This is an optimization exercise on Yosys and OpenROAD, whose aim is small area, a short achievable clock period and few clock cycles per item, not a production implementation. RTL that was checked went through simulation tests only; none was proved equivalent to the original. Some runs may be left out. An edit can pass the tests and still lose a function that they never use. The RTL of runs 2 to 4 was laid out without a check of its function. Power figures rest on the tool's default switching activity, not on a simulated workload.

<file path="flow/config.mk">
export PLATFORM = sky130hd
export DESIGN_NAME = sha256
export DESIGN_NICKNAME = sha256
export VERILOG_FILES = /design/flow/design.v
export SDC_FILE = /design/flow/constraint.sdc
export NUM_CORES = 4
export LEC_CHECK = 0
export CAP_MARGIN = 20
export CORE_MARGIN = 2
export CORE_UTILIZATION = 25
export PLACE_DENSITY = 0.4
export SLEW_MARGIN = 20
</file>
<file path="flow/constraint.sdc">
create_clock -name core_clock -period 12.0 [get_ports {clk}]
set_input_delay 2.4000 -clock core_clock [delete_from_list [all_inputs] [get_ports {clk}]]
set_output_delay 2.4000 -clock core_clock [all_outputs]
set_load 0.01 [all_outputs]
</file>
<file path="flow/design.v">
module sha256(
    input clk,
    input reset,
    input [71:0] input_number,
    output done,
    output [255:0] hash,
    output [71:0] answer_number
);
    localparam [6:0] IDLE = 7'h7f;
    localparam [31:0] IV0 = 32'h6a09e667, IV1 = 32'hbb67ae85,
                      IV2 = 32'h3c6ef372, IV3 = 32'ha54ff53a,
                      IV4 = 32'h510e527f, IV5 = 32'h9b05688c,
                      IV6 = 32'h1f83d9ab, IV7 = 32'h5be0cd19;
    reg [71:0]  msg;             
    reg         done_r;
    reg [6:0]   cnt;
    reg         ph_pre, ph_rnd, ph_fin, ph_wmsg;
    reg [31:0]  a, b, c, d, e, f, g, h;
    reg [31:0]  hkw;             
    reg [31:0]  w [0:15];        
    assign done = done_r;
    assign hash = {e, f, g, h, a, b, c, d};
    assign answer_number = msg;
    function [31:0] kc(input [6:0] i);
        case (i)
          7'd0: kc = 32'h428a2f98; 7'd1: kc = 32'h71374491; 7'd2: kc = 32'hb5c0fbcf; 7'd3: kc = 32'he9b5dba5;
          7'd4: kc = 32'h3956c25b; 7'd5: kc = 32'h59f111f1; 7'd6: kc = 32'h923f82a4; 7'd7: kc = 32'hab1c5ed5;
          7'd8: kc = 32'hd807aa98; 7'd9: kc = 32'h12835b01; 7'd10: kc = 32'h243185be; 7'd11: kc = 32'h550c7dc3;
          7'd12: kc = 32'h72be5d74; 7'd13: kc = 32'h80deb1fe; 7'd14: kc = 32'h9bdc06a7; 7'd15: kc = 32'hc19bf174;
          7'd16: kc = 32'he49b69c1; 7'd17: kc = 32'hefbe4786; 7'd18: kc = 32'h0fc19dc6; 7'd19: kc = 32'h240ca1cc;
          7'd20: kc = 32'h2de92c6f; 7'd21: kc = 32'h4a7484aa; 7'd22: kc = 32'h5cb0a9dc; 7'd23: kc = 32'h76f988da;
          7'd24: kc = 32'h983e5152; 7'd25: kc = 32'ha831c66d; 7'd26: kc = 32'hb00327c8; 7'd27: kc = 32'hbf597fc7;
          7'd28: kc = 32'hc6e00bf3; 7'd29: kc = 32'hd5a79147; 7'd30: kc = 32'h06ca6351; 7'd31: kc = 32'h14292967;
          7'd32: kc = 32'h27b70a85; 7'd33: kc = 32'h2e1b2138; 7'd34: kc = 32'h4d2c6dfc; 7'd35: kc = 32'h53380d13;
          7'd36: kc = 32'h650a7354; 7'd37: kc = 32'h766a0abb; 7'd38: kc = 32'h81c2c92e; 7'd39: kc = 32'h92722c85;
          7'd40: kc = 32'ha2bfe8a1; 7'd41: kc = 32'ha81a664b; 7'd42: kc = 32'hc24b8b70; 7'd43: kc = 32'hc76c51a3;
          7'd44: kc = 32'hd192e819; 7'd45: kc = 32'hd6990624; 7'd46: kc = 32'hf40e3585; 7'd47: kc = 32'h106aa070;
          7'd48: kc = 32'h19a4c116; 7'd49: kc = 32'h1e376c08; 7'd50: kc = 32'h2748774c; 7'd51: kc = 32'h34b0bcb5;
          7'd52: kc = 32'h391c0cb3; 7'd53: kc = 32'h4ed8aa4a; 7'd54: kc = 32'h5b9cca4f; 7'd55: kc = 32'h682e6ff3;
          7'd56: kc = 32'h748f82ee; 7'd57: kc = 32'h78a5636f; 7'd58: kc = 32'h84c87814; 7'd59: kc = 32'h8cc70208;
          7'd60: kc = 32'h90befffa; 7'd61: kc = 32'ha4506ceb; 7'd62: kc = 32'hbef9a3f7; 7'd63: kc = 32'hc67178f2;
          7'd64: kc = IV7; 7'd65: kc = IV6; 7'd66: kc = IV5; 7'd67: kc = IV4;
          default: kc = 32'h0;
        endcase
    endfunction
    function [31:0] ivd(input [1:0] i);
        case (i)
          2'd1: ivd = IV3; 2'd2: ivd = IV2; 2'd3: ivd = IV1; default: ivd = IV0;
        endcase
    endfunction
    function [31:0] rotr(input [31:0] x, input integer n);
        rotr = (x >> n) | (x << (32 - n));
    endfunction
    wire [31:0] S0  = rotr(a, 2) ^ rotr(a, 13) ^ rotr(a, 22);
    wire [31:0] S1  = rotr(e, 6) ^ rotr(e, 11) ^ rotr(e, 25);
    wire [31:0] ch  = (e & f) ^ (~e & g);
    wire [31:0] maj = (a & b) | (c & (a | b));
    wire [31:0] a1s = hkw ^ ch ^ maj;
    wire [31:0] a1c = ((hkw & ch) | (maj & (hkw | ch))) << 1;
    wire [31:0] a2s = a1s ^ a1c ^ S1;
    wire [31:0] a2c = ((a1s & a1c) | (S1 & (a1s | a1c))) << 1;
    wire [31:0] a3s = a2s ^ a2c ^ S0;
    wire [31:0] a3c = ((a2s & a2c) | (S0 & (a2s | a2c))) << 1;
    wire [31:0] a_new = a3s + a3c;
    wire [31:0] ex  = ph_fin ? ivd(cnt[1:0]) : hkw;
    wire [31:0] ey  = ch & {32{~ph_fin}};
    wire [31:0] ez  = S1 & {32{~ph_fin}};
    wire [31:0] e1s = ex ^ ey ^ d;
    wire [31:0] e1c = ((ex & ey) | (d & (ex | ey))) << 1;
    wire [31:0] e2s = e1s ^ e1c ^ ez;
    wire [31:0] e2c = ((e1s & e1c) | (ez & (e1s | e1c))) << 1;
    wire [31:0] e_new = e2s + e2c;
    wire [31:0] s0w = rotr(w[14], 7) ^ rotr(w[14], 18) ^ (w[14] >> 3);
    wire [31:0] s1w = rotr(w[1], 17) ^ rotr(w[1], 19) ^ (w[1] >> 10);
    wire [31:0] w1s = w[6] ^ w[15] ^ s0w;
    wire [31:0] w1c = ((w[6] & w[15]) | (s0w & (w[6] | w[15]))) << 1;
    wire [31:0] w2s = w1s ^ w1c ^ s1w;
    wire [31:0] w2c = ((w1s & w1c) | (s1w & (w1s | w1c))) << 1;
    wire [31:0] w_sched = w2s + w2c;
    reg [31:0] w_msg;
    always @(*) begin
        case (cnt[3:0])
          4'd0:  w_msg = msg[39:8];
          4'd1:  w_msg = {msg[7:0], 8'h80, 16'h0};
          4'd14: w_msg = 32'd72;
          default: w_msg = 32'h0;
        endcase
    end
    wire [31:0] w0_next = (cnt == IDLE) ? input_number[71:40]
                        : ph_wmsg ? w_msg : w_sched;
    wire [31:0] hx = ph_pre ? IV7 : g;
    wire [31:0] hy = kc(cnt);
    wire [31:0] hz = w[0] & {32{~cnt[6]}};
    wire [31:0] hkw_next = hx + hy + hz;
    integer j;
    always @(posedge clk) begin
        for (j = 15; j > 0; j = j - 1) w[j] <= w[j-1];
        w[0] <= w0_next;
        hkw <= hkw_next;
    end
    always @(posedge clk) begin
        if (ph_pre) begin
            a <= IV0; b <= IV1; c <= IV2; d <= IV3;
            e <= IV4; f <= IV5; g <= IV6; h <= IV7;
        end else if (ph_rnd | ph_fin) begin
            a <= ph_fin ? hkw : a_new;
            b <= a; c <= b; d <= c;
            e <= e_new;
            f <= e; g <= f; h <= g;
        end
    end
    wire start = (input_number != msg);
    wire [6:0] cnt_next = start ? 7'd0 : (cnt == 7'd68 || cnt == IDLE) ? IDLE : cnt + 7'd1;
    always @(posedge clk or posedge reset) begin
        if (reset) begin
            msg <= 72'h0;
            done_r <= 1'b0;
            cnt <= IDLE;
            ph_pre <= 1'b0;
            ph_rnd <= 1'b0;
            ph_fin <= 1'b0;
            ph_wmsg <= 1'b0;
        end else begin
            msg <= input_number;
            done_r <= start ? 1'b0 : (cnt == 7'd68) ? 1'b1 : done_r;
            cnt <= cnt_next;
            ph_pre  <= (cnt_next == 7'd0);
            ph_rnd  <= (cnt_next >= 7'd1) && (cnt_next <= 7'd64);
            ph_fin  <= (cnt_next >= 7'd65) && (cnt_next <= 7'd68);
            ph_wmsg <= (cnt_next <= 7'd14);
        end
    end
endmodule
</file>
<file path="flow/run.sh">
#!/bin/bash
# synth_recipe.tcl (not shown) runs the flow's synth.tcl, then flattens the netlist and writes it again
# the make line also repeats each setting of config.mk as NAME=value (left out here)
make -C /OpenROAD-flow-scripts/flow DESIGN_CONFIG=/design/flow/config.mk WORK_HOME=/design/flow/orfs CLKGATE_MAP_FILE= SYNTH_SCRIPT=/design/flow/synth_recipe.tcl finish
</file>
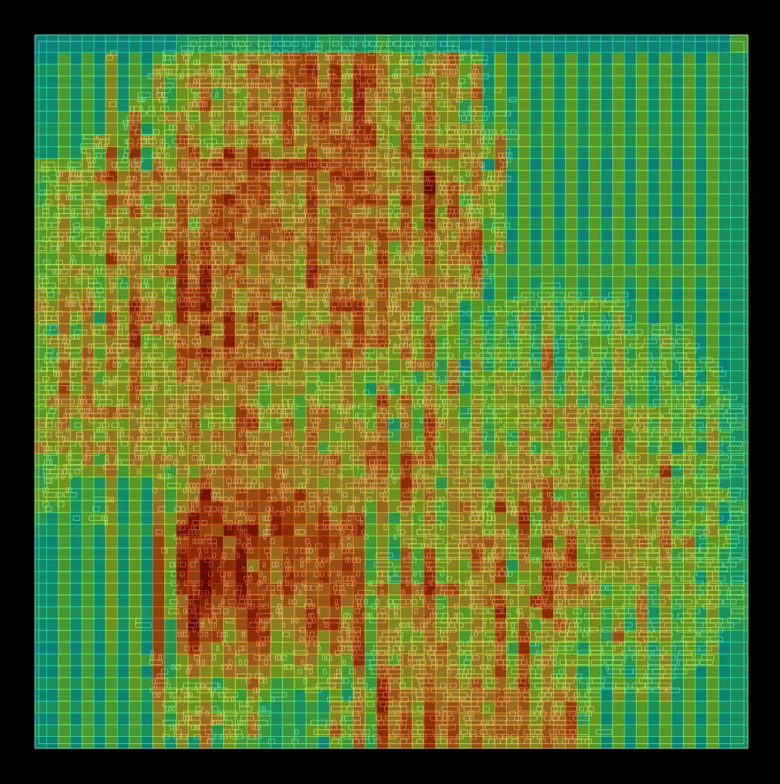
(run_1/congestion.png)
GR met2 Demand/Resource: 0.354
global-route track usage on met1: 0.295

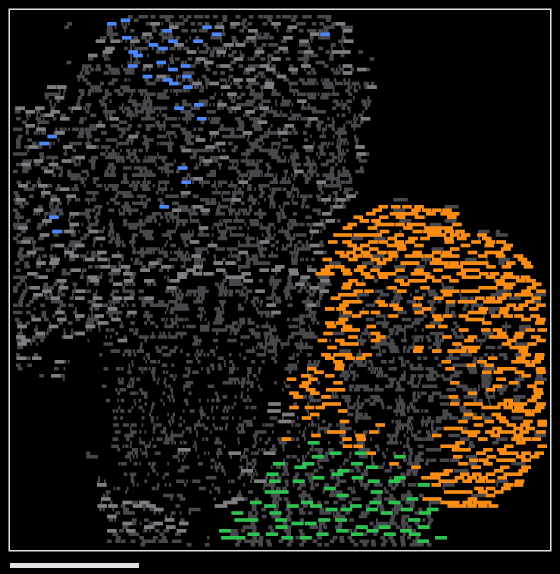
(run_1/flops_by_reg.png)
The bar under the picture is 100 µm long. Other sequential cells in the stronger grey, the rest of the logic in the fainter grey.
[green] msg | flops: 72
[blue] d | flops: 32
[orange] w | flops: 512

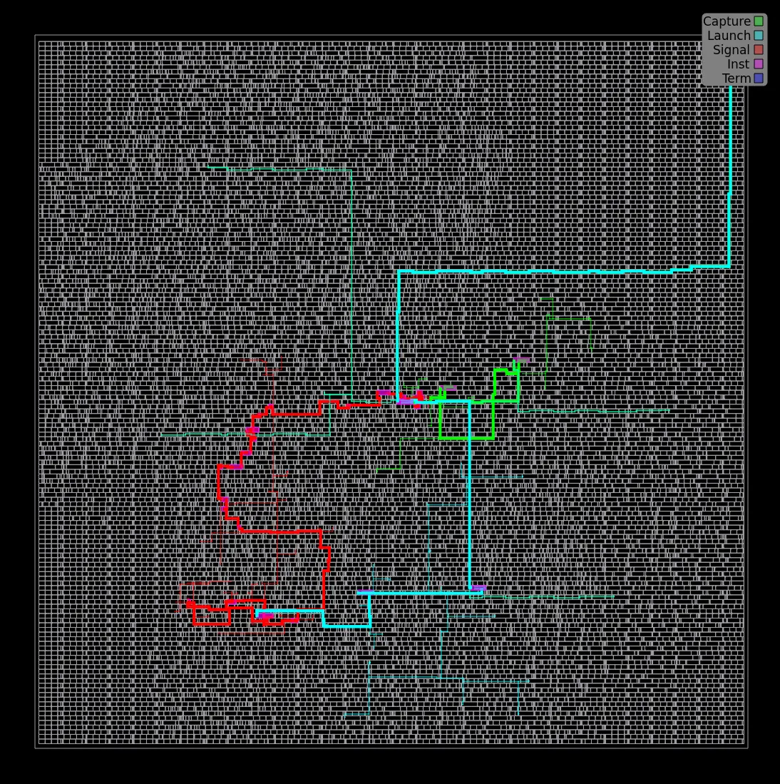
(run_1/worst_path.png)
final core utilization: 0.311
Period minus WS final: 7080 ps
Non-Filler Instances: 7,140

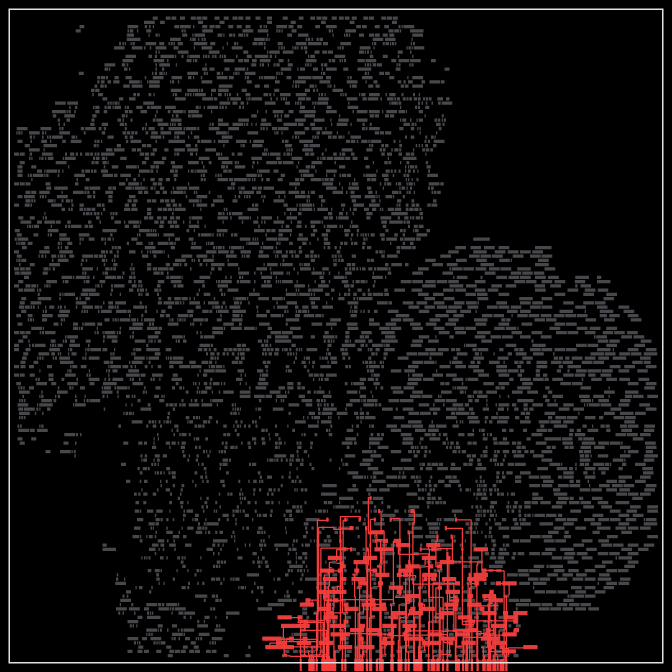
(run_1/io_fan.png)
[red] input_number | bits: 72 | direction: input | edge: bottom | end cells: 176 | wire: 5,040 µm

==> summary.txt, run 1 <==
The hold buffer count at CTS is 0. The required time reported for the critical path endpoint came out at 12,650 ps. For the worst flop-to-flop path, the logic depth is 21. The critical path is of the reg -> reg type. In this run the critical register-to-register path is captured at hkw[27].

Of the total power, registers draw 0.378. After detailed routing, the number of remaining DRC violations is 0. The routed via count divided by cell count is 4.73. The power per cell area came out at 160 nW/µm². The launch point of the worst path is cnt[1]. The average cell area after synthesis is 9.49 µm². The origin of the worst min-delay path is w[10][22]. The share of power burned in the clock network came out at 0.380. Across every metal layer, demand over resource in global routing totals 0.216.

The adder-cell share of the synthesized area is 0.162. The number of max-slew violations in the final report came to 0.

Detailed placement ended at an HPWL of 149,000 µm. The die width came out at 417 µm. The design internal power came out at 5.73 mW.

The post-synthesis compound-gate area fraction is 0.128. The slack of the worst reg-to-reg path is 4920 ps. The library cell used most frequently in the layout, excluding fill and tap cells, is dfxtp_1. Wires add up to 191,000 µm.

On the final layout, the worst hold slack is 312 ps. The setup violation total in the final timing report is 0. By area, the combinational part of the netlist is dominated by adder cells. The first detailed-routing pass took 6 iterations. The flow ran to the end and the layout has no timing, DRC or antenna violations. The clock tree root driver cell is clkbuf_16. The leftover overflow at the end of global routing is 0. The total setup buffers inserted after CTS came out at 0. The depth of the CTS H-tree came out at 3. The starting density of the core came out at 0.252. The number of vias in the routed layout came out at 33,800. The sequential cell area fraction in the yosys report came out at 0.425.

The area enclosed by the die boundary is 174,000 µm². The via count of the first global-routing pass was 33,500. Across the run, the number of max-cap violations was 0. The critical path ends at hkw[27]. The number of warning messages in the yosys log is 2. No sink is reached through more buffers than the 3 on the longest clock path. The worst register-to-register path begins at cnt[1]. The clock transition time at the flip-flop clock pins of the worst setup and hold paths is 70 ps. The area overhead of the layout relative to synthesis is 23.4%. The part of the total power dissipated in combinational logic is 0.242.

The startpoint kind of the worst setup timing path is a flop.
Testbench counts for the RTL of run 1, summed over its fixed seeds: cycles 26,880, items 384.
[run 1: how the worst min path moves through the flow]
stage | endpoint | slack [ps] | depth (start not counted)
finish | w[11][22] | 310 | 0
global route | w[11][22] | 310 | 0
CTS | w[11][22] | 300 | 0
detailed placement | w[10][17] | 310 | 0
global placement | w[13][3] | 310 | 0
floorplan | w[10][0] | 310 | 0
[run 1: kinds of logic after synthesis]
group	count (synthesis)
and+or+nand+nor	1256
DFF	884
AOI/OAI and AO/OA	863
buffers and inverters	610
xor gates and xnor gates	418
adders and majority gates	407
muxes	61
[run 1: state kept, by name (all words and copies together), names as in the netlist]
register and flops:
c 32, f 32, hkw 32, w 512, msg 72, a 32, h 32, ph_rnd 1
d 32, g 32, cnt 7, e 32, done_r 1, b 32, ph_pre 1, ph_fin 1
ph_wmsg 1
[run 1: power groups by stage]
stage | Clock, mW | Combinational (mW) | Sequential (mW)
2_1_floorplan | 0 | 1.39 | 3.18
3_3_place_gp | 0 | 2.01 | 3.24
3_5_place_dp | 0 | 2.00 | 3.24
4_1_cts | 3.30 | 2.02 | 3.18
5_1_grt | 3.41 | 2.25 | 3.19
6_report | 3.20 | 2.03 | 3.18
[run 1: worst max-delay path, cell delays in order, from the launching register on]
cell and delay (ps):
dfstp_2 750, inv_1 310, ha_1 980, inv_1 280, nand2_1 520, a21oi_1 180, o311ai_0 330, o311a_1 240
o21ai_0 110, fa_1 550, inv_1 40, ha_1 210, fa_1 460, a21oi_1 210, nor2_1 90, o31ai_1 510
a21oi_1 260, o31ai_4 340, o21ai_2 120, a21o_1 200, a21oi_2 140, xnor2_1 120
[run 1: metrics by stage]
stage / utilization / setup WS [ps] / instance area [µm²] / std cells
6_report: 0.311 / 4920 / 52700 / 7140
5_1_grt: 0.311 / 4500 / 52700 / 7137
3_5_place_dp: 0.290 / 5110 / 49200 / 6948
3_3_place_gp: 0.290 / 5230 / 49200 / 6948
4_1_cts: 0.311 / 5040 / 52700 / 7135
2_1_floorplan: - / 6590 / 42700 / 4499
[run 1: synthesized netlist by cell type, types with 17 or more instances]
cell type,number,share of area
a211oi_1,47,0.0083
dfxtp_1,800,0.38
nor4_1,22,0.0032
a31oi_1,48,0.0070
a21oi_1,309,0.036
o21a_1,25,0.0044
nand2_1,628,0.055
mux2i_1,39,0.0091
o21ai_0,147,0.017
a21o_1,62,0.011
nor2b_1,40,0.0059
xnor2_1,271,0.056
clkbuf_1,216,0.019
nand3_1,132,0.015
ha_1,143,0.042
xor2_1,147,0.030
nand4_1,21,0.0031
mux2_2,17,0.0045
nor2_1,205,0.018
o211ai_1,42,0.0074
inv_1,358,0.031
and3_1,25,0.0037
a22oi_1,21,0.0037
nand2b_1,21,0.0031
buf_1,31,0.0027
or2_2,26,0.0038
fa_1,248,0.12
and2_1,27,0.0040
dfrtp_1,77,0.045
nor3_1,65,0.0076
[run 1: layout make-up]
class	instances	area [µm²]
well taps	2218	2780
clock inverters	41	504
diodes	5	12.5
flip-flops and latches	884	18100
clock buffers	146	2940
repair buffers	481	4640
multi-input cells	3005	22300
fillers	17600	117000
inverters	360	1360
[run 1: routing by layer]
metal	GRT usage	vias up	wire, µm
met3	0.0283	210	9130
li1	-	15600	-
met2	0.354	1022	90300
met4	0.0644	2	5720
met1	0.295	16900	86300
met5	0	-	13
--- run 2 (diff from run 1) ---
--- a/flow/design.v
+++ b/flow/design.v
@@ -17,6 +17,8 @@
     reg         ph_pre, ph_rnd, ph_fin, ph_wmsg;
     reg [31:0]  a, b, c, d, e, f, g, h;
     reg [31:0]  hkw;             
+    reg [31:0]  kr;              
+    reg [3:0]   fsel;            
     reg [31:0]  w [0:15];        
     assign done = done_r;
     assign hash = {e, f, g, h, a, b, c, d};
@@ -43,11 +45,8 @@
           default: kc = 32'h0;
         endcase
     endfunction
-    function [31:0] ivd(input [1:0] i);
-        case (i)
-          2'd1: ivd = IV3; 2'd2: ivd = IV2; 2'd3: ivd = IV1; default: ivd = IV0;
-        endcase
-    endfunction
+    wire [31:0] ivd = ({32{fsel[0]}} & IV3) | ({32{fsel[1]}} & IV2) |
+                      ({32{fsel[2]}} & IV1) | ({32{fsel[3]}} & IV0);
     function [31:0] rotr(input [31:0] x, input integer n);
         rotr = (x >> n) | (x << (32 - n));
     endfunction
@@ -62,7 +61,7 @@
     wire [31:0] a3s = a2s ^ a2c ^ S0;
     wire [31:0] a3c = ((a2s & a2c) | (S0 & (a2s | a2c))) << 1;
     wire [31:0] a_new = a3s + a3c;
-    wire [31:0] ex  = ph_fin ? ivd(cnt[1:0]) : hkw;
+    wire [31:0] ex  = ph_fin ? ivd : hkw;
     wire [31:0] ey  = ch & {32{~ph_fin}};
     wire [31:0] ez  = S1 & {32{~ph_fin}};
     wire [31:0] e1s = ex ^ ey ^ d;
@@ -89,7 +88,7 @@
     wire [31:0] w0_next = (cnt == IDLE) ? input_number[71:40]
                         : ph_wmsg ? w_msg : w_sched;
     wire [31:0] hx = ph_pre ? IV7 : g;
-    wire [31:0] hy = kc(cnt);
+    wire [31:0] hy = kr;
     wire [31:0] hz = w[0] & {32{~cnt[6]}};
     wire [31:0] hkw_next = hx + hy + hz;
     integer j;
@@ -97,6 +96,7 @@
         for (j = 15; j > 0; j = j - 1) w[j] <= w[j-1];
         w[0] <= w0_next;
         hkw <= hkw_next;
+        kr <= kc(cnt + 7'd1);    
     end
     always @(posedge clk) begin
         if (ph_pre) begin
@@ -120,6 +120,7 @@
             ph_rnd <= 1'b0;
             ph_fin <= 1'b0;
             ph_wmsg <= 1'b0;
+            fsel <= 4'b0;
         end else begin
             msg <= input_number;
             done_r <= start ? 1'b0 : (cnt == 7'd68) ? 1'b1 : done_r;
@@ -128,6 +129,7 @@
             ph_rnd  <= (cnt_next >= 7'd1) && (cnt_next <= 7'd64);
             ph_fin  <= (cnt_next >= 7'd65) && (cnt_next <= 7'd68);
             ph_wmsg <= (cnt_next <= 7'd14);
+            fsel <= {cnt_next == 7'd68, cnt_next == 7'd67, cnt_next == 7'd66, cnt_next == 7'd65};
         end
     end
 endmodule
--- a/flow/config.mk
+++ b/flow/config.mk
@@ -7,6 +7,7 @@
 export LEC_CHECK = 0
 export CAP_MARGIN = 20
 export CORE_MARGIN = 2
-export CORE_UTILIZATION = 25
-export PLACE_DENSITY = 0.4
+export CORE_UTILIZATION = 50
+export PLACE_DENSITY = 0.6
+export SETUP_SLACK_MARGIN = 5
 export SLEW_MARGIN = 20
==> run 2 against run 1 <==
  * Still clean
  * Synthesized area increased by 3.2%
  * Cell count decreased by 14%
  * Worst hold slack improved by 1.3 ps
==> summary.txt, run 2 <==
The average cell area after synthesis came to 9.53 µm² (was 9.49 µm²). Cell breakdown of the critical path: mux2i_1 > fa_1 > fa_1 > fa_1 > inv_1 > ha_1 > inv_1 > fa_1 > nor2b_1 > o31ai_1 > a21oi_1 > o21ai_1 > o41a_1 > o21ai_2 > a31oi_1 > o21bai_1 > xnor2_1 > a21oi_1 (was inv_1 > ha_1 > inv_1 > nand2_1 > a21oi_1 > o311ai_0 > o311a_1 > o21ai_0 > fa_1 > inv_1 > ha_1 > fa_1 > a21oi_1 > nor2_1 > o31ai_1 > a21oi_1 > o31ai_4 > o21ai_2 > a21o_1 > a21oi_2 > xnor2_1). The slack of the worst reg-to-reg path came out at 6280 ps (was 4920 ps).

The via count of the first global-routing pass is 32,800 (was 33,500). The cell with the largest stage delay on the worst path is mux2i_1 (was ha_1). The hold buffer count at CTS came out at 0 (unchanged). The post-synthesis compound-gate area fraction came to 0.135 (was 0.128). The max-cap check violation count is 0 (unchanged).

Most frequent cells after synthesis: dfxtp_1, nand2_1, inv_1 (unchanged). The depth of the worst hold-timing path is 0 (unchanged). The depth of the CTS H-tree was 3 (unchanged). Outcome: no timing/DRC/antenna violations (unchanged). The number of design rule violations left after detail routing came out at 0 (unchanged).

The sequential cell area fraction in the yosys report is 0.428 (was 0.425). The cell count of the worst reg-to-reg path is 18 (was 21). The setup violation total in the final timing report is 0 (unchanged). The total setup buffers inserted after CTS is 0 (unchanged).

The largest family of logic cells by synthesized area is adder cells (unchanged). The largest buffer count on any clock path is 3 (unchanged). The origin of the worst min-delay path is w[4][2] (was w[10][22]).

The number of warning messages in the yosys log came to 2 (unchanged). The largest incremental delay on the critical path is 700 ps (was 980 ps). The required time reported for the critical path endpoint is 12,540 ps (was 12,650 ps). The cell taking the most area after synthesis was dfxtp_1 (unchanged). The clock tree root driver cell is clkbuf_16 (unchanged). Top area cells in the synthesized netlist: dfxtp_1, fa_1, xnor2_1 (unchanged). The die width is 301 µm (was 417 µm).
run 2: cell types whose count changed in the layout (fill, tap and decap cells not counted), sizes merged, moves of 12 or more:
cell	previous run	this run
a21o	63	83
buf	79	42
clkbuf	146	126
dfxtp	800	832
inv	363	379
nand2	628	616
nand2b	21	33
nor2b	40	57
nor3	65	42
o21ai	161	197
or2	28	14
xnor2	271	292
run 2: how the worst max path moves through the flow:
| stage | start | endpoint | slack (ps) |
|---|---|---|---|
| after floorplan | ph_fin | e[29] | 7220 |
| after global placement | e[1] | a[31] | 6460 |
| after detailed placement | e[1] | a[31] | 6440 |
| after CTS | e[1] | a[31] | 6390 |
| after global routing | e[1] | a[31] | 6100 |
| final | e[1] | a[31] | 6280 |
run 2: final cells by class:
class | count | area (µm²)
antenna | 3 | 7.51
clock buffer | 126 | 2670
clock inverter | 42 | 514
fill | 7683 | 34900
inverter | 381 | 1440
multi-input combinational | 3053 | 22800
sequential | 920 | 18900
tap | 1155 | 1450
timing repair buffer | 444 | 4340
run 2: power breakdown:
group          internal, mW  switching, mW  total (mW)
Clock                  1.71           1.28        2.99
Combinational         0.875           1.25        2.12
Sequential             3.18          0.108        3.29
Total                  5.76           2.64        8.40
run 2: cells by family after synthesis:
logic type,after synthesis
XOR/XNOR,441
flip-flops,920
AO/OA/AOI/OAI,929
adder cells (fa/ha/maj),411
buffers and inverters,654
AND/OR/NAND/NOR,1226
multiplexers,46
run 2: worst max-delay path: cells and delay by family (launching register included):
kind,cells,cell delay (ps)
AO/OA/AOI/OAI,8,1730
adder cells (fa/ha/maj),5,2200
XOR/XNOR,1,130
buffers and inverters,2,140
multiplexers,1,700
AND/OR/NAND/NOR,1,170
flip-flops,1,510
run 2: metal layers:
metal	global-route usage	routed length [µm]	part of all wire
met1	0.543	74000	0.45
met2	0.504	67600	0.41
met3	0.0897	17900	0.11
met4	0.101	5110	0.031
met5	0	52	0.00032
run 2: metrics by stage:
step                power [mW]  hold slack [ps]  area (µm²)
global route              8.75              314       52100
floorplan                 4.78              310       44100
global placement          5.40              310       48900
finish                    8.40              313       52100
detailed placement        5.39              312       48900
CTS                       8.37              311       52100
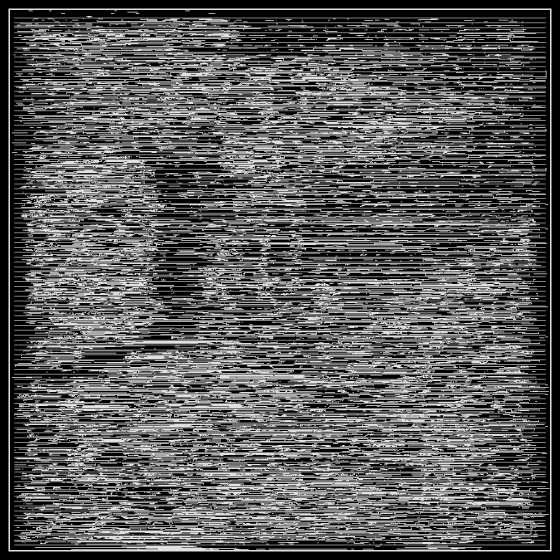
(run_2/layer_met1.png)
Supply wires on this layer in grey.
longest straight run: 133 µm
main direction: horizontal
nets with wire on the layer: 4,997

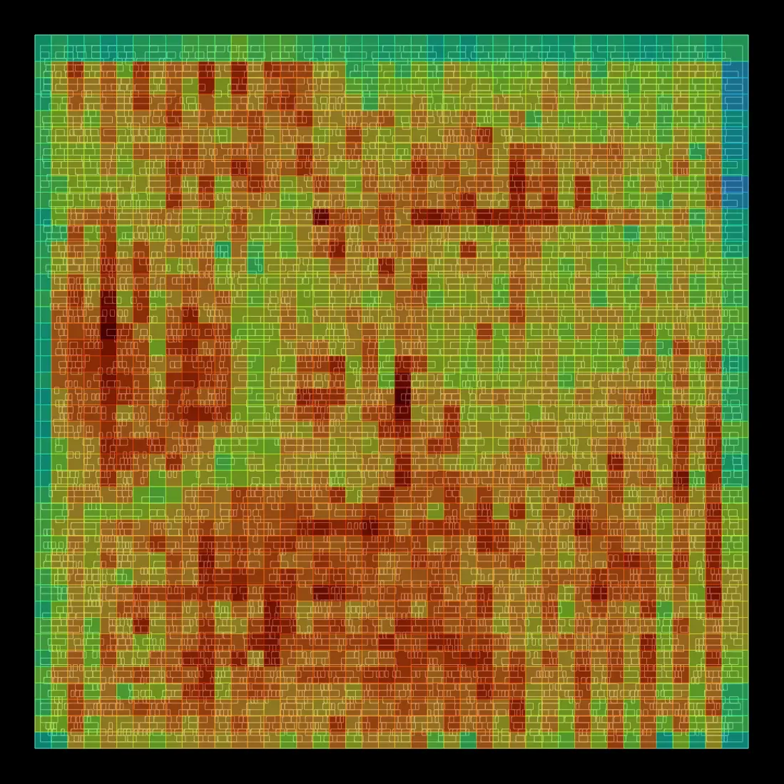
(run_2/congestion.png)
Global Route met3 Usage: 0.0897
total track usage: 0.359
GR met2 Demand/Resource: 0.504

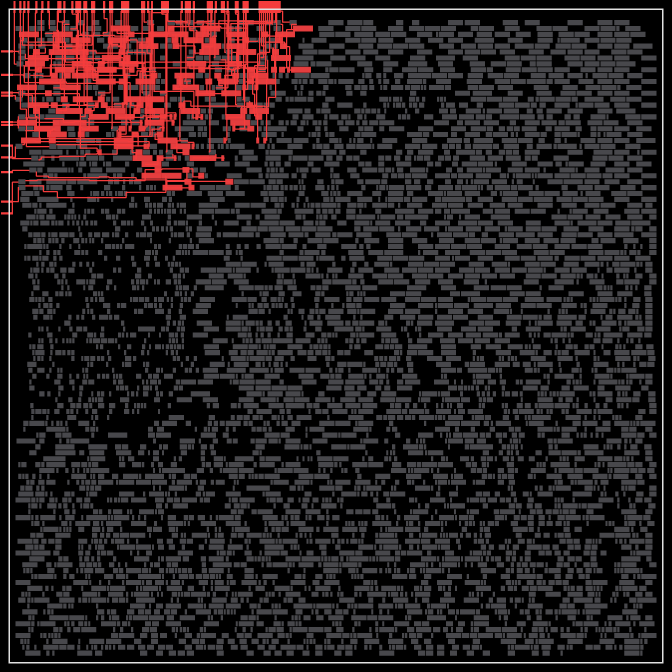
(run_2/io_fan.png)
[red] input_number | bits: 72 | direction: input | edge: 61 top, 11 left | end cells: 176 | wire: 4,650 µm

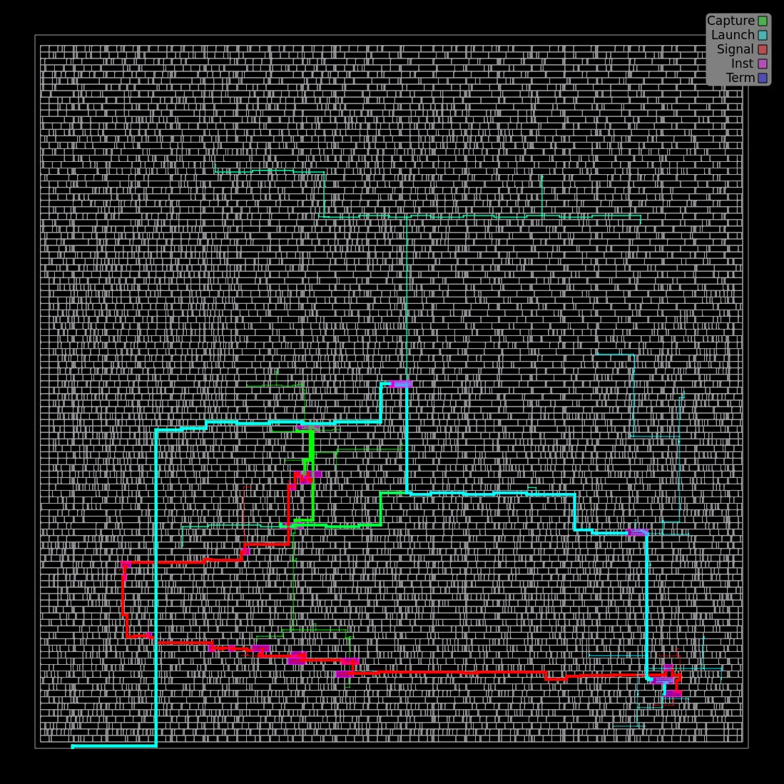
(run_2/worst_path.png)
Non-Filler Instances: 6,124
Final Worst Setup Slack: 6280 ps
Period minus WS final: 5720 ps
final core utilization: 0.599

--- run 3 (diff from run 2) ---
==> flow/flow/run.sh (new file) <==
#!/bin/bash
set -uo pipefail
cd "$(dirname "$0")/.."
bash standard.sh \
  "BUFFER_PORTS_ARGS=-buffer_cell sky130_fd_sc_hd__buf_1" \
  SETUP_SLACK_MARGIN=7.5 \
  finish > standard.log 2>&1
==> flow/standard.sh (new file) <==
#!/bin/bash
# synth_recipe.tcl (not shown) runs the flow's synth.tcl, then flattens the netlist and writes it again
# the make line also repeats each setting of config.mk as NAME=value (left out here)
make -C /OpenROAD-flow-scripts/flow DESIGN_CONFIG=/design/flow/config.mk WORK_HOME=/design/flow/orfs CLKGATE_MAP_FILE= SYNTH_SCRIPT=/design/flow/synth_recipe.tcl "${@:-finish}"
--- a/flow/config.mk
+++ b/flow/config.mk
@@ -9,5 +9,4 @@
 export CORE_MARGIN = 2
 export CORE_UTILIZATION = 50
 export PLACE_DENSITY = 0.6
-export SETUP_SLACK_MARGIN = 5
 export SLEW_MARGIN = 20
removed: flow/run.sh
==> run 3 against run 2 <==
  * Synthesized area did not move
  * Critical path depth did not move
  * Die area did not move
  * Worst setup slack improved by 920 ps
  * Flip-flop and latch count did not move
  * Sequential power barely moved
  * Design area fell by 0.25%
  * Fmax rose by 19%
  * Non-clock buffer count rose by 97
  * Core utilization fell by 0.15 points
  * Clock power rose by 1%
  * Power rose by 4.1%
  * Largest cell class unchanged
==> summary.txt, run 3 <==
The average cell area after synthesis is 9.53 µm² (unchanged). The share of power burned in the clock network is 0.346 (was 0.356). Biggest registers after layout: w: 512 flops, msg: 72 flops (unchanged).

The origin of the worst min-delay path is w[11][20] (was w[4][2]). The startpoint kind of the worst setup timing path was a flop (unchanged). The leftover overflow at the end of global routing was 0 (unchanged). The end point of the most critical hold path is w[12][20] (was w[5][2]). The final routed wirelength across all metal layers came out at 165,000 µm (about the same). The largest buffer count on any clock path came out at 3 (unchanged). The start of the worst register-to-register path is e[2] (was e[1]). The startpoint-to-endpoint class of the critical path is reg -> reg (unchanged). The number of vias in the routed layout came out at 35,700 (was 35,100).

The area overhead of the layout relative to synthesis is 17.9% (was 18.2%). Most frequent cells after synthesis: dfxtp_1, nand2_1, inv_1 (unchanged). The area occupied by registers is 19,100 µm² (was 18,900 µm²). The library cell with the highest instance count after synthesis was dfxtp_1 (unchanged).

The sequential share of power is 0.375 (was 0.391). The cell taking the most area after synthesis is dfxtp_1 (unchanged).

The number of max-slew violations in the final report came out at 0 (unchanged). The area enclosed by the die boundary is 90,600 µm² (unchanged). The area of placed instances came out at 46,500 µm² (was 48,900 µm²). The depth of the worst hold-timing path is 0 (unchanged). The minimum hold slack was 288 ps (was 313 ps). The slack of the worst reg-to-reg path came to 7200 ps (was 6280 ps).

The clock transition time at the flip-flop clock pins of the worst setup and hold paths was 60 ps (was 70 ps). The global-route usage over all layers came out at 0.356 (was 0.359). The depth of the CTS H-tree came out at 3 (unchanged).

The worst path arrival time came out at 5300 ps (was 6260 ps). The register with the highest flop count is w (unchanged). The commonest non-fill, non-tap cell in the layout was dfxtp_1 (unchanged).

The sequential cell area fraction in the yosys report came to 0.428 (unchanged). The time the final worst path needs with I/O delays and setup came out at 4800 ps (was 5720 ps). The part of the total power dissipated in combinational logic is 0.279 (was 0.252). The die width came out at 301 µm (unchanged).

The flip-flop count of the largest register, all copies and words added came out at 512 (unchanged). Top area cells in the synthesized netlist: dfxtp_1, fa_1, xnor2_1 (unchanged). The hold buffer count at CTS is 0 (unchanged). The number of design rule violations left after detail routing is 0 (unchanged).

The via count of the first global-routing pass is 33,400 (was 32,800). The worst flop-to-flop path endpoint is a[30] (was a[31]). The power per cell area came out at 168 nW/µm² (was 161 nW/µm²). The number of filler instances in the final layout was 7,701 (was 7,683). The clock tree root driver cell was clkbuf_16 (unchanged). The setup violation total in the final timing report is 0 (unchanged). The design area came out at 52,000 µm² (was 52,100 µm²). The routed via count divided by cell count came out at 5.73 (about the same). Outcome: no timing/DRC/antenna violations (unchanged). The area used by multi-input combinational logic came out at 23,900 µm² (was 22,800 µm²). The starting density of the core is 0.507 (unchanged). The number of warning messages in the yosys log is 2 (unchanged).

The HPWL after detailed placement is 124,000 µm (was 127,000 µm). The required time reported for the critical path endpoint came to 12,490 ps (was 12,540 ps).
## run 3: layer usage
metal	global-route usage	vias up	share of wire
met2	0.514	1853	0.42
met1	0.535	17500	0.44
met5	0	-	0
li1	-	16000	-
met3	0.0841	256	0.11
met4	0.0872	0	0.028
## run 3: final cells by class
type / instances / area share
inverters: 381 / 0.0278
diodes: 1 / 0.0000481
multi-input cells: 3053 / 0.460
clock buffers: 120 / 0.0488
clock inverters: 49 / 0.0136
flip-flops and latches: 920 / 0.368
repair buffers: 541 / 0.0546
well taps: 1155 / 0.0278
## run 3: cells by family (layout without fill, tap and decap cells)
kind of cell / count (synthesis) / count (layout) / synth area share
compound gates: 929 / 929 / 0.135
xor+xnor: 441 / 441 / 0.0880
fa+ha+maj: 411 / 411 / 0.158
buf+inv: 654 / 1091 / 0.0561
flops: 920 / 920 / 0.428
mux: 46 / 46 / 0.0112
other cells: 0 / 1 / 0
simple gates: 1226 / 1226 / 0.124
## run 3: power by group through the flow
stage,Clock (mW),Sequential (mW),Combinational (mW)
finish,3.03,3.28,2.44
global route,3.20,3.28,2.63
CTS,3.07,3.28,2.21
detailed placement,0,3.35,2.03
floorplan,0,3.30,1.48
global placement,0,3.35,2.05
## run 3: what timing repair did
action	in CTS	in global routing
resized for setup	262	118
buffers inserted	49	31
setup endpoints to repair	96	56
pin swaps	45	73
gates cloned	2	3
## run 3: stage by stage
step / instances / total power [mW] / utilization / setup slack (ps)
2_1_floorplan: 4627 / 4.78 / - / 7370
3_3_place_gp: 5965 / 5.39 / 0.535 / 6420
3_5_place_dp: 5965 / 5.38 / 0.535 / 6250
4_1_cts: 6185 / 8.55 / 0.588 / 7190
5_1_grt: 6219 / 9.12 / 0.597 / 7050
6_report: 6220 / 8.74 / 0.598 / 7200
## run 3: critical path, cell delays in order, from the launching register on
cell and delay [ps]:
dfxtp_4 360, mux2i_4 240, fa_1 550, inv_1 50
fa_1 520, inv_2 50, fa_1 540, inv_2 60
ha_4 210, a211o_1 320, o211ai_4 120, a21oi_4 100
a2111oi_4 350, o21bai_2 160, a311o_1 360, a221oi_2 290
nor3b_1 80, a31oi_1 150, o21ai_1 80
## run 3: how the worst max path moves through the flow
stage | start | slack (ps) | endpoint
6_report | e[2] | 7200 | a[30]
2_1_floorplan | ph_fin | 7370 | e[29]
4_1_cts | g[1] | 7190 | a[31]
3_3_place_gp | ph_fin | 6420 | e[29]
3_5_place_dp | ph_fin | 6250 | e[29]
5_1_grt | g[1] | 7050 | a[31]
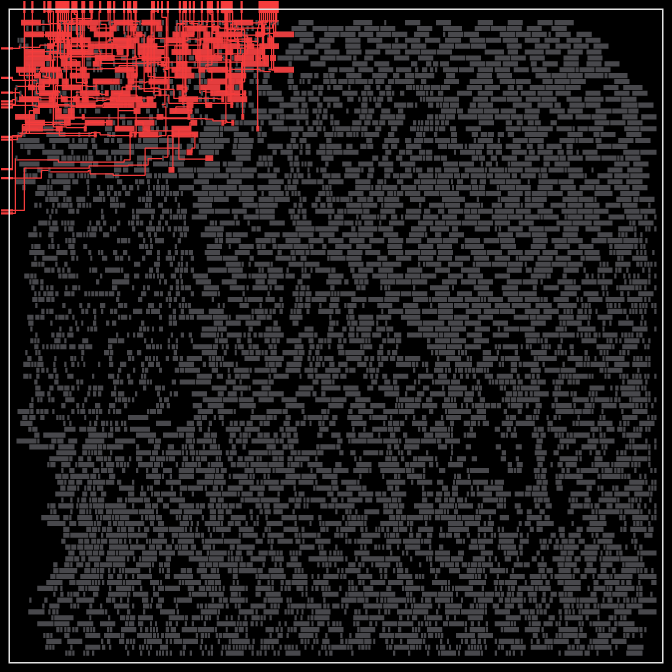
(run_3/io_fan.png)
[red] input_number | bits: 72 | direction: input | edge: 60 top, 12 left | end cells: 176 | wire: 4,290 µm

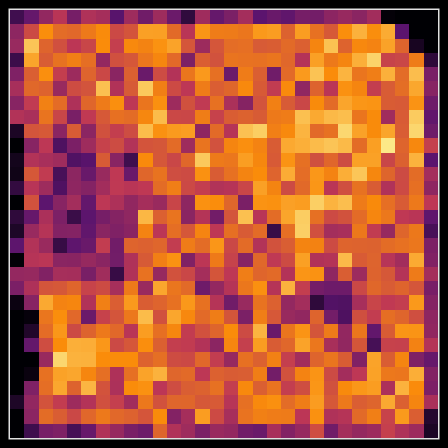
(run_3/cell_density.png)
The die is cut into 30 by 30 equal tiles; black is low, pale yellow is high, 0 to 100% covered.
emptiest ninth of the die: middle left
fullest tile: 95%
mean over tiles: 56%
tiles over 75% full: 16%
nearly empty tiles: 2.2%

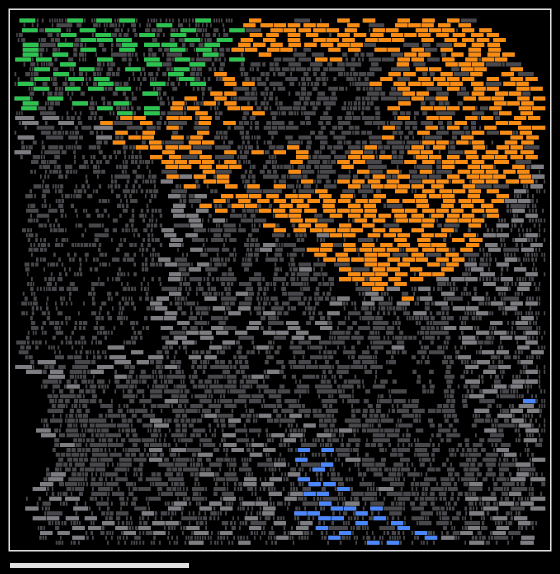
(run_3/flops_by_reg.png)
The bar under the picture is 100 µm long. Other sequential cells in the stronger grey, the rest of the logic in the fainter grey.
[blue] d | flops: 32 | where: bottom centre
[green] msg | flops: 72 | where: upper left
[orange] w | flops: 512

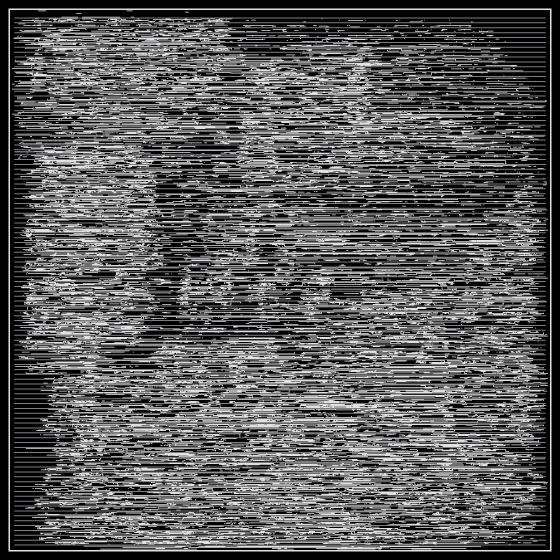
(run_3/layer_met1.png)
Supply wires on this layer in grey.
nets with wire on the layer: 5,057
main direction: horizontal
wire length on this layer: 73.5 mm

--- run 4 (diff from run 3) ---
--- a/flow/config.mk
+++ b/flow/config.mk
@@ -5,6 +5,7 @@
 export SDC_FILE = /design/flow/constraint.sdc
 export NUM_CORES = 4
 export LEC_CHECK = 0
+export ABC_AREA = 1
 export CAP_MARGIN = 20
 export CORE_MARGIN = 2
 export CORE_UTILIZATION = 50
==> run 4 against run 3 <==
  * Worst setup slack improved by 320 ps
  * Worst hold slack improved by 3.6 ps
  * Count of clock-buffer cells in the layout up 4
  * Power increased by 3.5%
  * Routed wire length grew 8.3%
  * Largest power group unchanged
  * Cell count is 16% higher
==> summary.txt, run 4 <==
The largest incremental delay on the critical path is 520 ps (was 550 ps). The time the final worst path needs with I/O delays and setup came out at 4480 ps (was 4800 ps). The fraction of synthesized cell area taken by the top area cell type was 0.361 (was 0.378). The startpoint kind of the worst setup timing path is a flop (unchanged).

The average cell area after synthesis is 8.19 µm² (was 9.53 µm²). Outcome: no timing/DRC/antenna violations (unchanged). The design area is 52,600 µm² (was 52,000 µm²).

The area of placed instances came out at 48,600 µm² (was 46,500 µm²). The area enclosed by the die boundary is 94,800 µm² (was 90,600 µm²). The register with the highest flop count is w (unchanged). Cell breakdown of the critical path: inv_2 > or2_2 > nand2_1 > fa_1 > fa_1 > inv_1 > fa_1 > inv_1 > ha_1 > inv_1 > o21ai_0 > a21oi_2 > nor2_1 > nor3_2 > nand3_1 > inv_1 > nand2_1 > nand3_1 > a21oi_1 (was mux2i_4 > fa_1 > inv_1 > fa_1 > inv_2 > fa_1 > inv_2 > ha_4 > a211o_1 > o211ai_4 > a21oi_4 > a2111oi_4 > o21bai_2 > a311o_1 > a221oi_2 > nor3b_1 > a31oi_1 > o21ai_1).

The depth of the CTS H-tree came out at 3 (unchanged). The via count of the first global-routing pass is 37,200 (was 33,400). The sequential cell area fraction in the yosys report is 0.409 (was 0.428). The number of vias in the routed layout came out at 40,100 (was 35,700). The area overhead of the layout relative to synthesis came out at 13.8% (was 17.9%). The clock transition time at the flip-flop clock pins of the worst setup and hold paths is 60 ps (about the same).

Top area cells in the synthesized netlist: dfxtp_1, fa_1, nand2_1 (was dfxtp_1, fa_1, xnor2_1). The library cell with the highest instance count after synthesis is nand2_1 (was dfxtp_1). The power per cell area is 172 nW/µm² (was 168 nW/µm²). The startpoint-to-endpoint class of the critical path was reg -> reg (unchanged). The number of filler instances in the final layout came to 8,568 (was 7,701).

The worst path arrival time came out at 5070 ps (was 5300 ps). The clock tree root driver cell was clkbuf_16 (unchanged). The max-cap check violation count was 0 (unchanged). The routed via count divided by cell count came to 5.54 (was 5.73). The cell with the largest stage delay on the worst path is fa_1 (unchanged). The flip-flop count of the largest register, all copies and words added is 512 (unchanged).

The required time reported for the critical path endpoint came out at 12,590 ps (was 12,490 ps).
run 4: cell count changes after synthesis, moves of 33 or more:
cell      delta
a211oi_1    -42
a21o_1      -64
a21oi_1     +95
clkbuf_1    -71
inv_1      +450
nand2_1    +423
nand2b_1    -33
nand3_1    +106
nor2_1     +278
nor2b_1     -56
o21ai_0    +247
xnor2_1     -99
run 4: path summary, 6_finish.rpt:
path / cells after the start / from / end / slack, ps
hold reg to reg: 0 / w[2][16] / w[3][16] / 290
setup / recovery: 19 / g[24] / a[31] / 7520
max in group asynchronous: 3 / reset / ph_pre / 8820
hold / removal: 0 / w[2][16] / w[3][16] / 290
min in group asynchronous: 2 / reset / msg[15] / 1770
setup reg to reg: 19 / g[24] / a[31] / 7520
run 4: per-stage QoR:
| stage | setup WS, ps | util | hold slack (ps) |
|---|---|---|---|
| CTS | 7480 | 0.571 | 292 |
| finish | 7520 | 0.574 | 291 |
| detailed placement | 6410 | 0.531 | 312 |
| global placement | 6450 | 0.531 | 310 |
| floorplan | 7860 | - | 310 |
| global route | 7480 | 0.574 | 305 |
run 4: critical path: cells and delay by family (launching register included):
kind | cells | cell delay (ps)
and+or+nand+nor | 7 | 1120
buffers and inverters | 5 | 470
adders and majority gates | 4 | 1870
AOI/OAI and AO/OA | 3 | 460
DFF | 1 | 450
run 4: final cells by class:
cell class / count / area [µm²] / area share
Antenna cell: 2 / 5.00 / 0.0000952
Clock buffer: 124 / 2700 / 0.0514
Clock inverter: 53 / 808 / 0.0154
Inverter: 841 / 3180 / 0.0604
Multi-Input combinational cell: 3668 / 23500 / 0.447
Sequential cell: 920 / 18900 / 0.360
Tap cell: 1186 / 1480 / 0.0282
Timing Repair Buffer: 445 / 1940 / 0.0369
run 4: cells by family (layout without fill, tap and decap cells):
| group | Yosys count | count (layout) | synth area share |
|---|---|---|---|
| multiplexers | 2 | 2 | 0.000434 |
| flip-flops | 920 | 920 | 0.409 |
| adder cells (fa/ha/maj) | 410 | 410 | 0.151 |
| AND/OR/NAND/NOR | 1885 | 1885 | 0.167 |
| buffers and inverters | 1051 | 1463 | 0.0873 |
| other | 0 | 2 | 0 |
| AO/OA/AOI/OAI | 1023 | 1023 | 0.120 |
| XOR/XNOR | 348 | 348 | 0.0664 |
run 4: report_power, final:
part           internal [mW]  total, mW  switching (mW)
sequential              3.18       3.30           0.117
clock                   1.87       3.23            1.36
combinational          0.840       2.52            1.68
run 4: repair_timing:
| item | 4_1_cts | 5_1_grt |
|---|---|---|
| buffers inserted | 5 | 4 |
| hold buffers | 0 | 0 |
| endpoints found under the setup margin | 61 | 50 |
| gates cloned | 1 | 0 |
| gates resized for setup | 43 | 98 |
| pin swaps | 0 | 2 |
run 4: metal layers:
| layer | part of all wire | vias up | track usage |
|---|---|---|---|
| met2 | 0.42 | 2187 | 0.522 |
| met1 | 0.44 | 19100 | 0.539 |
| met3 | 0.11 | 316 | 0.106 |
| met5 | 0.000073 | - | 0 |
| met4 | 0.033 | 2 | 0.119 |
| li1 | - | 18400 | - |
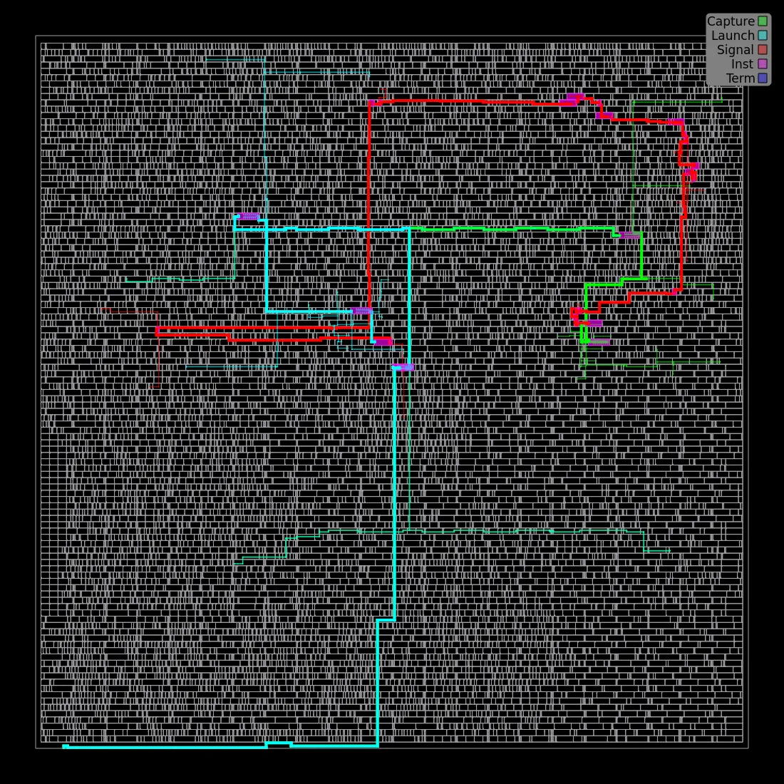
(run_4/worst_path.png)
Non-Filler Instances: 7,239
Final Worst Setup Slack: 7520 ps

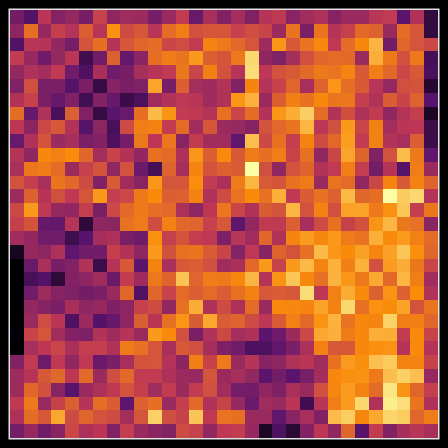
(run_4/cell_density.png)
The die is cut into 31 by 31 equal tiles; black is low, pale yellow is high, 0 to 100% covered.
nearly empty tiles: 0.70%
fullest tile: 100%
tiles over 75% full: 12%
mean over tiles: 54%

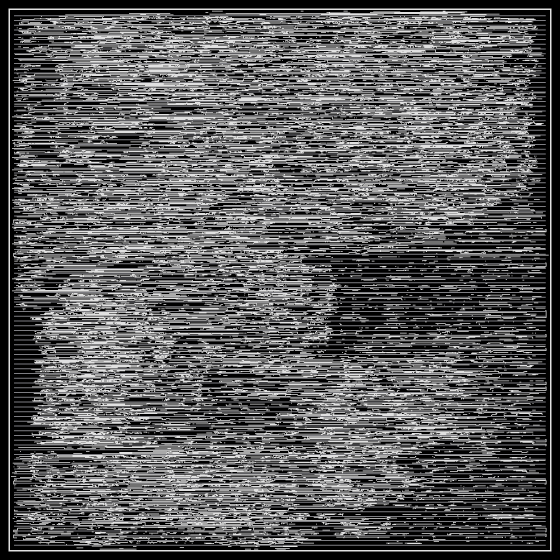
(run_4/layer_met1.png)
Supply wires on this layer in grey.
nets with wire on the layer: 6,077
longest straight run: 127 µm
main direction: horizontal

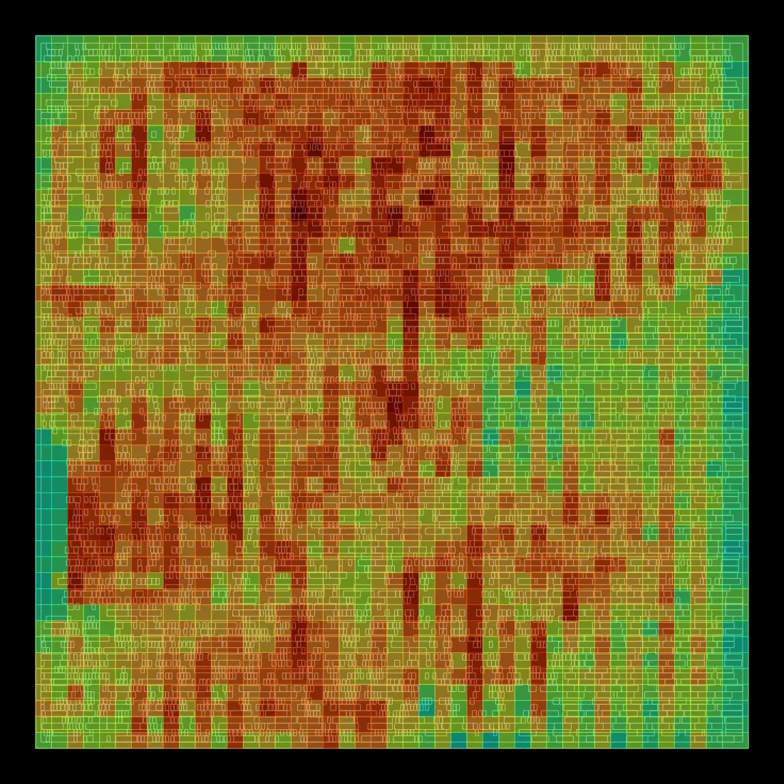
(run_4/congestion.png)
GR met2 Demand/Resource: 0.522
Global Route met3 Usage: 0.106
final core utilization: 0.574
total track usage: 0.369
average wire length per cell after detail routing: 24.7 µm

## Run 5: files that changed since run 4, shown whole
==> flow/design.v <==
module sha256(
    input clk,
    input reset,
    input [71:0] input_number,
    output done,
    output [255:0] hash,
    output [71:0] answer_number
);
    localparam [31:0] IV0 = 32'h6a09e667, IV1 = 32'hbb67ae85,
                      IV2 = 32'h3c6ef372, IV3 = 32'ha54ff53a,
                      IV4 = 32'h510e527f, IV5 = 32'h9b05688c,
                      IV6 = 32'h1f83d9ab, IV7 = 32'h5be0cd19;
    reg [71:0]  msg;             
    reg         done_r;
    reg [7:0]   lo;              
    reg [8:0]   hi;              
    reg         ph_pre, ph_rnd, ph_fin, ph_wmsg, idle;
    reg [31:0]  a, b, c, d, e, f, g, h;
    reg [31:0]  hkw;             
    reg [31:0]  w [0:15];        
    assign done = done_r;
    assign hash = {e, f, g, h, a, b, c, d};
    assign answer_number = msg;
    wire [31:0] kc;
    assign kc[0] = (hi[0] & (lo[1] | lo[2] | lo[3] | lo[4] | lo[5] | lo[7])) | (hi[1] & (lo[1] | lo[3] | lo[6])) | (hi[2] & (lo[0] | lo[4])) | (hi[3] & (lo[1] | lo[3] | lo[4] | lo[5] | lo[6] | lo[7])) | (hi[4] & (lo[0] | lo[3] | lo[5] | lo[7])) | (hi[5] & (lo[0] | lo[1] | lo[3] | lo[4] | lo[6])) | (hi[6] & (lo[3] | lo[4] | lo[6] | lo[7])) | (hi[7] & (lo[1] | lo[5] | lo[6])) | (hi[8] & (lo[0] | lo[1] | lo[3]));
    assign kc[1] = (hi[0] & (lo[2] | lo[4])) | (hi[1] & (lo[2] | lo[3] | lo[5] | lo[6])) | (hi[2] & (lo[1] | lo[2] | lo[4] | lo[5] | lo[7])) | (hi[3] & (lo[0] | lo[3] | lo[4] | lo[5] | lo[7])) | (hi[4] & (lo[3] | lo[5] | lo[6])) | (hi[5] & (lo[1] | lo[3])) | (hi[6] & (lo[0] | lo[4] | lo[5] | lo[6] | lo[7])) | (hi[7] & (lo[0] | lo[1] | lo[4] | lo[5] | lo[6] | lo[7])) | (hi[8] & (lo[1] | lo[3]));
    assign kc[2] = (hi[0] & (lo[2] | lo[3] | lo[6] | lo[7])) | (hi[1] & (lo[2] | lo[4] | lo[5] | lo[6] | lo[7])) | (hi[2] & (lo[1] | lo[2] | lo[3] | lo[4] | lo[6])) | (hi[3] & (lo[1] | lo[3] | lo[5] | lo[7])) | (hi[4] & (lo[0] | lo[2] | lo[4] | lo[6] | lo[7])) | (hi[5] & (lo[5] | lo[6])) | (hi[6] & (lo[0] | lo[2] | lo[3] | lo[6])) | (hi[7] & (lo[0] | lo[1] | lo[2] | lo[6])) | (hi[8] & (lo[2] | lo[3]));
    assign kc[3] = (hi[0] & (lo[0] | lo[2] | lo[4])) | (hi[1] & (lo[0] | lo[2] | lo[5])) | (hi[2] & (lo[3] | lo[4] | lo[5] | lo[6] | lo[7])) | (hi[3] & (lo[1] | lo[2])) | (hi[4] & (lo[1] | lo[2] | lo[5] | lo[6])) | (hi[5] & (lo[1] | lo[4])) | (hi[6] & (lo[1] | lo[2] | lo[5] | lo[6])) | (hi[7] & (lo[0] | lo[1] | lo[3] | lo[4] | lo[5])) | (hi[8] & (lo[0] | lo[1] | lo[2] | lo[3]));
    assign kc[4] = (hi[0] & (lo[0] | lo[1] | lo[4] | lo[5] | lo[7])) | (hi[1] & (lo[0] | lo[2] | lo[4] | lo[5] | lo[7])) | (hi[2] & (lo[6] | lo[7])) | (hi[3] & (lo[0] | lo[4] | lo[6])) | (hi[4] & (lo[1] | lo[2] | lo[3] | lo[4] | lo[5])) | (hi[5] & (lo[2] | lo[4] | lo[7])) | (hi[6] & (lo[0] | lo[3] | lo[4] | lo[7])) | (hi[7] & (lo[2] | lo[4] | lo[6] | lo[7])) | (hi[8] & (lo[0] | lo[3]));
    assign kc[5] = (hi[0] & (lo[3] | lo[5] | lo[6])) | (hi[1] & (lo[2] | lo[4] | lo[5] | lo[6] | lo[7])) | (hi[2] & (lo[4] | lo[5])) | (hi[3] & (lo[1] | lo[4] | lo[7])) | (hi[4] & (lo[1] | lo[2] | lo[5] | lo[6])) | (hi[5] & (lo[0] | lo[2] | lo[3] | lo[5] | lo[7])) | (hi[6] & (lo[3] | lo[4] | lo[7])) | (hi[7] & (lo[0] | lo[1] | lo[4] | lo[5] | lo[6] | lo[7])) | (hi[8] & (lo[1] | lo[3]));
    assign kc[6] = (hi[0] & (lo[2] | lo[4] | lo[5] | lo[7])) | (hi[1] & (lo[3] | lo[4] | lo[5] | lo[7])) | (hi[2] & (lo[0] | lo[2] | lo[3] | lo[4] | lo[6] | lo[7])) | hi[3] | (hi[4] & (lo[2] | lo[4])) | (hi[5] & (lo[1] | lo[2] | lo[7])) | (hi[6] & (lo[2] | lo[5] | lo[6] | lo[7])) | (hi[7] & (lo[0] | lo[1] | lo[4] | lo[5] | lo[6] | lo[7])) | (hi[8] & (lo[3]));
    assign kc[7] = (hi[0] & (lo[0] | lo[1] | lo[2] | lo[3] | lo[5] | lo[6] | lo[7])) | (hi[1] & (lo[0] | lo[2] | lo[3] | lo[5] | lo[6])) | (hi[2] & (lo[0] | lo[1] | lo[2] | lo[3] | lo[5] | lo[6] | lo[7])) | (hi[3] & (lo[2] | lo[3] | lo[4])) | (hi[4] & (lo[0] | lo[2] | lo[5] | lo[7])) | (hi[5] & (lo[0] | lo[3] | lo[6])) | (hi[6] & (lo[3] | lo[4] | lo[7])) | (hi[7] & (lo[0] | lo[4] | lo[5] | lo[6] | lo[7])) | (hi[8] & (lo[1] | lo[2]));
    assign kc[8] = (hi[0] & (lo[0] | lo[2] | lo[3] | lo[5])) | (hi[1] & (lo[1] | lo[2] | lo[3] | lo[4] | lo[5] | lo[7])) | (hi[2] & (lo[0] | lo[1] | lo[2] | lo[3] | lo[6])) | (hi[3] & (lo[0] | lo[2] | lo[3] | lo[4] | lo[5] | lo[6] | lo[7])) | (hi[4] & (lo[1] | lo[2] | lo[3] | lo[4] | lo[6])) | (hi[5] & (lo[2] | lo[3] | lo[6])) | (hi[6] & (lo[0] | lo[2] | lo[7])) | (hi[7] & (lo[1] | lo[4] | lo[6])) | (hi[8] & (lo[0] | lo[1]));
    assign kc[9] = (hi[0] & (lo[0] | lo[2] | lo[3] | lo[4] | lo[6] | lo[7])) | (hi[1] & (lo[0] | lo[1] | lo[6])) | (hi[2] & (lo[1])) | (hi[3] & (lo[1] | lo[2] | lo[3] | lo[4] | lo[6])) | (hi[4] & (lo[0] | lo[4] | lo[5])) | (hi[5] & (lo[1] | lo[2] | lo[5])) | (hi[6] & (lo[2] | lo[5] | lo[6] | lo[7])) | (hi[7] & (lo[0] | lo[1] | lo[3] | lo[4] | lo[6])) | (hi[8] & (lo[3]));
    assign kc[10] = (hi[0] & (lo[0] | lo[1] | lo[7])) | (hi[1] & (lo[2] | lo[3] | lo[4] | lo[6])) | (hi[2] & (lo[1] | lo[2] | lo[4] | lo[5])) | (hi[3] & (lo[1] | lo[2] | lo[3])) | (hi[4] & (lo[2] | lo[3] | lo[7])) | (hi[5] & (lo[1] | lo[5] | lo[6])) | (hi[6] & (lo[1] | lo[2] | lo[3] | lo[4] | lo[7])) | (hi[7] & (lo[4] | lo[5])) | (hi[8] & (lo[0]));
    assign kc[11] = (hi[0] & (lo[0] | lo[2] | lo[3] | lo[7])) | (hi[1] & (lo[0] | lo[1] | lo[3] | lo[4])) | (hi[2] & (lo[0] | lo[2] | lo[4] | lo[6] | lo[7])) | (hi[3] & (lo[3] | lo[4] | lo[7])) | (hi[4] & (lo[0] | lo[2] | lo[3] | lo[5] | lo[6] | lo[7])) | (hi[5] & (lo[0] | lo[2] | lo[4])) | (hi[6] & (lo[1] | lo[3] | lo[4] | lo[5] | lo[6] | lo[7])) | (hi[7] & (lo[2] | lo[4] | lo[5] | lo[7])) | (hi[8] & (lo[0] | lo[1] | lo[2]));
    assign kc[12] = (hi[0] & (lo[2] | lo[3] | lo[5] | lo[7])) | (hi[1] & (lo[1] | lo[3] | lo[4] | lo[5] | lo[7])) | (hi[2] & (lo[2])) | (hi[3] & (lo[0] | lo[3] | lo[5])) | (hi[4] & (lo[4])) | (hi[5] & (lo[3] | lo[6])) | (hi[6] & (lo[2] | lo[3])) | (hi[7] & (lo[2] | lo[4] | lo[7])) | (hi[8] & (lo[1] | lo[3]));
    assign kc[13] = (hi[0] & (lo[0] | lo[2])) | (hi[1] & (lo[0] | lo[3] | lo[5] | lo[7])) | (hi[2] & (lo[0] | lo[3] | lo[4] | lo[6])) | (hi[3] & (lo[2] | lo[3] | lo[6] | lo[7])) | (hi[4] & (lo[1] | lo[2] | lo[4] | lo[7])) | (hi[5] & (lo[0] | lo[1] | lo[4] | lo[6] | lo[7])) | (hi[6] & (lo[1] | lo[2] | lo[3] | lo[5] | lo[7])) | (hi[7] & (lo[1] | lo[2] | lo[4] | lo[5] | lo[6] | lo[7])) | (hi[8] & (lo[2]));
    assign kc[14] = (hi[0] & (lo[1] | lo[2] | lo[3] | lo[4] | lo[7])) | (hi[1] & (lo[1] | lo[3] | lo[4] | lo[7])) | (hi[2] & (lo[0] | lo[1])) | (hi[3] & (lo[0] | lo[1] | lo[3] | lo[6])) | (hi[4] & (lo[2] | lo[4] | lo[6])) | (hi[5] & (lo[0] | lo[1] | lo[3] | lo[4])) | (hi[6] & (lo[0] | lo[1] | lo[2] | lo[6] | lo[7])) | (hi[7] & (lo[1] | lo[2] | lo[4] | lo[5] | lo[7])) | (hi[8] & (lo[0] | lo[1] | lo[2] | lo[3]));
    assign kc[15] = (hi[0] & (lo[2] | lo[3] | lo[4] | lo[6])) | (hi[1] & (lo[0] | lo[2] | lo[5] | lo[7])) | (hi[2] & (lo[2] | lo[3] | lo[5] | lo[6] | lo[7])) | (hi[3] & (lo[1] | lo[5])) | (hi[4] & (lo[6])) | (hi[5] & (lo[0] | lo[2] | lo[4] | lo[7])) | (hi[6] & (lo[0] | lo[3] | lo[5] | lo[6])) | (hi[7] & (lo[0] | lo[4] | lo[6])) | (hi[8] & (lo[0] | lo[1]));
    assign kc[16] = (hi[0] & (lo[1] | lo[3] | lo[5] | lo[6])) | (hi[1] & (lo[0] | lo[1] | lo[2] | lo[7])) | (hi[2] & (lo[0] | lo[2] | lo[4] | lo[7])) | (hi[3] & (lo[1] | lo[2] | lo[3] | lo[5] | lo[7])) | (hi[4] & (lo[0] | lo[1])) | (hi[5] & (lo[0] | lo[2] | lo[5])) | (hi[6] & (lo[1])) | (hi[7] & (lo[0] | lo[1] | lo[3] | lo[6] | lo[7])) | (hi[8] & (lo[1] | lo[2]));
    assign kc[17] = (hi[0] & (lo[0] | lo[1] | lo[4] | lo[6])) | (hi[1] & (lo[0] | lo[1] | lo[4] | lo[5] | lo[7])) | (hi[2] & (lo[0] | lo[1])) | (hi[3] & (lo[0] | lo[2] | lo[5] | lo[6])) | (hi[4] & (lo[0] | lo[1] | lo[4] | lo[5] | lo[6] | lo[7])) | (hi[5] & (lo[0] | lo[1] | lo[2] | lo[4] | lo[6] | lo[7])) | (hi[6] & (lo[1] | lo[7])) | (hi[7] & (lo[0] | lo[3] | lo[4])) | (hi[8] & (lo[1] | lo[3]));
    assign kc[18] = (hi[0] & (lo[1] | lo[3] | lo[4] | lo[6] | lo[7])) | (hi[1] & (lo[0] | lo[3] | lo[4] | lo[5] | lo[6])) | (hi[2] & (lo[1] | lo[3] | lo[5])) | (hi[3] & (lo[0] | lo[5])) | (hi[4] & (lo[0] | lo[2])) | (hi[5] & (lo[0] | lo[3] | lo[6])) | (hi[6] & (lo[0] | lo[1] | lo[4] | lo[6] | lo[7])) | (hi[7] & (lo[0] | lo[1] | lo[3] | lo[4])) | (hi[8] & (lo[2] | lo[3]));
    assign kc[19] = (hi[0] & (lo[0] | lo[6] | lo[7])) | (hi[1] & (lo[3] | lo[4] | lo[5] | lo[6] | lo[7])) | (hi[2] & (lo[0] | lo[1] | lo[3] | lo[4] | lo[7])) | (hi[3] & (lo[0] | lo[3] | lo[6] | lo[7])) | (hi[4] & (lo[1] | lo[2] | lo[3] | lo[4] | lo[5])) | (hi[5] & (lo[0] | lo[1] | lo[2] | lo[3] | lo[5] | lo[6] | lo[7])) | (hi[6] & (lo[2] | lo[4] | lo[5] | lo[6] | lo[7])) | (hi[7] & (lo[0] | lo[2] | lo[4] | lo[6])) | (hi[8] & (lo[3]));
    assign kc[20] = (hi[0] & (lo[1] | lo[3] | lo[4] | lo[5] | lo[6] | lo[7])) | (hi[1] & (lo[2] | lo[4] | lo[5] | lo[6] | lo[7])) | (hi[2] & (lo[0] | lo[1] | lo[5] | lo[6] | lo[7])) | (hi[3] & (lo[0] | lo[1] | lo[3])) | (hi[4] & (lo[0] | lo[1] | lo[3] | lo[7])) | (hi[5] & (lo[0] | lo[1] | lo[4] | lo[5])) | (hi[6] & (lo[1] | lo[3] | lo[4] | lo[5] | lo[6])) | (hi[7] & (lo[4] | lo[5] | lo[6] | lo[7]));
    assign kc[21] = (hi[0] & (lo[1] | lo[3] | lo[5] | lo[6])) | (hi[1] & (lo[2] | lo[4])) | (hi[2] & (lo[1] | lo[4] | lo[5] | lo[6] | lo[7])) | (hi[3] & (lo[0] | lo[1] | lo[4] | lo[5] | lo[7])) | (hi[4] & (lo[0] | lo[2] | lo[3] | lo[5] | lo[7])) | (hi[5] & (lo[0] | lo[3] | lo[7])) | (hi[6] & (lo[0] | lo[1] | lo[3] | lo[7])) | (hi[7] & (lo[1] | lo[4] | lo[6] | lo[7])) | (hi[8] & (lo[0]));
    assign kc[22] = (hi[0] & (lo[2] | lo[4] | lo[5])) | (hi[1] & (lo[5] | lo[6])) | (hi[2] & (lo[2] | lo[4] | lo[5] | lo[7])) | (hi[3] & (lo[3] | lo[4] | lo[6])) | (hi[4] & (lo[5] | lo[6] | lo[7])) | (hi[5] & (lo[2] | lo[3] | lo[7])) | (hi[6] & (lo[2] | lo[5])) | (hi[7] & (lo[2] | lo[3] | lo[5] | lo[6] | lo[7])) | (hi[8] & (lo[0]));
    assign kc[23] = (hi[0] & (lo[0] | lo[2] | lo[3] | lo[5])) | (hi[1] & (lo[1] | lo[4] | lo[5] | lo[6] | lo[7])) | (hi[2] & (lo[0] | lo[1] | lo[2] | lo[4] | lo[6] | lo[7])) | (hi[3] & (lo[4] | lo[5] | lo[6])) | (hi[4] & (lo[0] | lo[6])) | (hi[5] & (lo[0] | lo[4] | lo[5])) | (hi[6] & (lo[0] | lo[3] | lo[5] | lo[6])) | (hi[7] & (lo[0] | lo[1] | lo[2] | lo[3] | lo[4] | lo[6])) | (hi[8] & (lo[0] | lo[1]));
    assign kc[24] = (hi[0] & (lo[1] | lo[2] | lo[3] | lo[4] | lo[5] | lo[7])) | (hi[1] & (lo[3] | lo[6] | lo[7])) | (hi[2] & (lo[1] | lo[2] | lo[4])) | (hi[3] & (lo[3] | lo[5])) | (hi[4] & (lo[0] | lo[2] | lo[3] | lo[4] | lo[6])) | (hi[5] & (lo[3] | lo[4])) | (hi[6] & (lo[0] | lo[2] | lo[4] | lo[6])) | (hi[8] & (lo[0] | lo[1] | lo[2] | lo[3]));
    assign kc[25] = (hi[0] & (lo[0] | lo[6] | lo[7])) | (hi[1] & (lo[1] | lo[4] | lo[6])) | (hi[2] & (lo[1] | lo[2] | lo[5] | lo[7])) | (hi[3] & (lo[3] | lo[4] | lo[6])) | (hi[4] & (lo[0] | lo[1] | lo[3] | lo[5] | lo[7])) | (hi[5] & (lo[0] | lo[2] | lo[3] | lo[5])) | (hi[6] & (lo[1] | lo[2] | lo[5] | lo[6])) | (hi[7] & (lo[6] | lo[7])) | (hi[8] & (lo[0] | lo[1] | lo[2]));
    assign kc[26] = (hi[0] & (lo[2])) | (hi[1] & (lo[2] | lo[3])) | (hi[2] & (lo[0] | lo[1] | lo[2] | lo[3] | lo[4] | lo[6] | lo[7])) | (hi[3] & (lo[3] | lo[4] | lo[5] | lo[6] | lo[7])) | (hi[4] & (lo[0] | lo[1] | lo[2] | lo[4] | lo[5])) | (hi[5] & (lo[3] | lo[5] | lo[6])) | (hi[6] & (lo[1] | lo[2] | lo[3] | lo[5])) | (hi[7] & (lo[0] | lo[2] | lo[3] | lo[5] | lo[6] | lo[7])) | (hi[8] & (lo[1]));
    assign kc[27] = (hi[0] & (lo[3] | lo[4] | lo[5] | lo[7])) | (hi[1] & (lo[0] | lo[6])) | (hi[2] & (lo[1] | lo[2] | lo[4] | lo[5] | lo[6])) | (hi[3] & (lo[0] | lo[1] | lo[3])) | (hi[4] & (lo[1] | lo[2])) | (hi[5] & (lo[1])) | (hi[6] & (lo[0] | lo[1] | lo[4] | lo[5] | lo[6] | lo[7])) | (hi[7] & (lo[1] | lo[3] | lo[6])) | (hi[8] & (lo[0] | lo[1] | lo[2]));
    assign kc[28] = (hi[0] & (lo[1] | lo[2] | lo[4] | lo[5] | lo[6])) | (hi[1] & (lo[0] | lo[1] | lo[3] | lo[4] | lo[6])) | (hi[2] & (lo[6] | lo[7])) | (hi[3] & (lo[0] | lo[2] | lo[3] | lo[5] | lo[7])) | (hi[4] & (lo[3] | lo[5] | lo[7])) | (hi[5] & (lo[4] | lo[5] | lo[6] | lo[7])) | (hi[6] & (lo[0] | lo[1] | lo[3] | lo[4] | lo[6])) | (hi[7] & (lo[0] | lo[1] | lo[4] | lo[6])) | (hi[8] & (lo[0] | lo[1] | lo[2] | lo[3]));
    assign kc[29] = (hi[0] & (lo[1] | lo[2] | lo[3] | lo[4] | lo[7])) | (hi[1] & (lo[2] | lo[4])) | (hi[2] & (lo[0] | lo[1] | lo[3] | lo[4] | lo[7])) | (hi[3] & (lo[1] | lo[2] | lo[3])) | (hi[4] & (lo[0] | lo[1] | lo[4] | lo[5])) | (hi[5] & (lo[0] | lo[1] | lo[6])) | (hi[6] & (lo[2] | lo[3] | lo[4] | lo[7])) | (hi[7] & (lo[0] | lo[1] | lo[5] | lo[6]));
    assign kc[30] = (hi[0] & (lo[0] | lo[1] | lo[3] | lo[5])) | (hi[1] & (lo[0] | lo[3] | lo[4] | lo[7])) | (hi[2] & (lo[0] | lo[1] | lo[5] | lo[6] | lo[7])) | (hi[3] & (lo[4] | lo[5])) | (hi[4] & (lo[2] | lo[3] | lo[4] | lo[5])) | (hi[5] & (lo[2] | lo[3] | lo[4] | lo[5] | lo[6])) | (hi[6] & (lo[5] | lo[6] | lo[7])) | (hi[7] & (lo[0] | lo[1] | lo[7])) | (hi[8] & (lo[0] | lo[3]));
    assign kc[31] = (hi[0] & (lo[2] | lo[3] | lo[6] | lo[7])) | (hi[1] & (lo[0] | lo[5] | lo[6] | lo[7])) | (hi[2] & (lo[0] | lo[1])) | (hi[3] & (lo[0] | lo[1] | lo[2] | lo[3] | lo[4] | lo[5])) | (hi[4] & (lo[6] | lo[7])) | (hi[5] & (lo[0] | lo[1] | lo[2] | lo[3] | lo[4] | lo[5] | lo[6])) | (hi[7] & (lo[2] | lo[3] | lo[4] | lo[5] | lo[6] | lo[7])) | (hi[8] & (lo[2]));
    function [31:0] rotr(input [31:0] x, input integer n);
        rotr = (x >> n) | (x << (32 - n));
    endfunction
    function [31:0] add_bk(input [31:0] x, input [31:0] y);
        reg [31:0] gg, pp, G, P;
        integer i, l, st;
        begin
            gg = x & y; pp = x ^ y;
            G = gg; P = pp;
            for (l = 0; l < 5; l = l + 1) begin
                st = 1 << l;
                for (i = 31; i >= 0; i = i - 1) if (i % (2*st) == 2*st - 1) begin
                    G[i] = G[i] | (P[i] & G[i-st]);
                    P[i] = P[i] & P[i-st];
                end
            end
            for (l = 3; l >= 0; l = l - 1) begin
                st = 1 << l;
                for (i = 31; i >= 0; i = i - 1) if (i >= 3*st - 1 && i % (2*st) == st - 1) begin
                    G[i] = G[i] | (P[i] & G[i-st]);
                    P[i] = P[i] & P[i-st];
                end
            end
            add_bk = pp ^ {G[30:0], 1'b0};
        end
    endfunction
    wire [31:0] S0  = rotr(a, 2) ^ rotr(a, 13) ^ rotr(a, 22);
    wire [31:0] S1  = rotr(e, 6) ^ rotr(e, 11) ^ rotr(e, 25);
    wire [31:0] ch  = (e & f) ^ (~e & g);
    wire [31:0] maj = (a & b) | (c & (a | b));
    wire [31:0] t1s = hkw ^ ch ^ S1;
    wire [31:0] t1c = ((hkw & ch) | (S1 & (hkw | ch))) << 1;
    wire [31:0] a2s = t1s ^ t1c ^ maj;
    wire [31:0] a2c = ((t1s & t1c) | (maj & (t1s | t1c))) << 1;
    wire [31:0] a3s = a2s ^ a2c ^ S0;
    wire [31:0] a3c = ((a2s & a2c) | (S0 & (a2s | a2c))) << 1;
    wire [31:0] a_new = a3s + a3c;
    wire [31:0] ivd = ({32{lo[1]}} & IV3) | ({32{lo[2]}} & IV2) |
                      ({32{lo[3]}} & IV1) | ({32{lo[4]}} & IV0);
    wire [31:0] ex  = ph_fin ? ivd : t1s;
    wire [31:0] ey  = t1c & {32{~ph_fin}};
    wire [31:0] e2s = ex ^ ey ^ d;
    wire [31:0] e2c = ((ex & ey) | (d & (ex | ey))) << 1;
    wire [31:0] e_new = e2s + e2c;
    wire [31:0] s0w = rotr(w[14], 7) ^ rotr(w[14], 18) ^ (w[14] >> 3);
    wire [31:0] s1w = rotr(w[1], 17) ^ rotr(w[1], 19) ^ (w[1] >> 10);
    wire [31:0] w1s = w[6] ^ w[15] ^ s0w;
    wire [31:0] w1c = ((w[6] & w[15]) | (s0w & (w[6] | w[15]))) << 1;
    wire [31:0] w2s = w1s ^ w1c ^ s1w;
    wire [31:0] w2c = ((w1s & w1c) | (s1w & (w1s | w1c))) << 1;
    wire [31:0] w_sched = w2s + w2c;
    wire [31:0] w_msg = ({32{hi[0] & lo[0]}} & msg[39:8]) |
                        ({32{hi[0] & lo[1]}} & {msg[7:0], 8'h80, 16'h0}) |
                        ({32{hi[1] & lo[6]}} & 32'd72);
    wire [31:0] w0_next = idle ? input_number[71:40]
                        : ph_wmsg ? w_msg : w_sched;
    wire [31:0] hx = ph_pre ? IV7 : g;
    wire [31:0] hz = w[0] & {32{~hi[8]}};
    wire [31:0] h1s = hx ^ kc ^ hz;
    wire [31:0] h1c = ((hx & kc) | (hz & (hx | kc))) << 1;
    wire [31:0] hkw_next = h1s + h1c;
    integer j;
    always @(posedge clk) begin
        for (j = 15; j > 0; j = j - 1) w[j] <= w[j-1];
        w[0] <= w0_next;
        hkw <= hkw_next;
    end
    always @(posedge clk) begin
        if (ph_pre) begin
            a <= IV0; b <= IV1; c <= IV2; d <= IV3;
            e <= IV4; f <= IV5; g <= IV6; h <= IV7;
        end else if (ph_rnd | ph_fin) begin
            a <= ph_fin ? hkw : a_new;
            b <= a; c <= b; d <= c;
            e <= e_new;
            f <= e; g <= f; h <= g;
        end
    end
    wire start = (input_number != msg);
    wire c64 = hi[8] & lo[0];
    wire c68 = hi[8] & lo[4];
    always @(posedge clk) begin
        if (start) begin
            lo <= 8'd1;
            hi <= 9'd1;
        end else begin
            lo <= {lo[6:0], lo[7]};
            if (lo[7]) hi <= {hi[7:0], hi[8]};
        end
    end
    always @(posedge clk or posedge reset) begin
        if (reset) begin
            msg <= 72'h0;
            done_r <= 1'b0;
            ph_pre <= 1'b0;
            ph_rnd <= 1'b0;
            ph_fin <= 1'b0;
            ph_wmsg <= 1'b0;
            idle <= 1'b1;
        end else begin
            msg <= input_number;
            done_r <= start ? 1'b0 : (ph_fin & c68) ? 1'b1 : done_r;
            ph_pre <= start;
            ph_rnd <= ~start & (ph_pre | (ph_rnd & ~c64));
            ph_fin <= ~start & ((ph_rnd & c64) | (ph_fin & ~c68));
            idle <= ~start & (idle | (ph_fin & c68));
            ph_wmsg <= start | (~start & (ph_pre | ph_rnd) & (hi[0] | (hi[1] & ~lo[6] & ~lo[7])));
        end
    end
endmodule
==> flow/config.mk <==
export PLATFORM = sky130hd
export DESIGN_NAME = sha256
export DESIGN_NICKNAME = sha256
export VERILOG_FILES = /design/flow/design.v
export SDC_FILE = /design/flow/constraint.sdc
export NUM_CORES = 4
export LEC_CHECK = 0
export ABC_AREA = 1
export CAP_MARGIN = 20
export CORE_MARGIN = 2
export CORE_UTILIZATION = 60
export CTS_BUF_LIST = sky130_fd_sc_hd__clkbuf_8
export CTS_CLUSTER_SIZE = 30
export PLACE_DENSITY = 0.7
export SLEW_MARGIN = 20
==> run 5 against run 4 <==
  * Sequential power decreased by 3%
  * Highest routed layer unchanged
  * Still clean
  * Register-to-register slack improved by 40 ps
  * Cell count fell by 10%
  * Via count shrank 2.5%
==> summary.txt, run 5 <==
The area occupied by registers is 18,400 µm² (was 18,900 µm²). The number of design rule violations left after detail routing came out at 0 (unchanged). The commonest non-fill, non-tap cell in the layout is nand2_1 (unchanged). The average cell area after synthesis is 8.49 µm² (was 8.19 µm²). The global-route met2 utilization came out at 0.652 (was 0.522). The number of warning messages in the yosys log is 2 (unchanged). The max-cap check violation count came out at 0 (unchanged). The launch point of the worst path was ph_fin (was g[24]). The depth of the CTS H-tree came out at 4 (was 3). The setup violation total in the final timing report came out at 0 (unchanged). The area used by multi-input combinational logic is 21,600 µm² (was 23,500 µm²). The flip-flop count of the largest register, all copies and words added is 512 (unchanged). The time the final worst path needs with I/O delays and setup was 4450 ps (was 4480 ps). The HPWL after detailed placement came out at 128,000 µm (was 139,000 µm). The met3 track demand over resource in global routing came out at 0.147 (was 0.106).

The routed length per instance came to 26.1 µm (was 24.7 µm). The starting density of the core is 0.604 (was 0.504). The number of max-slew violations in the final report was 0 (unchanged). The global-route met1 utilization is 0.594 (was 0.539). Biggest registers after layout: w: 512 flops, msg: 72 flops (unchanged).

The area overhead of the layout relative to synthesis came out at 12.6% (was 13.8%). The routed via count divided by cell count came to 6.02 (was 5.54). The start of the worst register-to-register path was ph_fin (was g[24]). The cell taking the most area after synthesis is dfxtp_1 (unchanged). The sequential cell area fraction in the yosys report is 0.425 (was 0.409). The register with the highest flop count is w (unchanged). The worst path arrival time came to 5190 ps (was 5070 ps). Cell breakdown of the critical path: buf_16 > clkinv_1 > buf_8 > nor2_2 > nand2_1 > o21ai_0 > fa_1 > inv_1 > ha_1 > a21oi_1 > a21boi_0 > a21boi_0 > nand3_1 > nand2_1 > nand3_1 > nand2_1 > inv_1 (was inv_2 > or2_2 > nand2_1 > fa_1 > fa_1 > inv_1 > fa_1 > inv_1 > ha_1 > inv_1 > o21ai_0 > a21oi_2 > nor2_1 > nor3_2 > nand3_1 > inv_1 > nand2_1 > nand3_1 > a21oi_1).

The clock transition time at the flip-flop clock pins of the worst setup and hold paths came to 70 ps (was 60 ps). The number of vias in the routed layout came out at 39,100 (was 40,100). The startpoint kind of the worst setup timing path is a flop (unchanged).

The number of filler instances in the final layout came out at 5,630 (was 8,568). Top area cells in the synthesized netlist: dfxtp_1, fa_1, nand2_1 (unchanged). The power per cell area was 171 nW/µm² (was 172 nW/µm²). The fraction of synthesized cell area taken by the top area cell type is 0.380 (was 0.361). The first-pass detailed-route iteration total came out at 9 (was 8).

The library cell with the highest instance count after synthesis is nand2_1 (unchanged). Outcome: no timing/DRC/antenna violations (unchanged). The clock tree root driver cell is clkbuf_8 (was clkbuf_16).
Testbench counts for the RTL of run 5, summed over its fixed seeds: cycles 26,880, items 384.
run 5: layer usage:
layer  vias up  wire length, µm
met4         4            10000
met3       673            24000
met5         -               18
met2      3027            70900
li1      16800                -
met1     18500            64100
run 5: worst paths after layout:
| path | end | slack [ps] | depth (start not counted) |
|---|---|---|---|
| max | e[25] | 7550 | 17 |
| min | w[9][22] | 280 | 0 |
| max reg2reg | e[25] | 7550 | 17 |
| min reg2reg | w[9][22] | 280 | 0 |
| max in group asynchronous | ph_pre | 9630 | 3 |
| min in group asynchronous | msg[31] | 1750 | 3 |
run 5: cell families after synthesis:
kind of cell,after synthesis,synth area share
xor+xnor,366,0.0745
mux,13,0.00302
fa+ha+maj,370,0.144
buf+inv,875,0.0783
flops,895,0.425
compound gates,895,0.114
simple gates,1656,0.161
run 5: cell type report:
cell class,count,area share
diodes,6,0.000310
clock buffers,159,0.0451
clock inverters,75,0.0156
inverters,661,0.0517
multi-input cells,3300,0.446
flip-flops and latches,895,0.379
well taps,950,0.0245
repair buffers,437,0.0379
repair inverters,1,0.000103
run 5: metrics by stage:
stage / hold WS, ps / instances / power (mW) / area [µm²] / setup WS, ps
final: 282 / 6484 / 8.29 / 48500 / 7550
after global routing: 297 / 6479 / 8.61 / 48500 / 7420
after CTS: 286 / 6468 / 8.17 / 48100 / 7520
after detailed placement: 312 / 6234 / 5.47 / 45100 / 6910
after global placement: 309 / 6234 / 5.43 / 45100 / 6930
after floorplan: 310 / 5070 / 4.71 / 43100 / 7610
run 5: critical path, delay by kind of cell, from the launching register on:
kind	cells	cell delay, ps
AO/OA/AOI/OAI	4	1300
AND/OR/NAND/NOR	6	1060
adder cells (fa/ha/maj)	2	800
flip-flops	1	400
buffers and inverters	5	670
run 5: report_power, final:
| part | total (mW) | internal, mW | leakage (nW) | switching [mW] |
|---|---|---|---|---|
| clock network | 2.72 | 1.39 | 1.62 | 1.33 |
| registers | 3.19 | 3.10 | 7.70 | 0.0952 |
| logic | 2.38 | 0.774 | 12.3 | 1.61 |
run 5: what timing repair did:
action / in CTS / in global routing
hold buffers: 0 / 0
gates resized for setup: 18 / 90
buffers inserted: 0 / 8
pin swaps: 0 / 4
endpoints found under the setup margin: 37 / 64
cloned: 0 / 2
endpoints found under the hold margin: 0 / 0
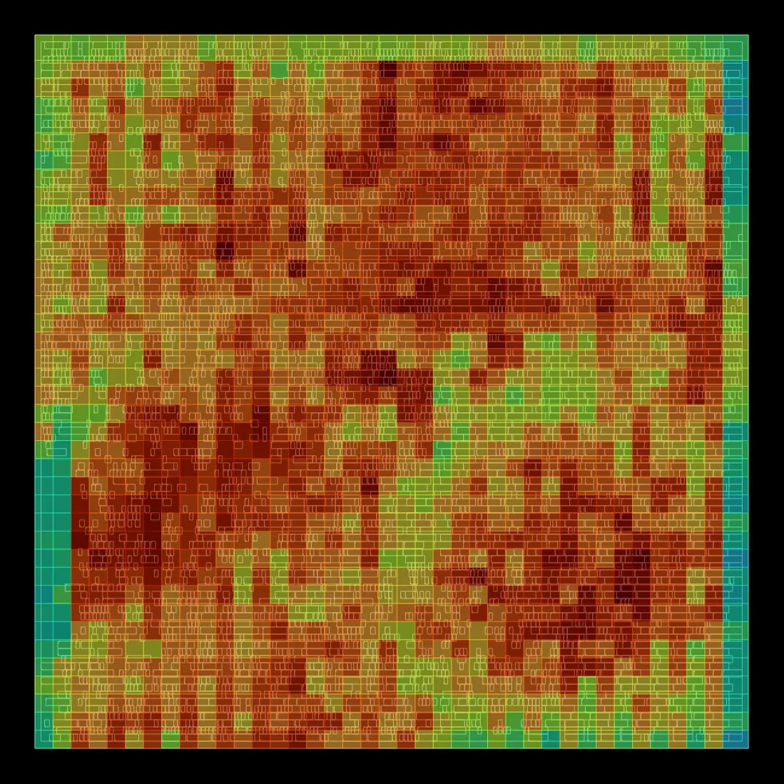
(run_5/congestion.png)
most heavily used metal layer in global routing: met2
final core utilization: 0.680

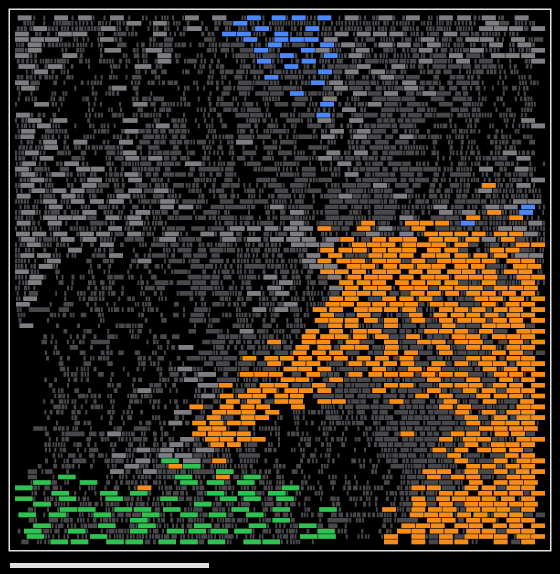
(run_5/flops_by_reg.png)
The bar under the picture is 100 µm long. Other sequential cells in the stronger grey, the rest of the logic in the fainter grey.
[blue] d | flops: 32 | where: top centre
[orange] w | flops: 512
[green] msg | flops: 72
not coloured: 279

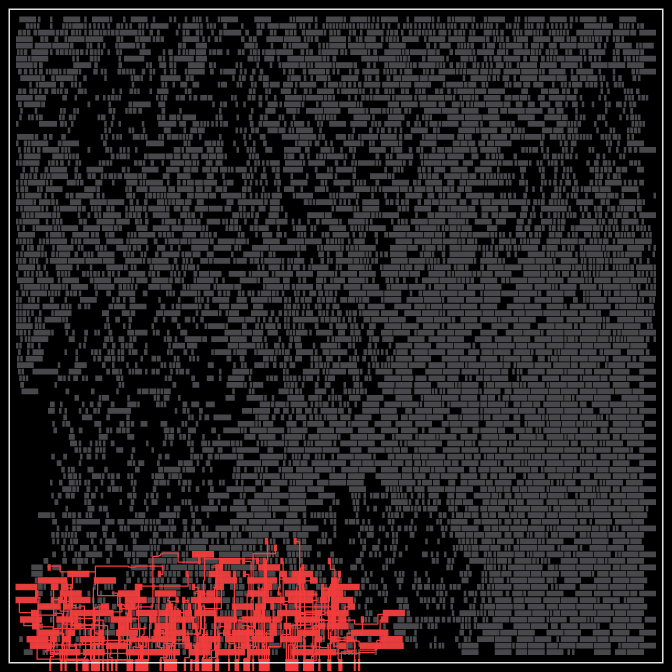
(run_5/io_fan.png)
[red] input_number | bits: 72 | direction: input | edge: bottom | end cells: 180 | wire: 3,380 µm

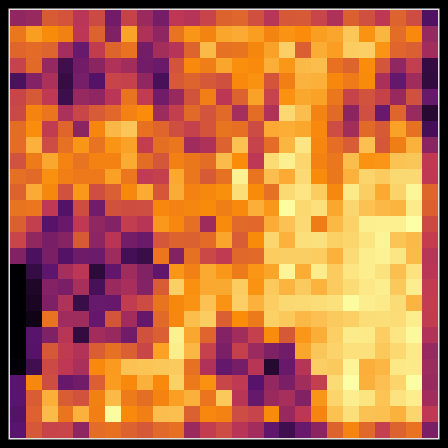
(run_5/cell_density.png)
The die is cut into 27 by 27 equal tiles; black is low, pale yellow is high, 0 to 100% covered.
nearly empty tiles: 1.0%
fullest tile: 100%
mean over tiles: 64%
tiles over 75% full: 35%

--- run 6 (diff from run 5) ---
--- a/flow/config.mk
+++ b/flow/config.mk
@@ -8,8 +8,6 @@
 export ABC_AREA = 1
 export CAP_MARGIN = 20
 export CORE_MARGIN = 2
-export CORE_UTILIZATION = 60
-export CTS_BUF_LIST = sky130_fd_sc_hd__clkbuf_8
-export CTS_CLUSTER_SIZE = 30
-export PLACE_DENSITY = 0.7
+export CORE_UTILIZATION = 50
+export PLACE_DENSITY = 0.6
 export SLEW_MARGIN = 20
==> run 6 against run 5 <==
  * Still clean on timing, DRC and antenna
  * Core utilization decreased by 10 points
  * Critical path depth fell by 2
  * First-iteration DRC count decreased by 9.7%
  * Cell count increased by 2.1%
  * Synthesized cell count did not move
  * Flip-flop and latch count is the same
  * Routed wire length increased by 1.4%
  * Synthesized area stayed put
  * Non-clock buffer count is 11 higher
  * Global-route usage decreased by 6.5 points
  * Largest power group unchanged
==> summary.txt, run 6 <==
The power per cell area came to 177 nW/µm² (was 171 nW/µm²). The met1 wire length was 72,300 µm (was 64,100 µm). The area occupied by registers came to 18,400 µm² (about the same). The mux share of post-synthesis cell area came out at 0.00302 (unchanged). The global-route usage over all layers came to 0.381 (was 0.445).

The required time reported for the critical path endpoint came out at 12,650 ps (was 12,740 ps). The commonest non-fill, non-tap cell in the layout is nand2_1 (unchanged).

The sequential cell area fraction in the yosys report is 0.425 (unchanged). The minimum setup slack after placement came out at 7120 ps (was 6910 ps). The post-synthesis compound-gate area fraction came to 0.114 (unchanged).

The cell taking the most area after synthesis is dfxtp_1 (unchanged). The final routed wirelength across all metal layers is 171,000 µm (was 169,000 µm). The antenna cell count is 0 (was 6).

The number of filler instances in the final layout came out at 7,871 (was 5,630). The hold buffer count at CTS is 0 (unchanged). The met3 routed wirelength came to 20,800 µm (was 24,000 µm). The die width is 297 µm (was 272 µm). The first-pass detailed-route iteration total came out at 8 (was 9). Outcome: no timing/DRC/antenna violations (unchanged). The leftover overflow at the end of global routing was 0 (unchanged). The minimum setup slack in the final design came out at 7560 ps (was 7550 ps). The number of vias in the routed layout came out at 37,500 (was 39,100). The largest family of logic cells by synthesized area is simple AND/OR/NAND/NOR gates (unchanged). The top layer reached by signal wires is met5 (unchanged). The area enclosed by the die boundary came out at 88,500 µm² (was 73,900 µm²). The area fraction in and, or, nand and nor cells after synthesis is 0.161 (unchanged). Biggest registers after layout: w: 512 flops, msg: 72 flops (unchanged). The max-cap check violation count came out at 0 (unchanged).
[run 6: cell types whose count changed in the layout (fill, tap and decap cells not counted), moves of 5 or more]
cell,before,now
clkbuf_8,159,19
clkbuf_16,1,91
inv_1,677,634
clkbuf_1,0,12
buf_4,29,40
bufinv_16,6,13
clkinv_2,9,16
diode_2,6,0
xor2_1,138,144
xor2_2,8,2
inv_12,5,0
[run 6: final timing paths]
check / start / to / slack, ps / depth (start not counted)
max in group asynchronous: reset / idle / 9640 / 4
worst min-delay path: w[4][10] / w[5][10] / 300 / 0
worst min register to register: w[4][10] / w[5][10] / 300 / 0
worst max register to register: g[23] / a[26] / 7560 / 15
worst max-delay path: g[23] / a[26] / 7560 / 15
min in group asynchronous: reset / msg[34] / 1730 / 3
[run 6: area by class of cell]
type                       count  share of cell area
clock inverter                48              0.0154
multi-input combinational   3300               0.440
inverter                     661              0.0509
clock buffer                 121              0.0523
tap                         1144              0.0291
timing repair buffer         448              0.0389
sequential                   895               0.374
[run 6: layer usage]
layer  GRT usage  up-vias
met2       0.546     2232
met1       0.540    18100
met5           0        -
met4       0.139       12
li1            -    16800
met3       0.113      419
[run 6: where the power goes]
| group | switching (mW) | internal [mW] |
|---|---|---|
| Clock | 1.30 | 1.82 |
| Sequential | 0.0877 | 3.09 |
| Combinational | 1.62 | 0.771 |
[run 6: critical path: stages, from the launching register on]
cell	delay, ps
dfxtp_1	330
inv_1	180
o21ai_1	550
fa_1	620
fa_1	560
fa_1	450
ha_1	420
nand2_1	130
nor2_1	220
inv_1	60
nor2_1	170
and3_1	170
nand2_1	90
nand4_1	120
nand3_1	150
a21oi_1	170
[run 6: through the flow]
stage	hold WS [ps]	instances	util	power, mW
after CTS	310	6603	0.572	8.62
after global placement	309	6434	0.532	5.51
final	297	6617	0.576	8.69
after detailed placement	312	6434	0.532	5.51
after global routing	319	6617	0.576	9.05
after floorplan	310	5070	-	4.71
[run 6: kinds of logic (layout without fill, tap and decap cells)]
| group | count (synthesis) | in the layout |
|---|---|---|
| adder cells (fa/ha/maj) | 370 | 370 |
| flip-flops | 895 | 895 |
| buffers and inverters | 875 | 1278 |
| AO/OA/AOI/OAI | 895 | 895 |
| AND/OR/NAND/NOR | 1656 | 1656 |
| XOR/XNOR | 366 | 366 |
| multiplexers | 13 | 13 |
[run 6: timing repair]
item / CTS / global route
setup endpoints to repair: 22 / 54
hold endpoints to repair: 0 / 0
gates resized for setup: 29 / 78
pin swaps: 0 / 9
setup buffers: 0 / 13
cloned: 0 / 0
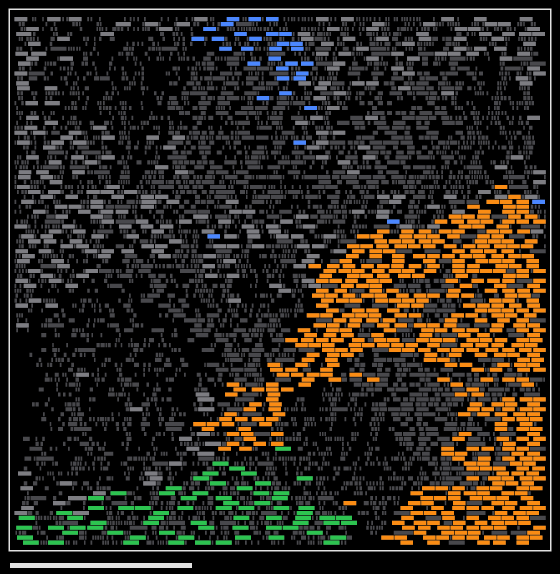
(run_6/flops_by_reg.png)
The bar under the picture is 100 µm long. Other sequential cells in the stronger grey, the rest of the logic in the fainter grey.
[orange] w | flops: 512
[green] msg | flops: 72
[blue] d | flops: 32 | where: top centre

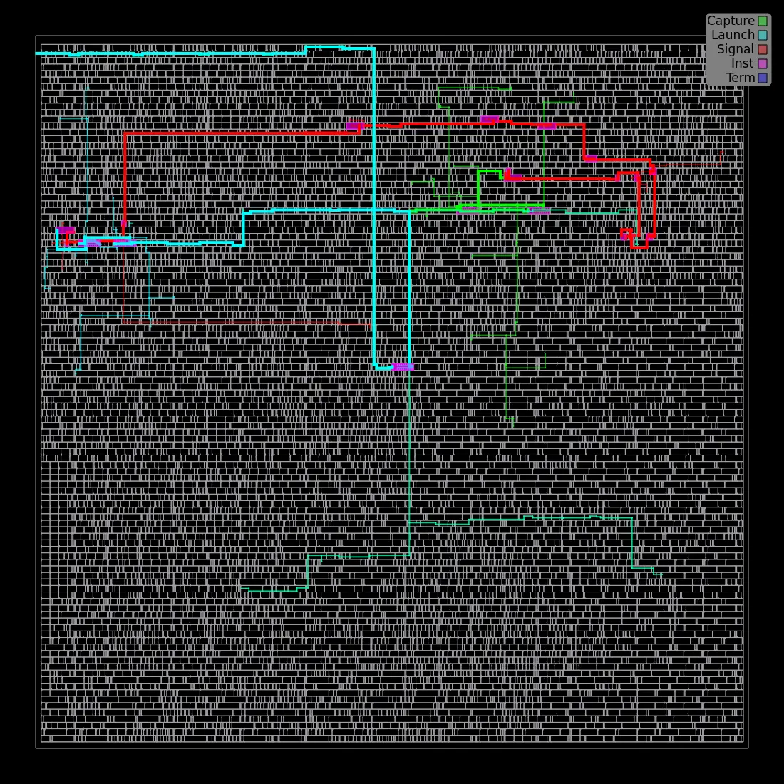
(run_6/worst_path.png)
final core utilization: 0.576
Period minus WS final: 4440 ps

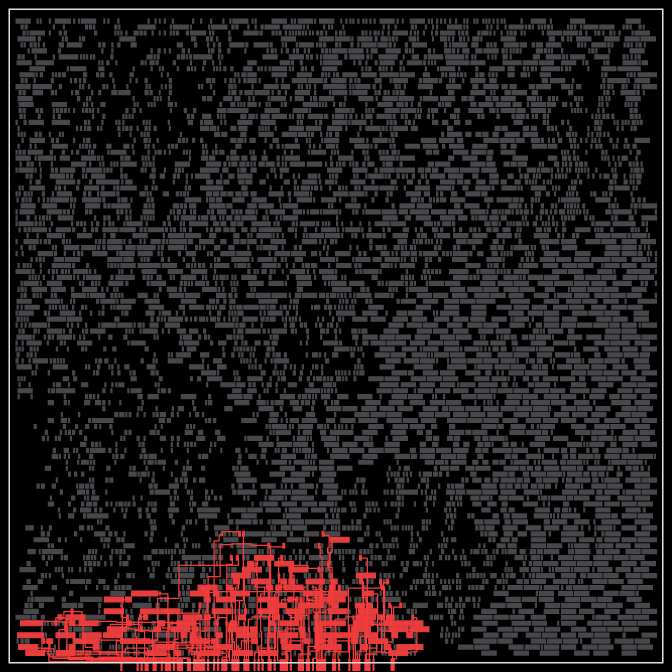
(run_6/io_fan.png)
[red] input_number | bits: 72 | direction: input | edge: bottom | end cells: 180 | wire: 3,740 µm

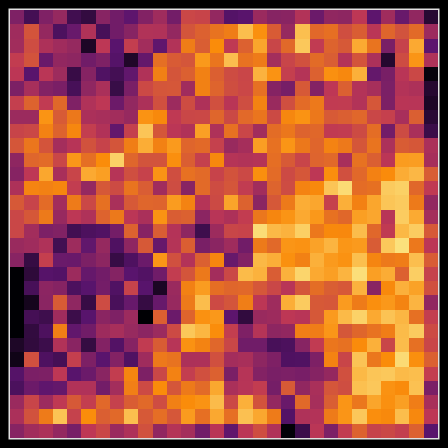
(run_6/cell_density.png)
The die is cut into 30 by 30 equal tiles; black is low, pale yellow is high, 0 to 100% covered.
fullest tile: 93%
nearly empty tiles: 0.90%
tiles over 75% full: 17%
densest ninth of the die: middle right
mean over tiles: 54%

--- run 7 (diff from run 6) ---
--- a/flow/design.v
+++ b/flow/design.v
@@ -84,27 +84,34 @@
     wire [31:0] S1  = rotr(e, 6) ^ rotr(e, 11) ^ rotr(e, 25);
     wire [31:0] ch  = (e & f) ^ (~e & g);
     wire [31:0] maj = (a & b) | (c & (a | b));
-    wire [31:0] t1s = hkw ^ ch ^ S1;
-    wire [31:0] t1c = ((hkw & ch) | (S1 & (hkw | ch))) << 1;
-    wire [31:0] a2s = t1s ^ t1c ^ maj;
-    wire [31:0] a2c = ((t1s & t1c) | (maj & (t1s | t1c))) << 1;
-    wire [31:0] a3s = a2s ^ a2c ^ S0;
-    wire [31:0] a3c = ((a2s & a2c) | (S0 & (a2s | a2c))) << 1;
+    wire [31:0] t1s, t1c_r;
+    csa32 u_t1s (.x(hkw), .y(ch), .z(S1), .s(t1s), .c(t1c_r));
+    wire [31:0] t1c = t1c_r << 1;
+    wire [31:0] a2s, a2c_r;
+    csa32 u_a2s (.x(t1s), .y(t1c), .z(maj), .s(a2s), .c(a2c_r));
+    wire [31:0] a2c = a2c_r << 1;
+    wire [31:0] a3s, a3c_r;
+    csa32 u_a3s (.x(a2s), .y(a2c), .z(S0), .s(a3s), .c(a3c_r));
+    wire [31:0] a3c = a3c_r << 1;
     wire [31:0] a_new = a3s + a3c;
     wire [31:0] ivd = ({32{lo[1]}} & IV3) | ({32{lo[2]}} & IV2) |
                       ({32{lo[3]}} & IV1) | ({32{lo[4]}} & IV0);
     wire [31:0] ex  = ph_fin ? ivd : t1s;
     wire [31:0] ey  = t1c & {32{~ph_fin}};
-    wire [31:0] e2s = ex ^ ey ^ d;
-    wire [31:0] e2c = ((ex & ey) | (d & (ex | ey))) << 1;
+    wire [31:0] e2s, e2c_r;
+    csa32 u_e2s (.x(ex), .y(ey), .z(d), .s(e2s), .c(e2c_r));
+    wire [31:0] e2c = e2c_r << 1;
     wire [31:0] e_new = e2s + e2c;
     wire [31:0] s0w = rotr(w[14], 7) ^ rotr(w[14], 18) ^ (w[14] >> 3);
     wire [31:0] s1w = rotr(w[1], 17) ^ rotr(w[1], 19) ^ (w[1] >> 10);
-    wire [31:0] w1s = w[6] ^ w[15] ^ s0w;
-    wire [31:0] w1c = ((w[6] & w[15]) | (s0w & (w[6] | w[15]))) << 1;
-    wire [31:0] w2s = w1s ^ w1c ^ s1w;
-    wire [31:0] w2c = ((w1s & w1c) | (s1w & (w1s | w1c))) << 1;
-    wire [31:0] w_sched = w2s + w2c;
+    wire [31:0] w1s, w1c_r;
+    csa32 u_w1s (.x(w[6]), .y(w[15]), .z(s0w), .s(w1s), .c(w1c_r));
+    wire [31:0] w1c = w1c_r << 1;
+    wire [31:0] w2s, w2c_r;
+    csa32 u_w2s (.x(w1s), .y(w1c), .z(s1w), .s(w2s), .c(w2c_r));
+    wire [31:0] w2c = w2c_r << 1;
+    wire [31:0] w_sched;
+    add32bk u_w_sched (.x(w2s), .y(w2c), .s(w_sched));
     wire [31:0] w_msg = ({32{hi[0] & lo[0]}} & msg[39:8]) |
                         ({32{hi[0] & lo[1]}} & {msg[7:0], 8'h80, 16'h0}) |
                         ({32{hi[1] & lo[6]}} & 32'd72);
@@ -112,9 +119,11 @@
                         : ph_wmsg ? w_msg : w_sched;
     wire [31:0] hx = ph_pre ? IV7 : g;
     wire [31:0] hz = w[0] & {32{~hi[8]}};
-    wire [31:0] h1s = hx ^ kc ^ hz;
-    wire [31:0] h1c = ((hx & kc) | (hz & (hx | kc))) << 1;
-    wire [31:0] hkw_next = h1s + h1c;
+    wire [31:0] h1s, h1c_r;
+    csa32 u_h1s (.x(hx), .y(kc), .z(hz), .s(h1s), .c(h1c_r));
+    wire [31:0] h1c = h1c_r << 1;
+    wire [31:0] hkw_next;
+    add32bk u_hkw_next (.x(h1s), .y(h1c), .s(hkw_next));
     integer j;
     always @(posedge clk) begin
         for (j = 15; j > 0; j = j - 1) w[j] <= w[j-1];
@@ -164,3 +173,128 @@
         end
     end
 endmodule
+module csa32(input [31:0] x, input [31:0] y, input [31:0] z,
+             output [31:0] s, output [31:0] c);
+    assign s = ~(~x ^ y ^ z);
+    assign c = ~((~x & ~y) | (~z & (~x | ~y)));
+endmodule
+module add32bk(input [31:0] x, input [31:0] y, output [31:0] s);
+    wire [31:0] p0 = x ^ y;
+    wire [31:0] g0 = x & y;
+    wire g1_1 = g0[1] | (p0[1] & g0[0]);
+    wire p1_1 = p0[1] & p0[0];
+    wire g1_3 = g0[3] | (p0[3] & g0[2]);
+    wire p1_3 = p0[3] & p0[2];
+    wire g1_5 = g0[5] | (p0[5] & g0[4]);
+    wire p1_5 = p0[5] & p0[4];
+    wire g1_7 = g0[7] | (p0[7] & g0[6]);
+    wire p1_7 = p0[7] & p0[6];
+    wire g1_9 = g0[9] | (p0[9] & g0[8]);
+    wire p1_9 = p0[9] & p0[8];
+    wire g1_11 = g0[11] | (p0[11] & g0[10]);
+    wire p1_11 = p0[11] & p0[10];
+    wire g1_13 = g0[13] | (p0[13] & g0[12]);
+    wire p1_13 = p0[13] & p0[12];
+    wire g1_15 = g0[15] | (p0[15] & g0[14]);
+    wire p1_15 = p0[15] & p0[14];
+    wire g1_17 = g0[17] | (p0[17] & g0[16]);
+    wire p1_17 = p0[17] & p0[16];
+    wire g1_19 = g0[19] | (p0[19] & g0[18]);
+    wire p1_19 = p0[19] & p0[18];
+    wire g1_21 = g0[21] | (p0[21] & g0[20]);
+    wire p1_21 = p0[21] & p0[20];
+    wire g1_23 = g0[23] | (p0[23] & g0[22]);
+    wire p1_23 = p0[23] & p0[22];
+    wire g1_25 = g0[25] | (p0[25] & g0[24]);
+    wire p1_25 = p0[25] & p0[24];
+    wire g1_27 = g0[27] | (p0[27] & g0[26]);
+    wire p1_27 = p0[27] & p0[26];
+    wire g1_29 = g0[29] | (p0[29] & g0[28]);
+    wire p1_29 = p0[29] & p0[28];
+    wire g1_31 = g0[31] | (p0[31] & g0[30]);
+    wire p1_31 = p0[31] & p0[30];
+    wire g2_3 = g1_3 | (p1_3 & g1_1);
+    wire p2_3 = p1_3 & p1_1;
+    wire g2_7 = g1_7 | (p1_7 & g1_5);
+    wire p2_7 = p1_7 & p1_5;
+    wire g2_11 = g1_11 | (p1_11 & g1_9);
+    wire p2_11 = p1_11 & p1_9;
+    wire g2_15 = g1_15 | (p1_15 & g1_13);
+    wire p2_15 = p1_15 & p1_13;
+    wire g2_19 = g1_19 | (p1_19 & g1_17);
+    wire p2_19 = p1_19 & p1_17;
+    wire g2_23 = g1_23 | (p1_23 & g1_21);
+    wire p2_23 = p1_23 & p1_21;
+    wire g2_27 = g1_27 | (p1_27 & g1_25);
+    wire p2_27 = p1_27 & p1_25;
+    wire g2_31 = g1_31 | (p1_31 & g1_29);
+    wire p2_31 = p1_31 & p1_29;
+    wire g3_7 = g2_7 | (p2_7 & g2_3);
+    wire p3_7 = p2_7 & p2_3;
+    wire g3_15 = g2_15 | (p2_15 & g2_11);
+    wire p3_15 = p2_15 & p2_11;
+    wire g3_23 = g2_23 | (p2_23 & g2_19);
+    wire p3_23 = p2_23 & p2_19;
+    wire g3_31 = g2_31 | (p2_31 & g2_27);
+    wire p3_31 = p2_31 & p2_27;
+    wire g4_15 = g3_15 | (p3_15 & g3_7);
+    wire p4_15 = p3_15 & p3_7;
+    wire g4_31 = g3_31 | (p3_31 & g3_23);
+    wire p4_31 = p3_31 & p3_23;
+    wire g5_31 = g4_31 | (p4_31 & g4_15);
+    wire p5_31 = p4_31 & p4_15;
+    wire g6_23 = g3_23 | (p3_23 & g4_15);
+    wire p6_23 = p3_23 & p4_15;
+    wire g7_11 = g2_11 | (p2_11 & g3_7);
+    wire p7_11 = p2_11 & p3_7;
+    wire g7_19 = g2_19 | (p2_19 & g4_15);
+    wire p7_19 = p2_19 & p4_15;
+    wire g7_27 = g2_27 | (p2_27 & g6_23);
+    wire p7_27 = p2_27 & p6_23;
+    wire g8_5 = g1_5 | (p1_5 & g2_3);
+    wire p8_5 = p1_5 & p2_3;
+    wire g8_9 = g1_9 | (p1_9 & g3_7);
+    wire p8_9 = p1_9 & p3_7;
+    wire g8_13 = g1_13 | (p1_13 & g7_11);
+    wire p8_13 = p1_13 & p7_11;
+    wire g8_17 = g1_17 | (p1_17 & g4_15);
+    wire p8_17 = p1_17 & p4_15;
+    wire g8_21 = g1_21 | (p1_21 & g7_19);
+    wire p8_21 = p1_21 & p7_19;
+    wire g8_25 = g1_25 | (p1_25 & g6_23);
+    wire p8_25 = p1_25 & p6_23;
+    wire g8_29 = g1_29 | (p1_29 & g7_27);
+    wire p8_29 = p1_29 & p7_27;
+    wire g9_2 = g0[2] | (p0[2] & g1_1);
+    wire p9_2 = p0[2] & p1_1;
+    wire g9_4 = g0[4] | (p0[4] & g2_3);
+    wire p9_4 = p0[4] & p2_3;
+    wire g9_6 = g0[6] | (p0[6] & g8_5);
+    wire p9_6 = p0[6] & p8_5;
+    wire g9_8 = g0[8] | (p0[8] & g3_7);
+    wire p9_8 = p0[8] & p3_7;
+    wire g9_10 = g0[10] | (p0[10] & g8_9);
+    wire p9_10 = p0[10] & p8_9;
+    wire g9_12 = g0[12] | (p0[12] & g7_11);
+    wire p9_12 = p0[12] & p7_11;
+    wire g9_14 = g0[14] | (p0[14] & g8_13);
+    wire p9_14 = p0[14] & p8_13;
+    wire g9_16 = g0[16] | (p0[16] & g4_15);
+    wire p9_16 = p0[16] & p4_15;
+    wire g9_18 = g0[18] | (p0[18] & g8_17);
+    wire p9_18 = p0[18] & p8_17;
+    wire g9_20 = g0[20] | (p0[20] & g7_19);
+    wire p9_20 = p0[20] & p7_19;
+    wire g9_22 = g0[22] | (p0[22] & g8_21);
+    wire p9_22 = p0[22] & p8_21;
+    wire g9_24 = g0[24] | (p0[24] & g6_23);
+    wire p9_24 = p0[24] & p6_23;
+    wire g9_26 = g0[26] | (p0[26] & g8_25);
+    wire p9_26 = p0[26] & p8_25;
+    wire g9_28 = g0[28] | (p0[28] & g7_27);
+    wire p9_28 = p0[28] & p7_27;
+    wire g9_30 = g0[30] | (p0[30] & g8_29);
+    wire p9_30 = p0[30] & p8_29;
+    wire [31:0] cg = {g5_31, g9_30, g8_29, g9_28, g7_27, g9_26, g8_25, g9_24, g6_23, g9_22, g8_21, g9_20, g7_19, g9_18, g8_17, g9_16, g4_15, g9_14, g8_13, g9_12, g7_11, g9_10, g8_9, g9_8, g3_7, g9_6, g8_5, g9_4, g2_3, g9_2, g1_1, g0[0]};
+    assign s = p0 ^ {cg[30:0], 1'b0};
+endmodule
--- a/flow/config.mk
+++ b/flow/config.mk
@@ -8,6 +8,9 @@
 export ABC_AREA = 1
 export CAP_MARGIN = 20
 export CORE_MARGIN = 2
-export CORE_UTILIZATION = 50
-export PLACE_DENSITY = 0.6
+export CORE_UTILIZATION = 60
+export CTS_BUF_LIST = sky130_fd_sc_hd__clkbuf_8
+export CTS_CLUSTER_SIZE = 30
+export PLACE_DENSITY = 0.7
 export SLEW_MARGIN = 20
+export SYNTH_HIERARCHICAL = 1
==> run 7 against run 6 <==
  * Fmax decreased by 0.97%
  * Highest routed layer unchanged
  * Worst setup slack got worse by 44 ps
  * Critical path type unchanged
  * Synthesized area decreased by 3.3%
  * Register-to-register slack got worse by 40 ps
  * Die area decreased by 19%
  * Critical endpoint unchanged
  * Largest cell class unchanged
  * Largest power group unchanged
  * Still clean
  * Count of clock-buffer cells in the layout increased by 47
==> summary.txt, run 7 <==
Outcome: no timing/DRC/antenna violations (unchanged). The clock transition time at the flip-flop clock pins of the worst setup and hold paths came out at 70 ps (about the same). The average cell area after synthesis was 9.03 µm² (was 8.49 µm²). The commonest non-fill, non-tap cell in the layout was nand2_1 (unchanged). The number of vias in the routed layout came out at 35,300 (was 37,500). The largest incremental delay on the critical path is 540 ps (was 620 ps). The setup violation total in the final timing report came out at 0 (unchanged).

The time the final worst path needs with I/O delays and setup is 4490 ps (was 4440 ps). The max-cap check violation count is 0 (unchanged). The cell taking the most area after synthesis is dfxtp_1 (unchanged). Cell breakdown of the critical path: inv_1 > o21ai_1 > fa_1 > fa_1 > fa_1 > ha_1 > nand2_1 > inv_1 > nand2_1 > nand2_1 > nand3b_1 > nand2_1 > nand2_1 > nand2_1 > nand3_1 > a21oi_1 (was inv_1 > o21ai_1 > fa_1 > fa_1 > fa_1 > ha_1 > nand2_1 > nor2_1 > inv_1 > nor2_1 > and3_1 > nand2_1 > nand4_1 > nand3_1 > a21oi_1). The fraction of synthesized cell area taken by the top area cell type was 0.393 (was 0.380).

The flip-flop count of the largest register, all copies and words added is 512 (unchanged). The leftover overflow at the end of global routing is 0 (unchanged). The largest buffer count on any clock path was 3 (unchanged). The final routed wirelength across all metal layers is 158,000 µm (was 171,000 µm). The number of warning messages in the yosys log is 9 (was 2). The sequential cell area fraction in the yosys report was 0.440 (was 0.425). The starting density of the core is 0.607 (was 0.505).

Biggest registers after layout: w: 512 flops, msg: 72 flops (unchanged). The start of the worst register-to-register path is g[7] (was g[23]). The HPWL after detailed placement is 118,000 µm (was 134,000 µm). The die width is 267 µm (was 297 µm). Top area cells in the synthesized netlist: dfxtp_1, fa_1, nand2_1 (unchanged).

The worst path arrival time is 5230 ps (was 5090 ps).
Testbench counts for the RTL of run 7, summed over its fixed seeds: cycles 26,880, items 384.
run 7: cell count changes in the layout (fill, tap and decap cells not counted), sizes merged, moves of 20 or more:
cell    change
inv       -161
a21oi     -118
xor2       -77
xnor2      +73
o21ai      -54
clkbuf     +47
nor2       -43
fa         +41
nand3      -24
nand2      +20
run 7: how the worst max path moves through the flow:
| stage | depth (start not counted) | from | endpoint | slack (ps) |
|---|---|---|---|---|
| after global routing | 20 | lo[3] | hkw[31] | 7420 |
| after detailed placement | 24 | lo[1] | hkw[31] | 7180 |
| after global placement | 19 | lo[7] | hkw[31] | 7150 |
| after floorplan | 1 | reset | done_r | 7610 |
| after CTS | 23 | lo[4] | hkw[31] | 7510 |
| final | 16 | g[7] | a[26] | 7510 |
run 7: stage by stage:
stage / hold slack [ps] / std cells / util / cell area (µm²)
floorplan: 310 / 4614 / - / 41600
global placement: 309 / 5762 / 0.636 / 43600
detailed placement: 312 / 5762 / 0.636 / 43600
CTS: 302 / 6018 / 0.680 / 46700
global route: 297 / 6036 / 0.689 / 47200
finish: 306 / 6036 / 0.689 / 47200
run 7: cells by family (layout without fill, tap and decap cells):
logic type      Yosys count  in the layout  synth area share
simple gates           1574           1574             0.160
flops                   895            895             0.440
compound gates          710            710            0.0940
buf+inv                 659           1149            0.0624
fa+ha+maj               408            408             0.167
xor+xnor                362            362            0.0762
other cells               1              7         0.0000901
run 7: critical path, delay by kind of cell (launching register included):
family	cells	cell delay (ps)
fa+ha+maj	4	1920
simple gates	8	1200
compound gates	2	680
flops	1	350
buf+inv	2	240
run 7: report_power, final:
part	total [mW]	switching, mW	internal, mW	leakage, nW
clock network	2.71	1.33	1.38	1.71
registers	3.21	0.114	3.10	7.71
logic	2.27	1.45	0.822	11.2
total	8.20	2.90	5.30	20.6
run 7: routing by layer:
| layer | vias to the layer above | GRT usage | routed length [µm] |
|---|---|---|---|
| li1 | 15500 | - | - |
| met1 | 16900 | 0.586 | 60700 |
| met2 | 2441 | 0.620 | 66400 |
| met3 | 523 | 0.153 | 21700 |
| met4 | 8 | 0.211 | 8710 |
| met5 | - | 0 | 45 |
run 7: Yosys stat by module (local to each module, per instance):
module / area [µm²] / copies in the design / flip-flops and latches / cells inside
csa32: 641 / 7 / 0 / 32
add32bk: 1340 / 2 / 0 / 173
sha256: 34400 / 1 / 895 / 4039
run 7: timing repair:
item | CTS | global route
setup endpoints to repair | 35 | 64
buffers inserted | 0 | 16
gates cloned | 0 | 1
pin swaps | 0 | 26
resized for setup | 21 | 150
hold buffers | 0 | 0
run 7: final cells by class:
| cell class | count | area, µm² |
|---|---|---|
| Clock inverter | 88 | 662 |
| Inverter | 450 | 1740 |
| Sequential cell | 895 | 18400 |
| Multi-Input combinational cell | 3060 | 21100 |
| Tap cell | 931 | 1160 |
| Timing Repair Buffer | 442 | 1840 |
| Fill cell | 5494 | 21300 |
| Timing Repair inverter | 1 | 5.00 |
| Clock buffer | 168 | 2310 |
| Antenna cell | 1 | 2.50 |
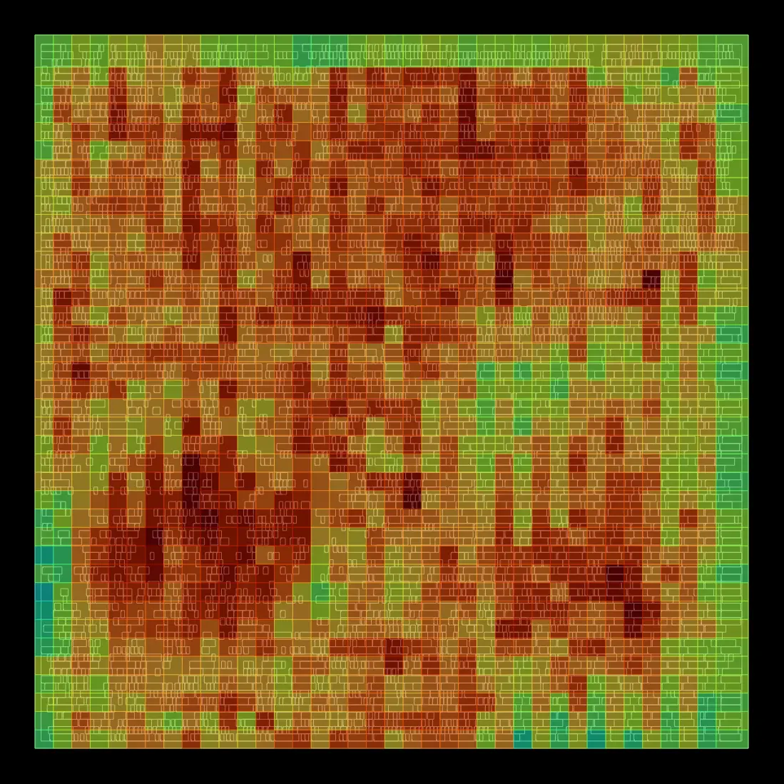
(run_7/congestion.png)
GR met2 Demand/Resource: 0.620
average wire length per cell after detail routing: 26.1 µm
Global Route met3 Usage: 0.153
final core utilization: 0.689
global-route track usage on met1: 0.586

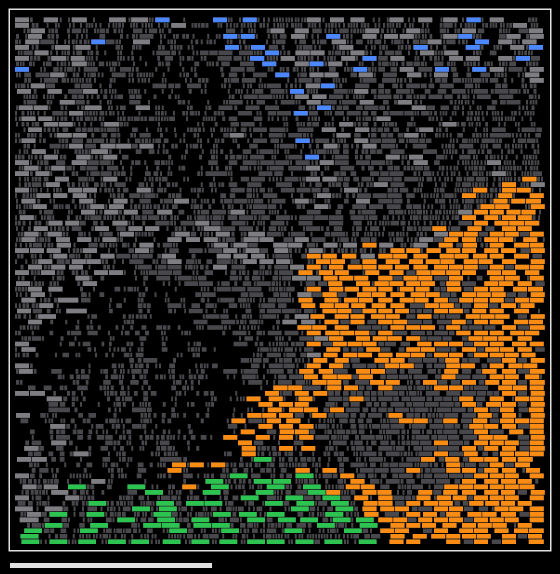
(run_7/flops_by_reg.png)
The bar under the picture is 100 µm long. Other sequential cells in the stronger grey, the rest of the logic in the fainter grey.
[blue] d | flops: 32
[orange] w | flops: 512
[green] msg | flops: 72
not coloured: 279

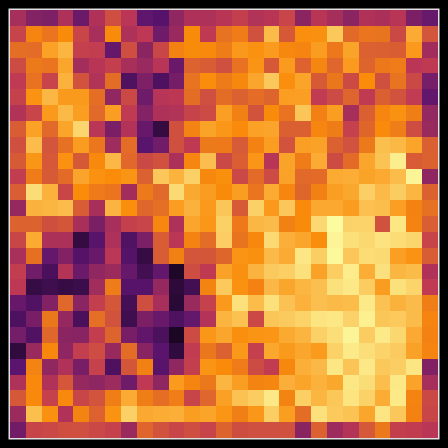
(run_7/cell_density.png)
The die is cut into 27 by 27 equal tiles; black is low, pale yellow is high, 0 to 100% covered.
tiles over 75% full: 37%
fullest tile: 99%
mean over tiles: 65%

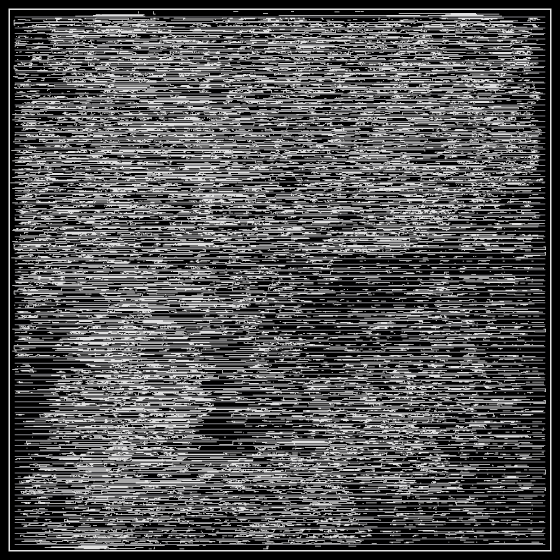
(run_7/layer_met1.png)
Supply wires on this layer in grey.
main direction: horizontal
share of all routed wire: 39%
longest straight run: 95.7 µm


## Gallery

M1 wires.
Supply wires on this layer in grey.
image #1
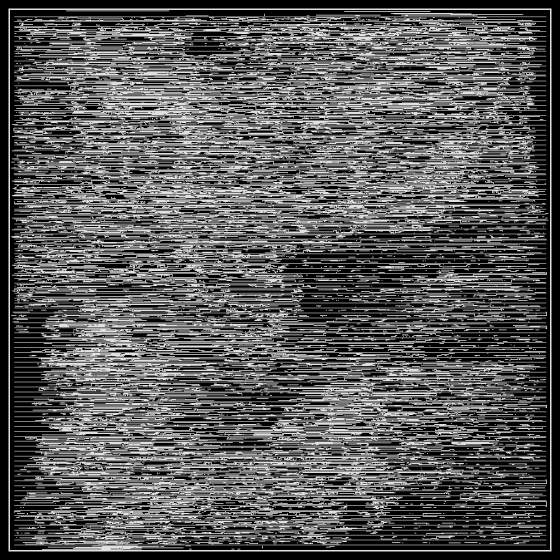
image #2
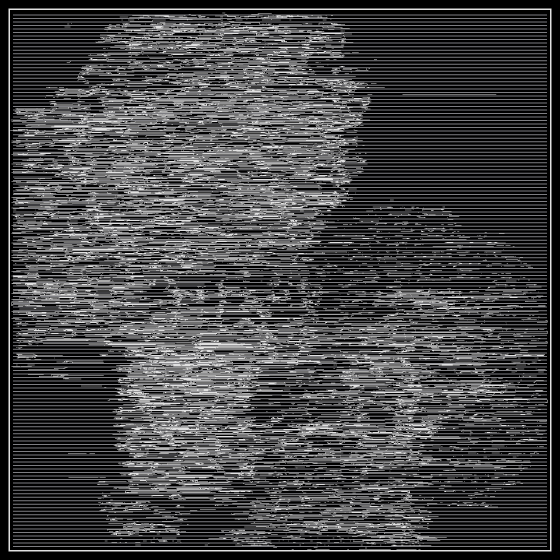
For run 6, see image #1.
For run 1, see image #2.


==> screenshots <==
Critical path on the layout.
panel A
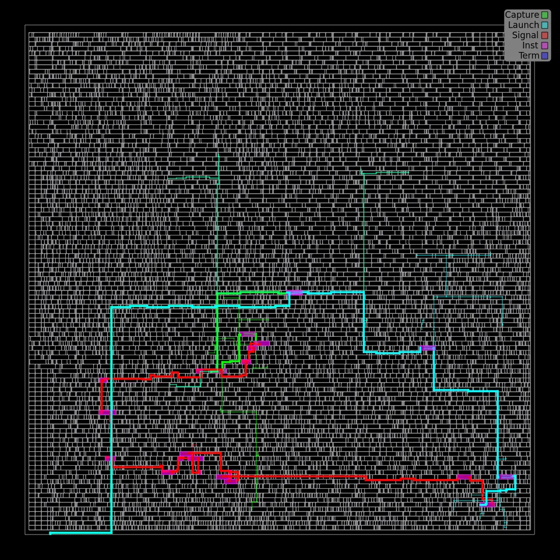
panel B
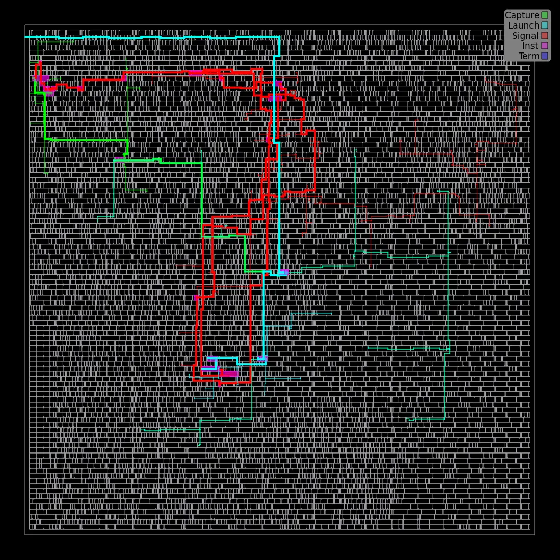
panel C
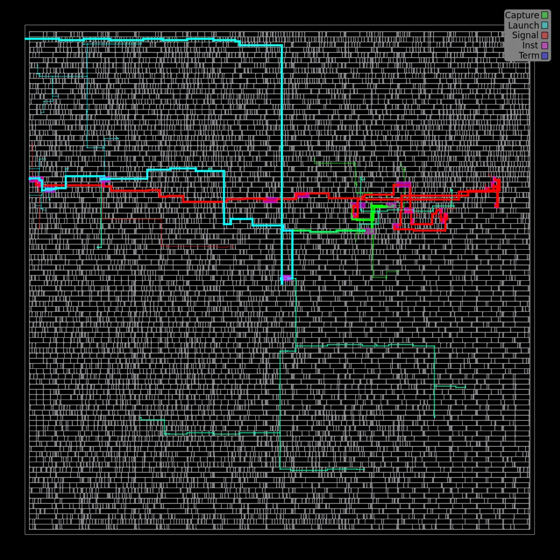
run 3 -> panel A
run 5 -> panel B
run 7 -> panel C

[re-timing with driven ports]
How much do the figures lean on ideal ports? The routed layouts below were timed once more, with nothing changed but the port constraints.
Step 1, drivers: a clkbuf_16 drives clk and a buf_2 each remaining input, both assumed.
Step 2 moves the port delays by t, midway between the first and last clock arrival at a register: inputs arrive t later, outputs are due t later. That takes back most of the time a late clock gives input paths.
Slacks: ideal ports / drivers / drivers and shift; pairs: ideal ports / drivers.
run	t, ns	setup slack, ns	worst slew at a driven data input, ns
run 1	0.804	4.924 / 4.924 / 4.924	0.09
run 2	0.744	6.280 / 6.280 / 6.280	0.07
run 3	0.719	7.199 / 7.199 / 7.007	0.09
run 4	0.770	7.516 / 7.516 / 7.076	0.07
run 5	0.891	7.555 / 7.555 / 7.393	0.07
run 6	0.776	7.556 / 7.556 / 7.302	0.08
run 7	0.882	7.513 / 7.513 / 7.513	0.07
After both steps setup and hold are still met in every run listed. For run 4, which loses most, drivers alone change the setup slack by 0.000 ns; drivers and shift together by -0.440 ns.
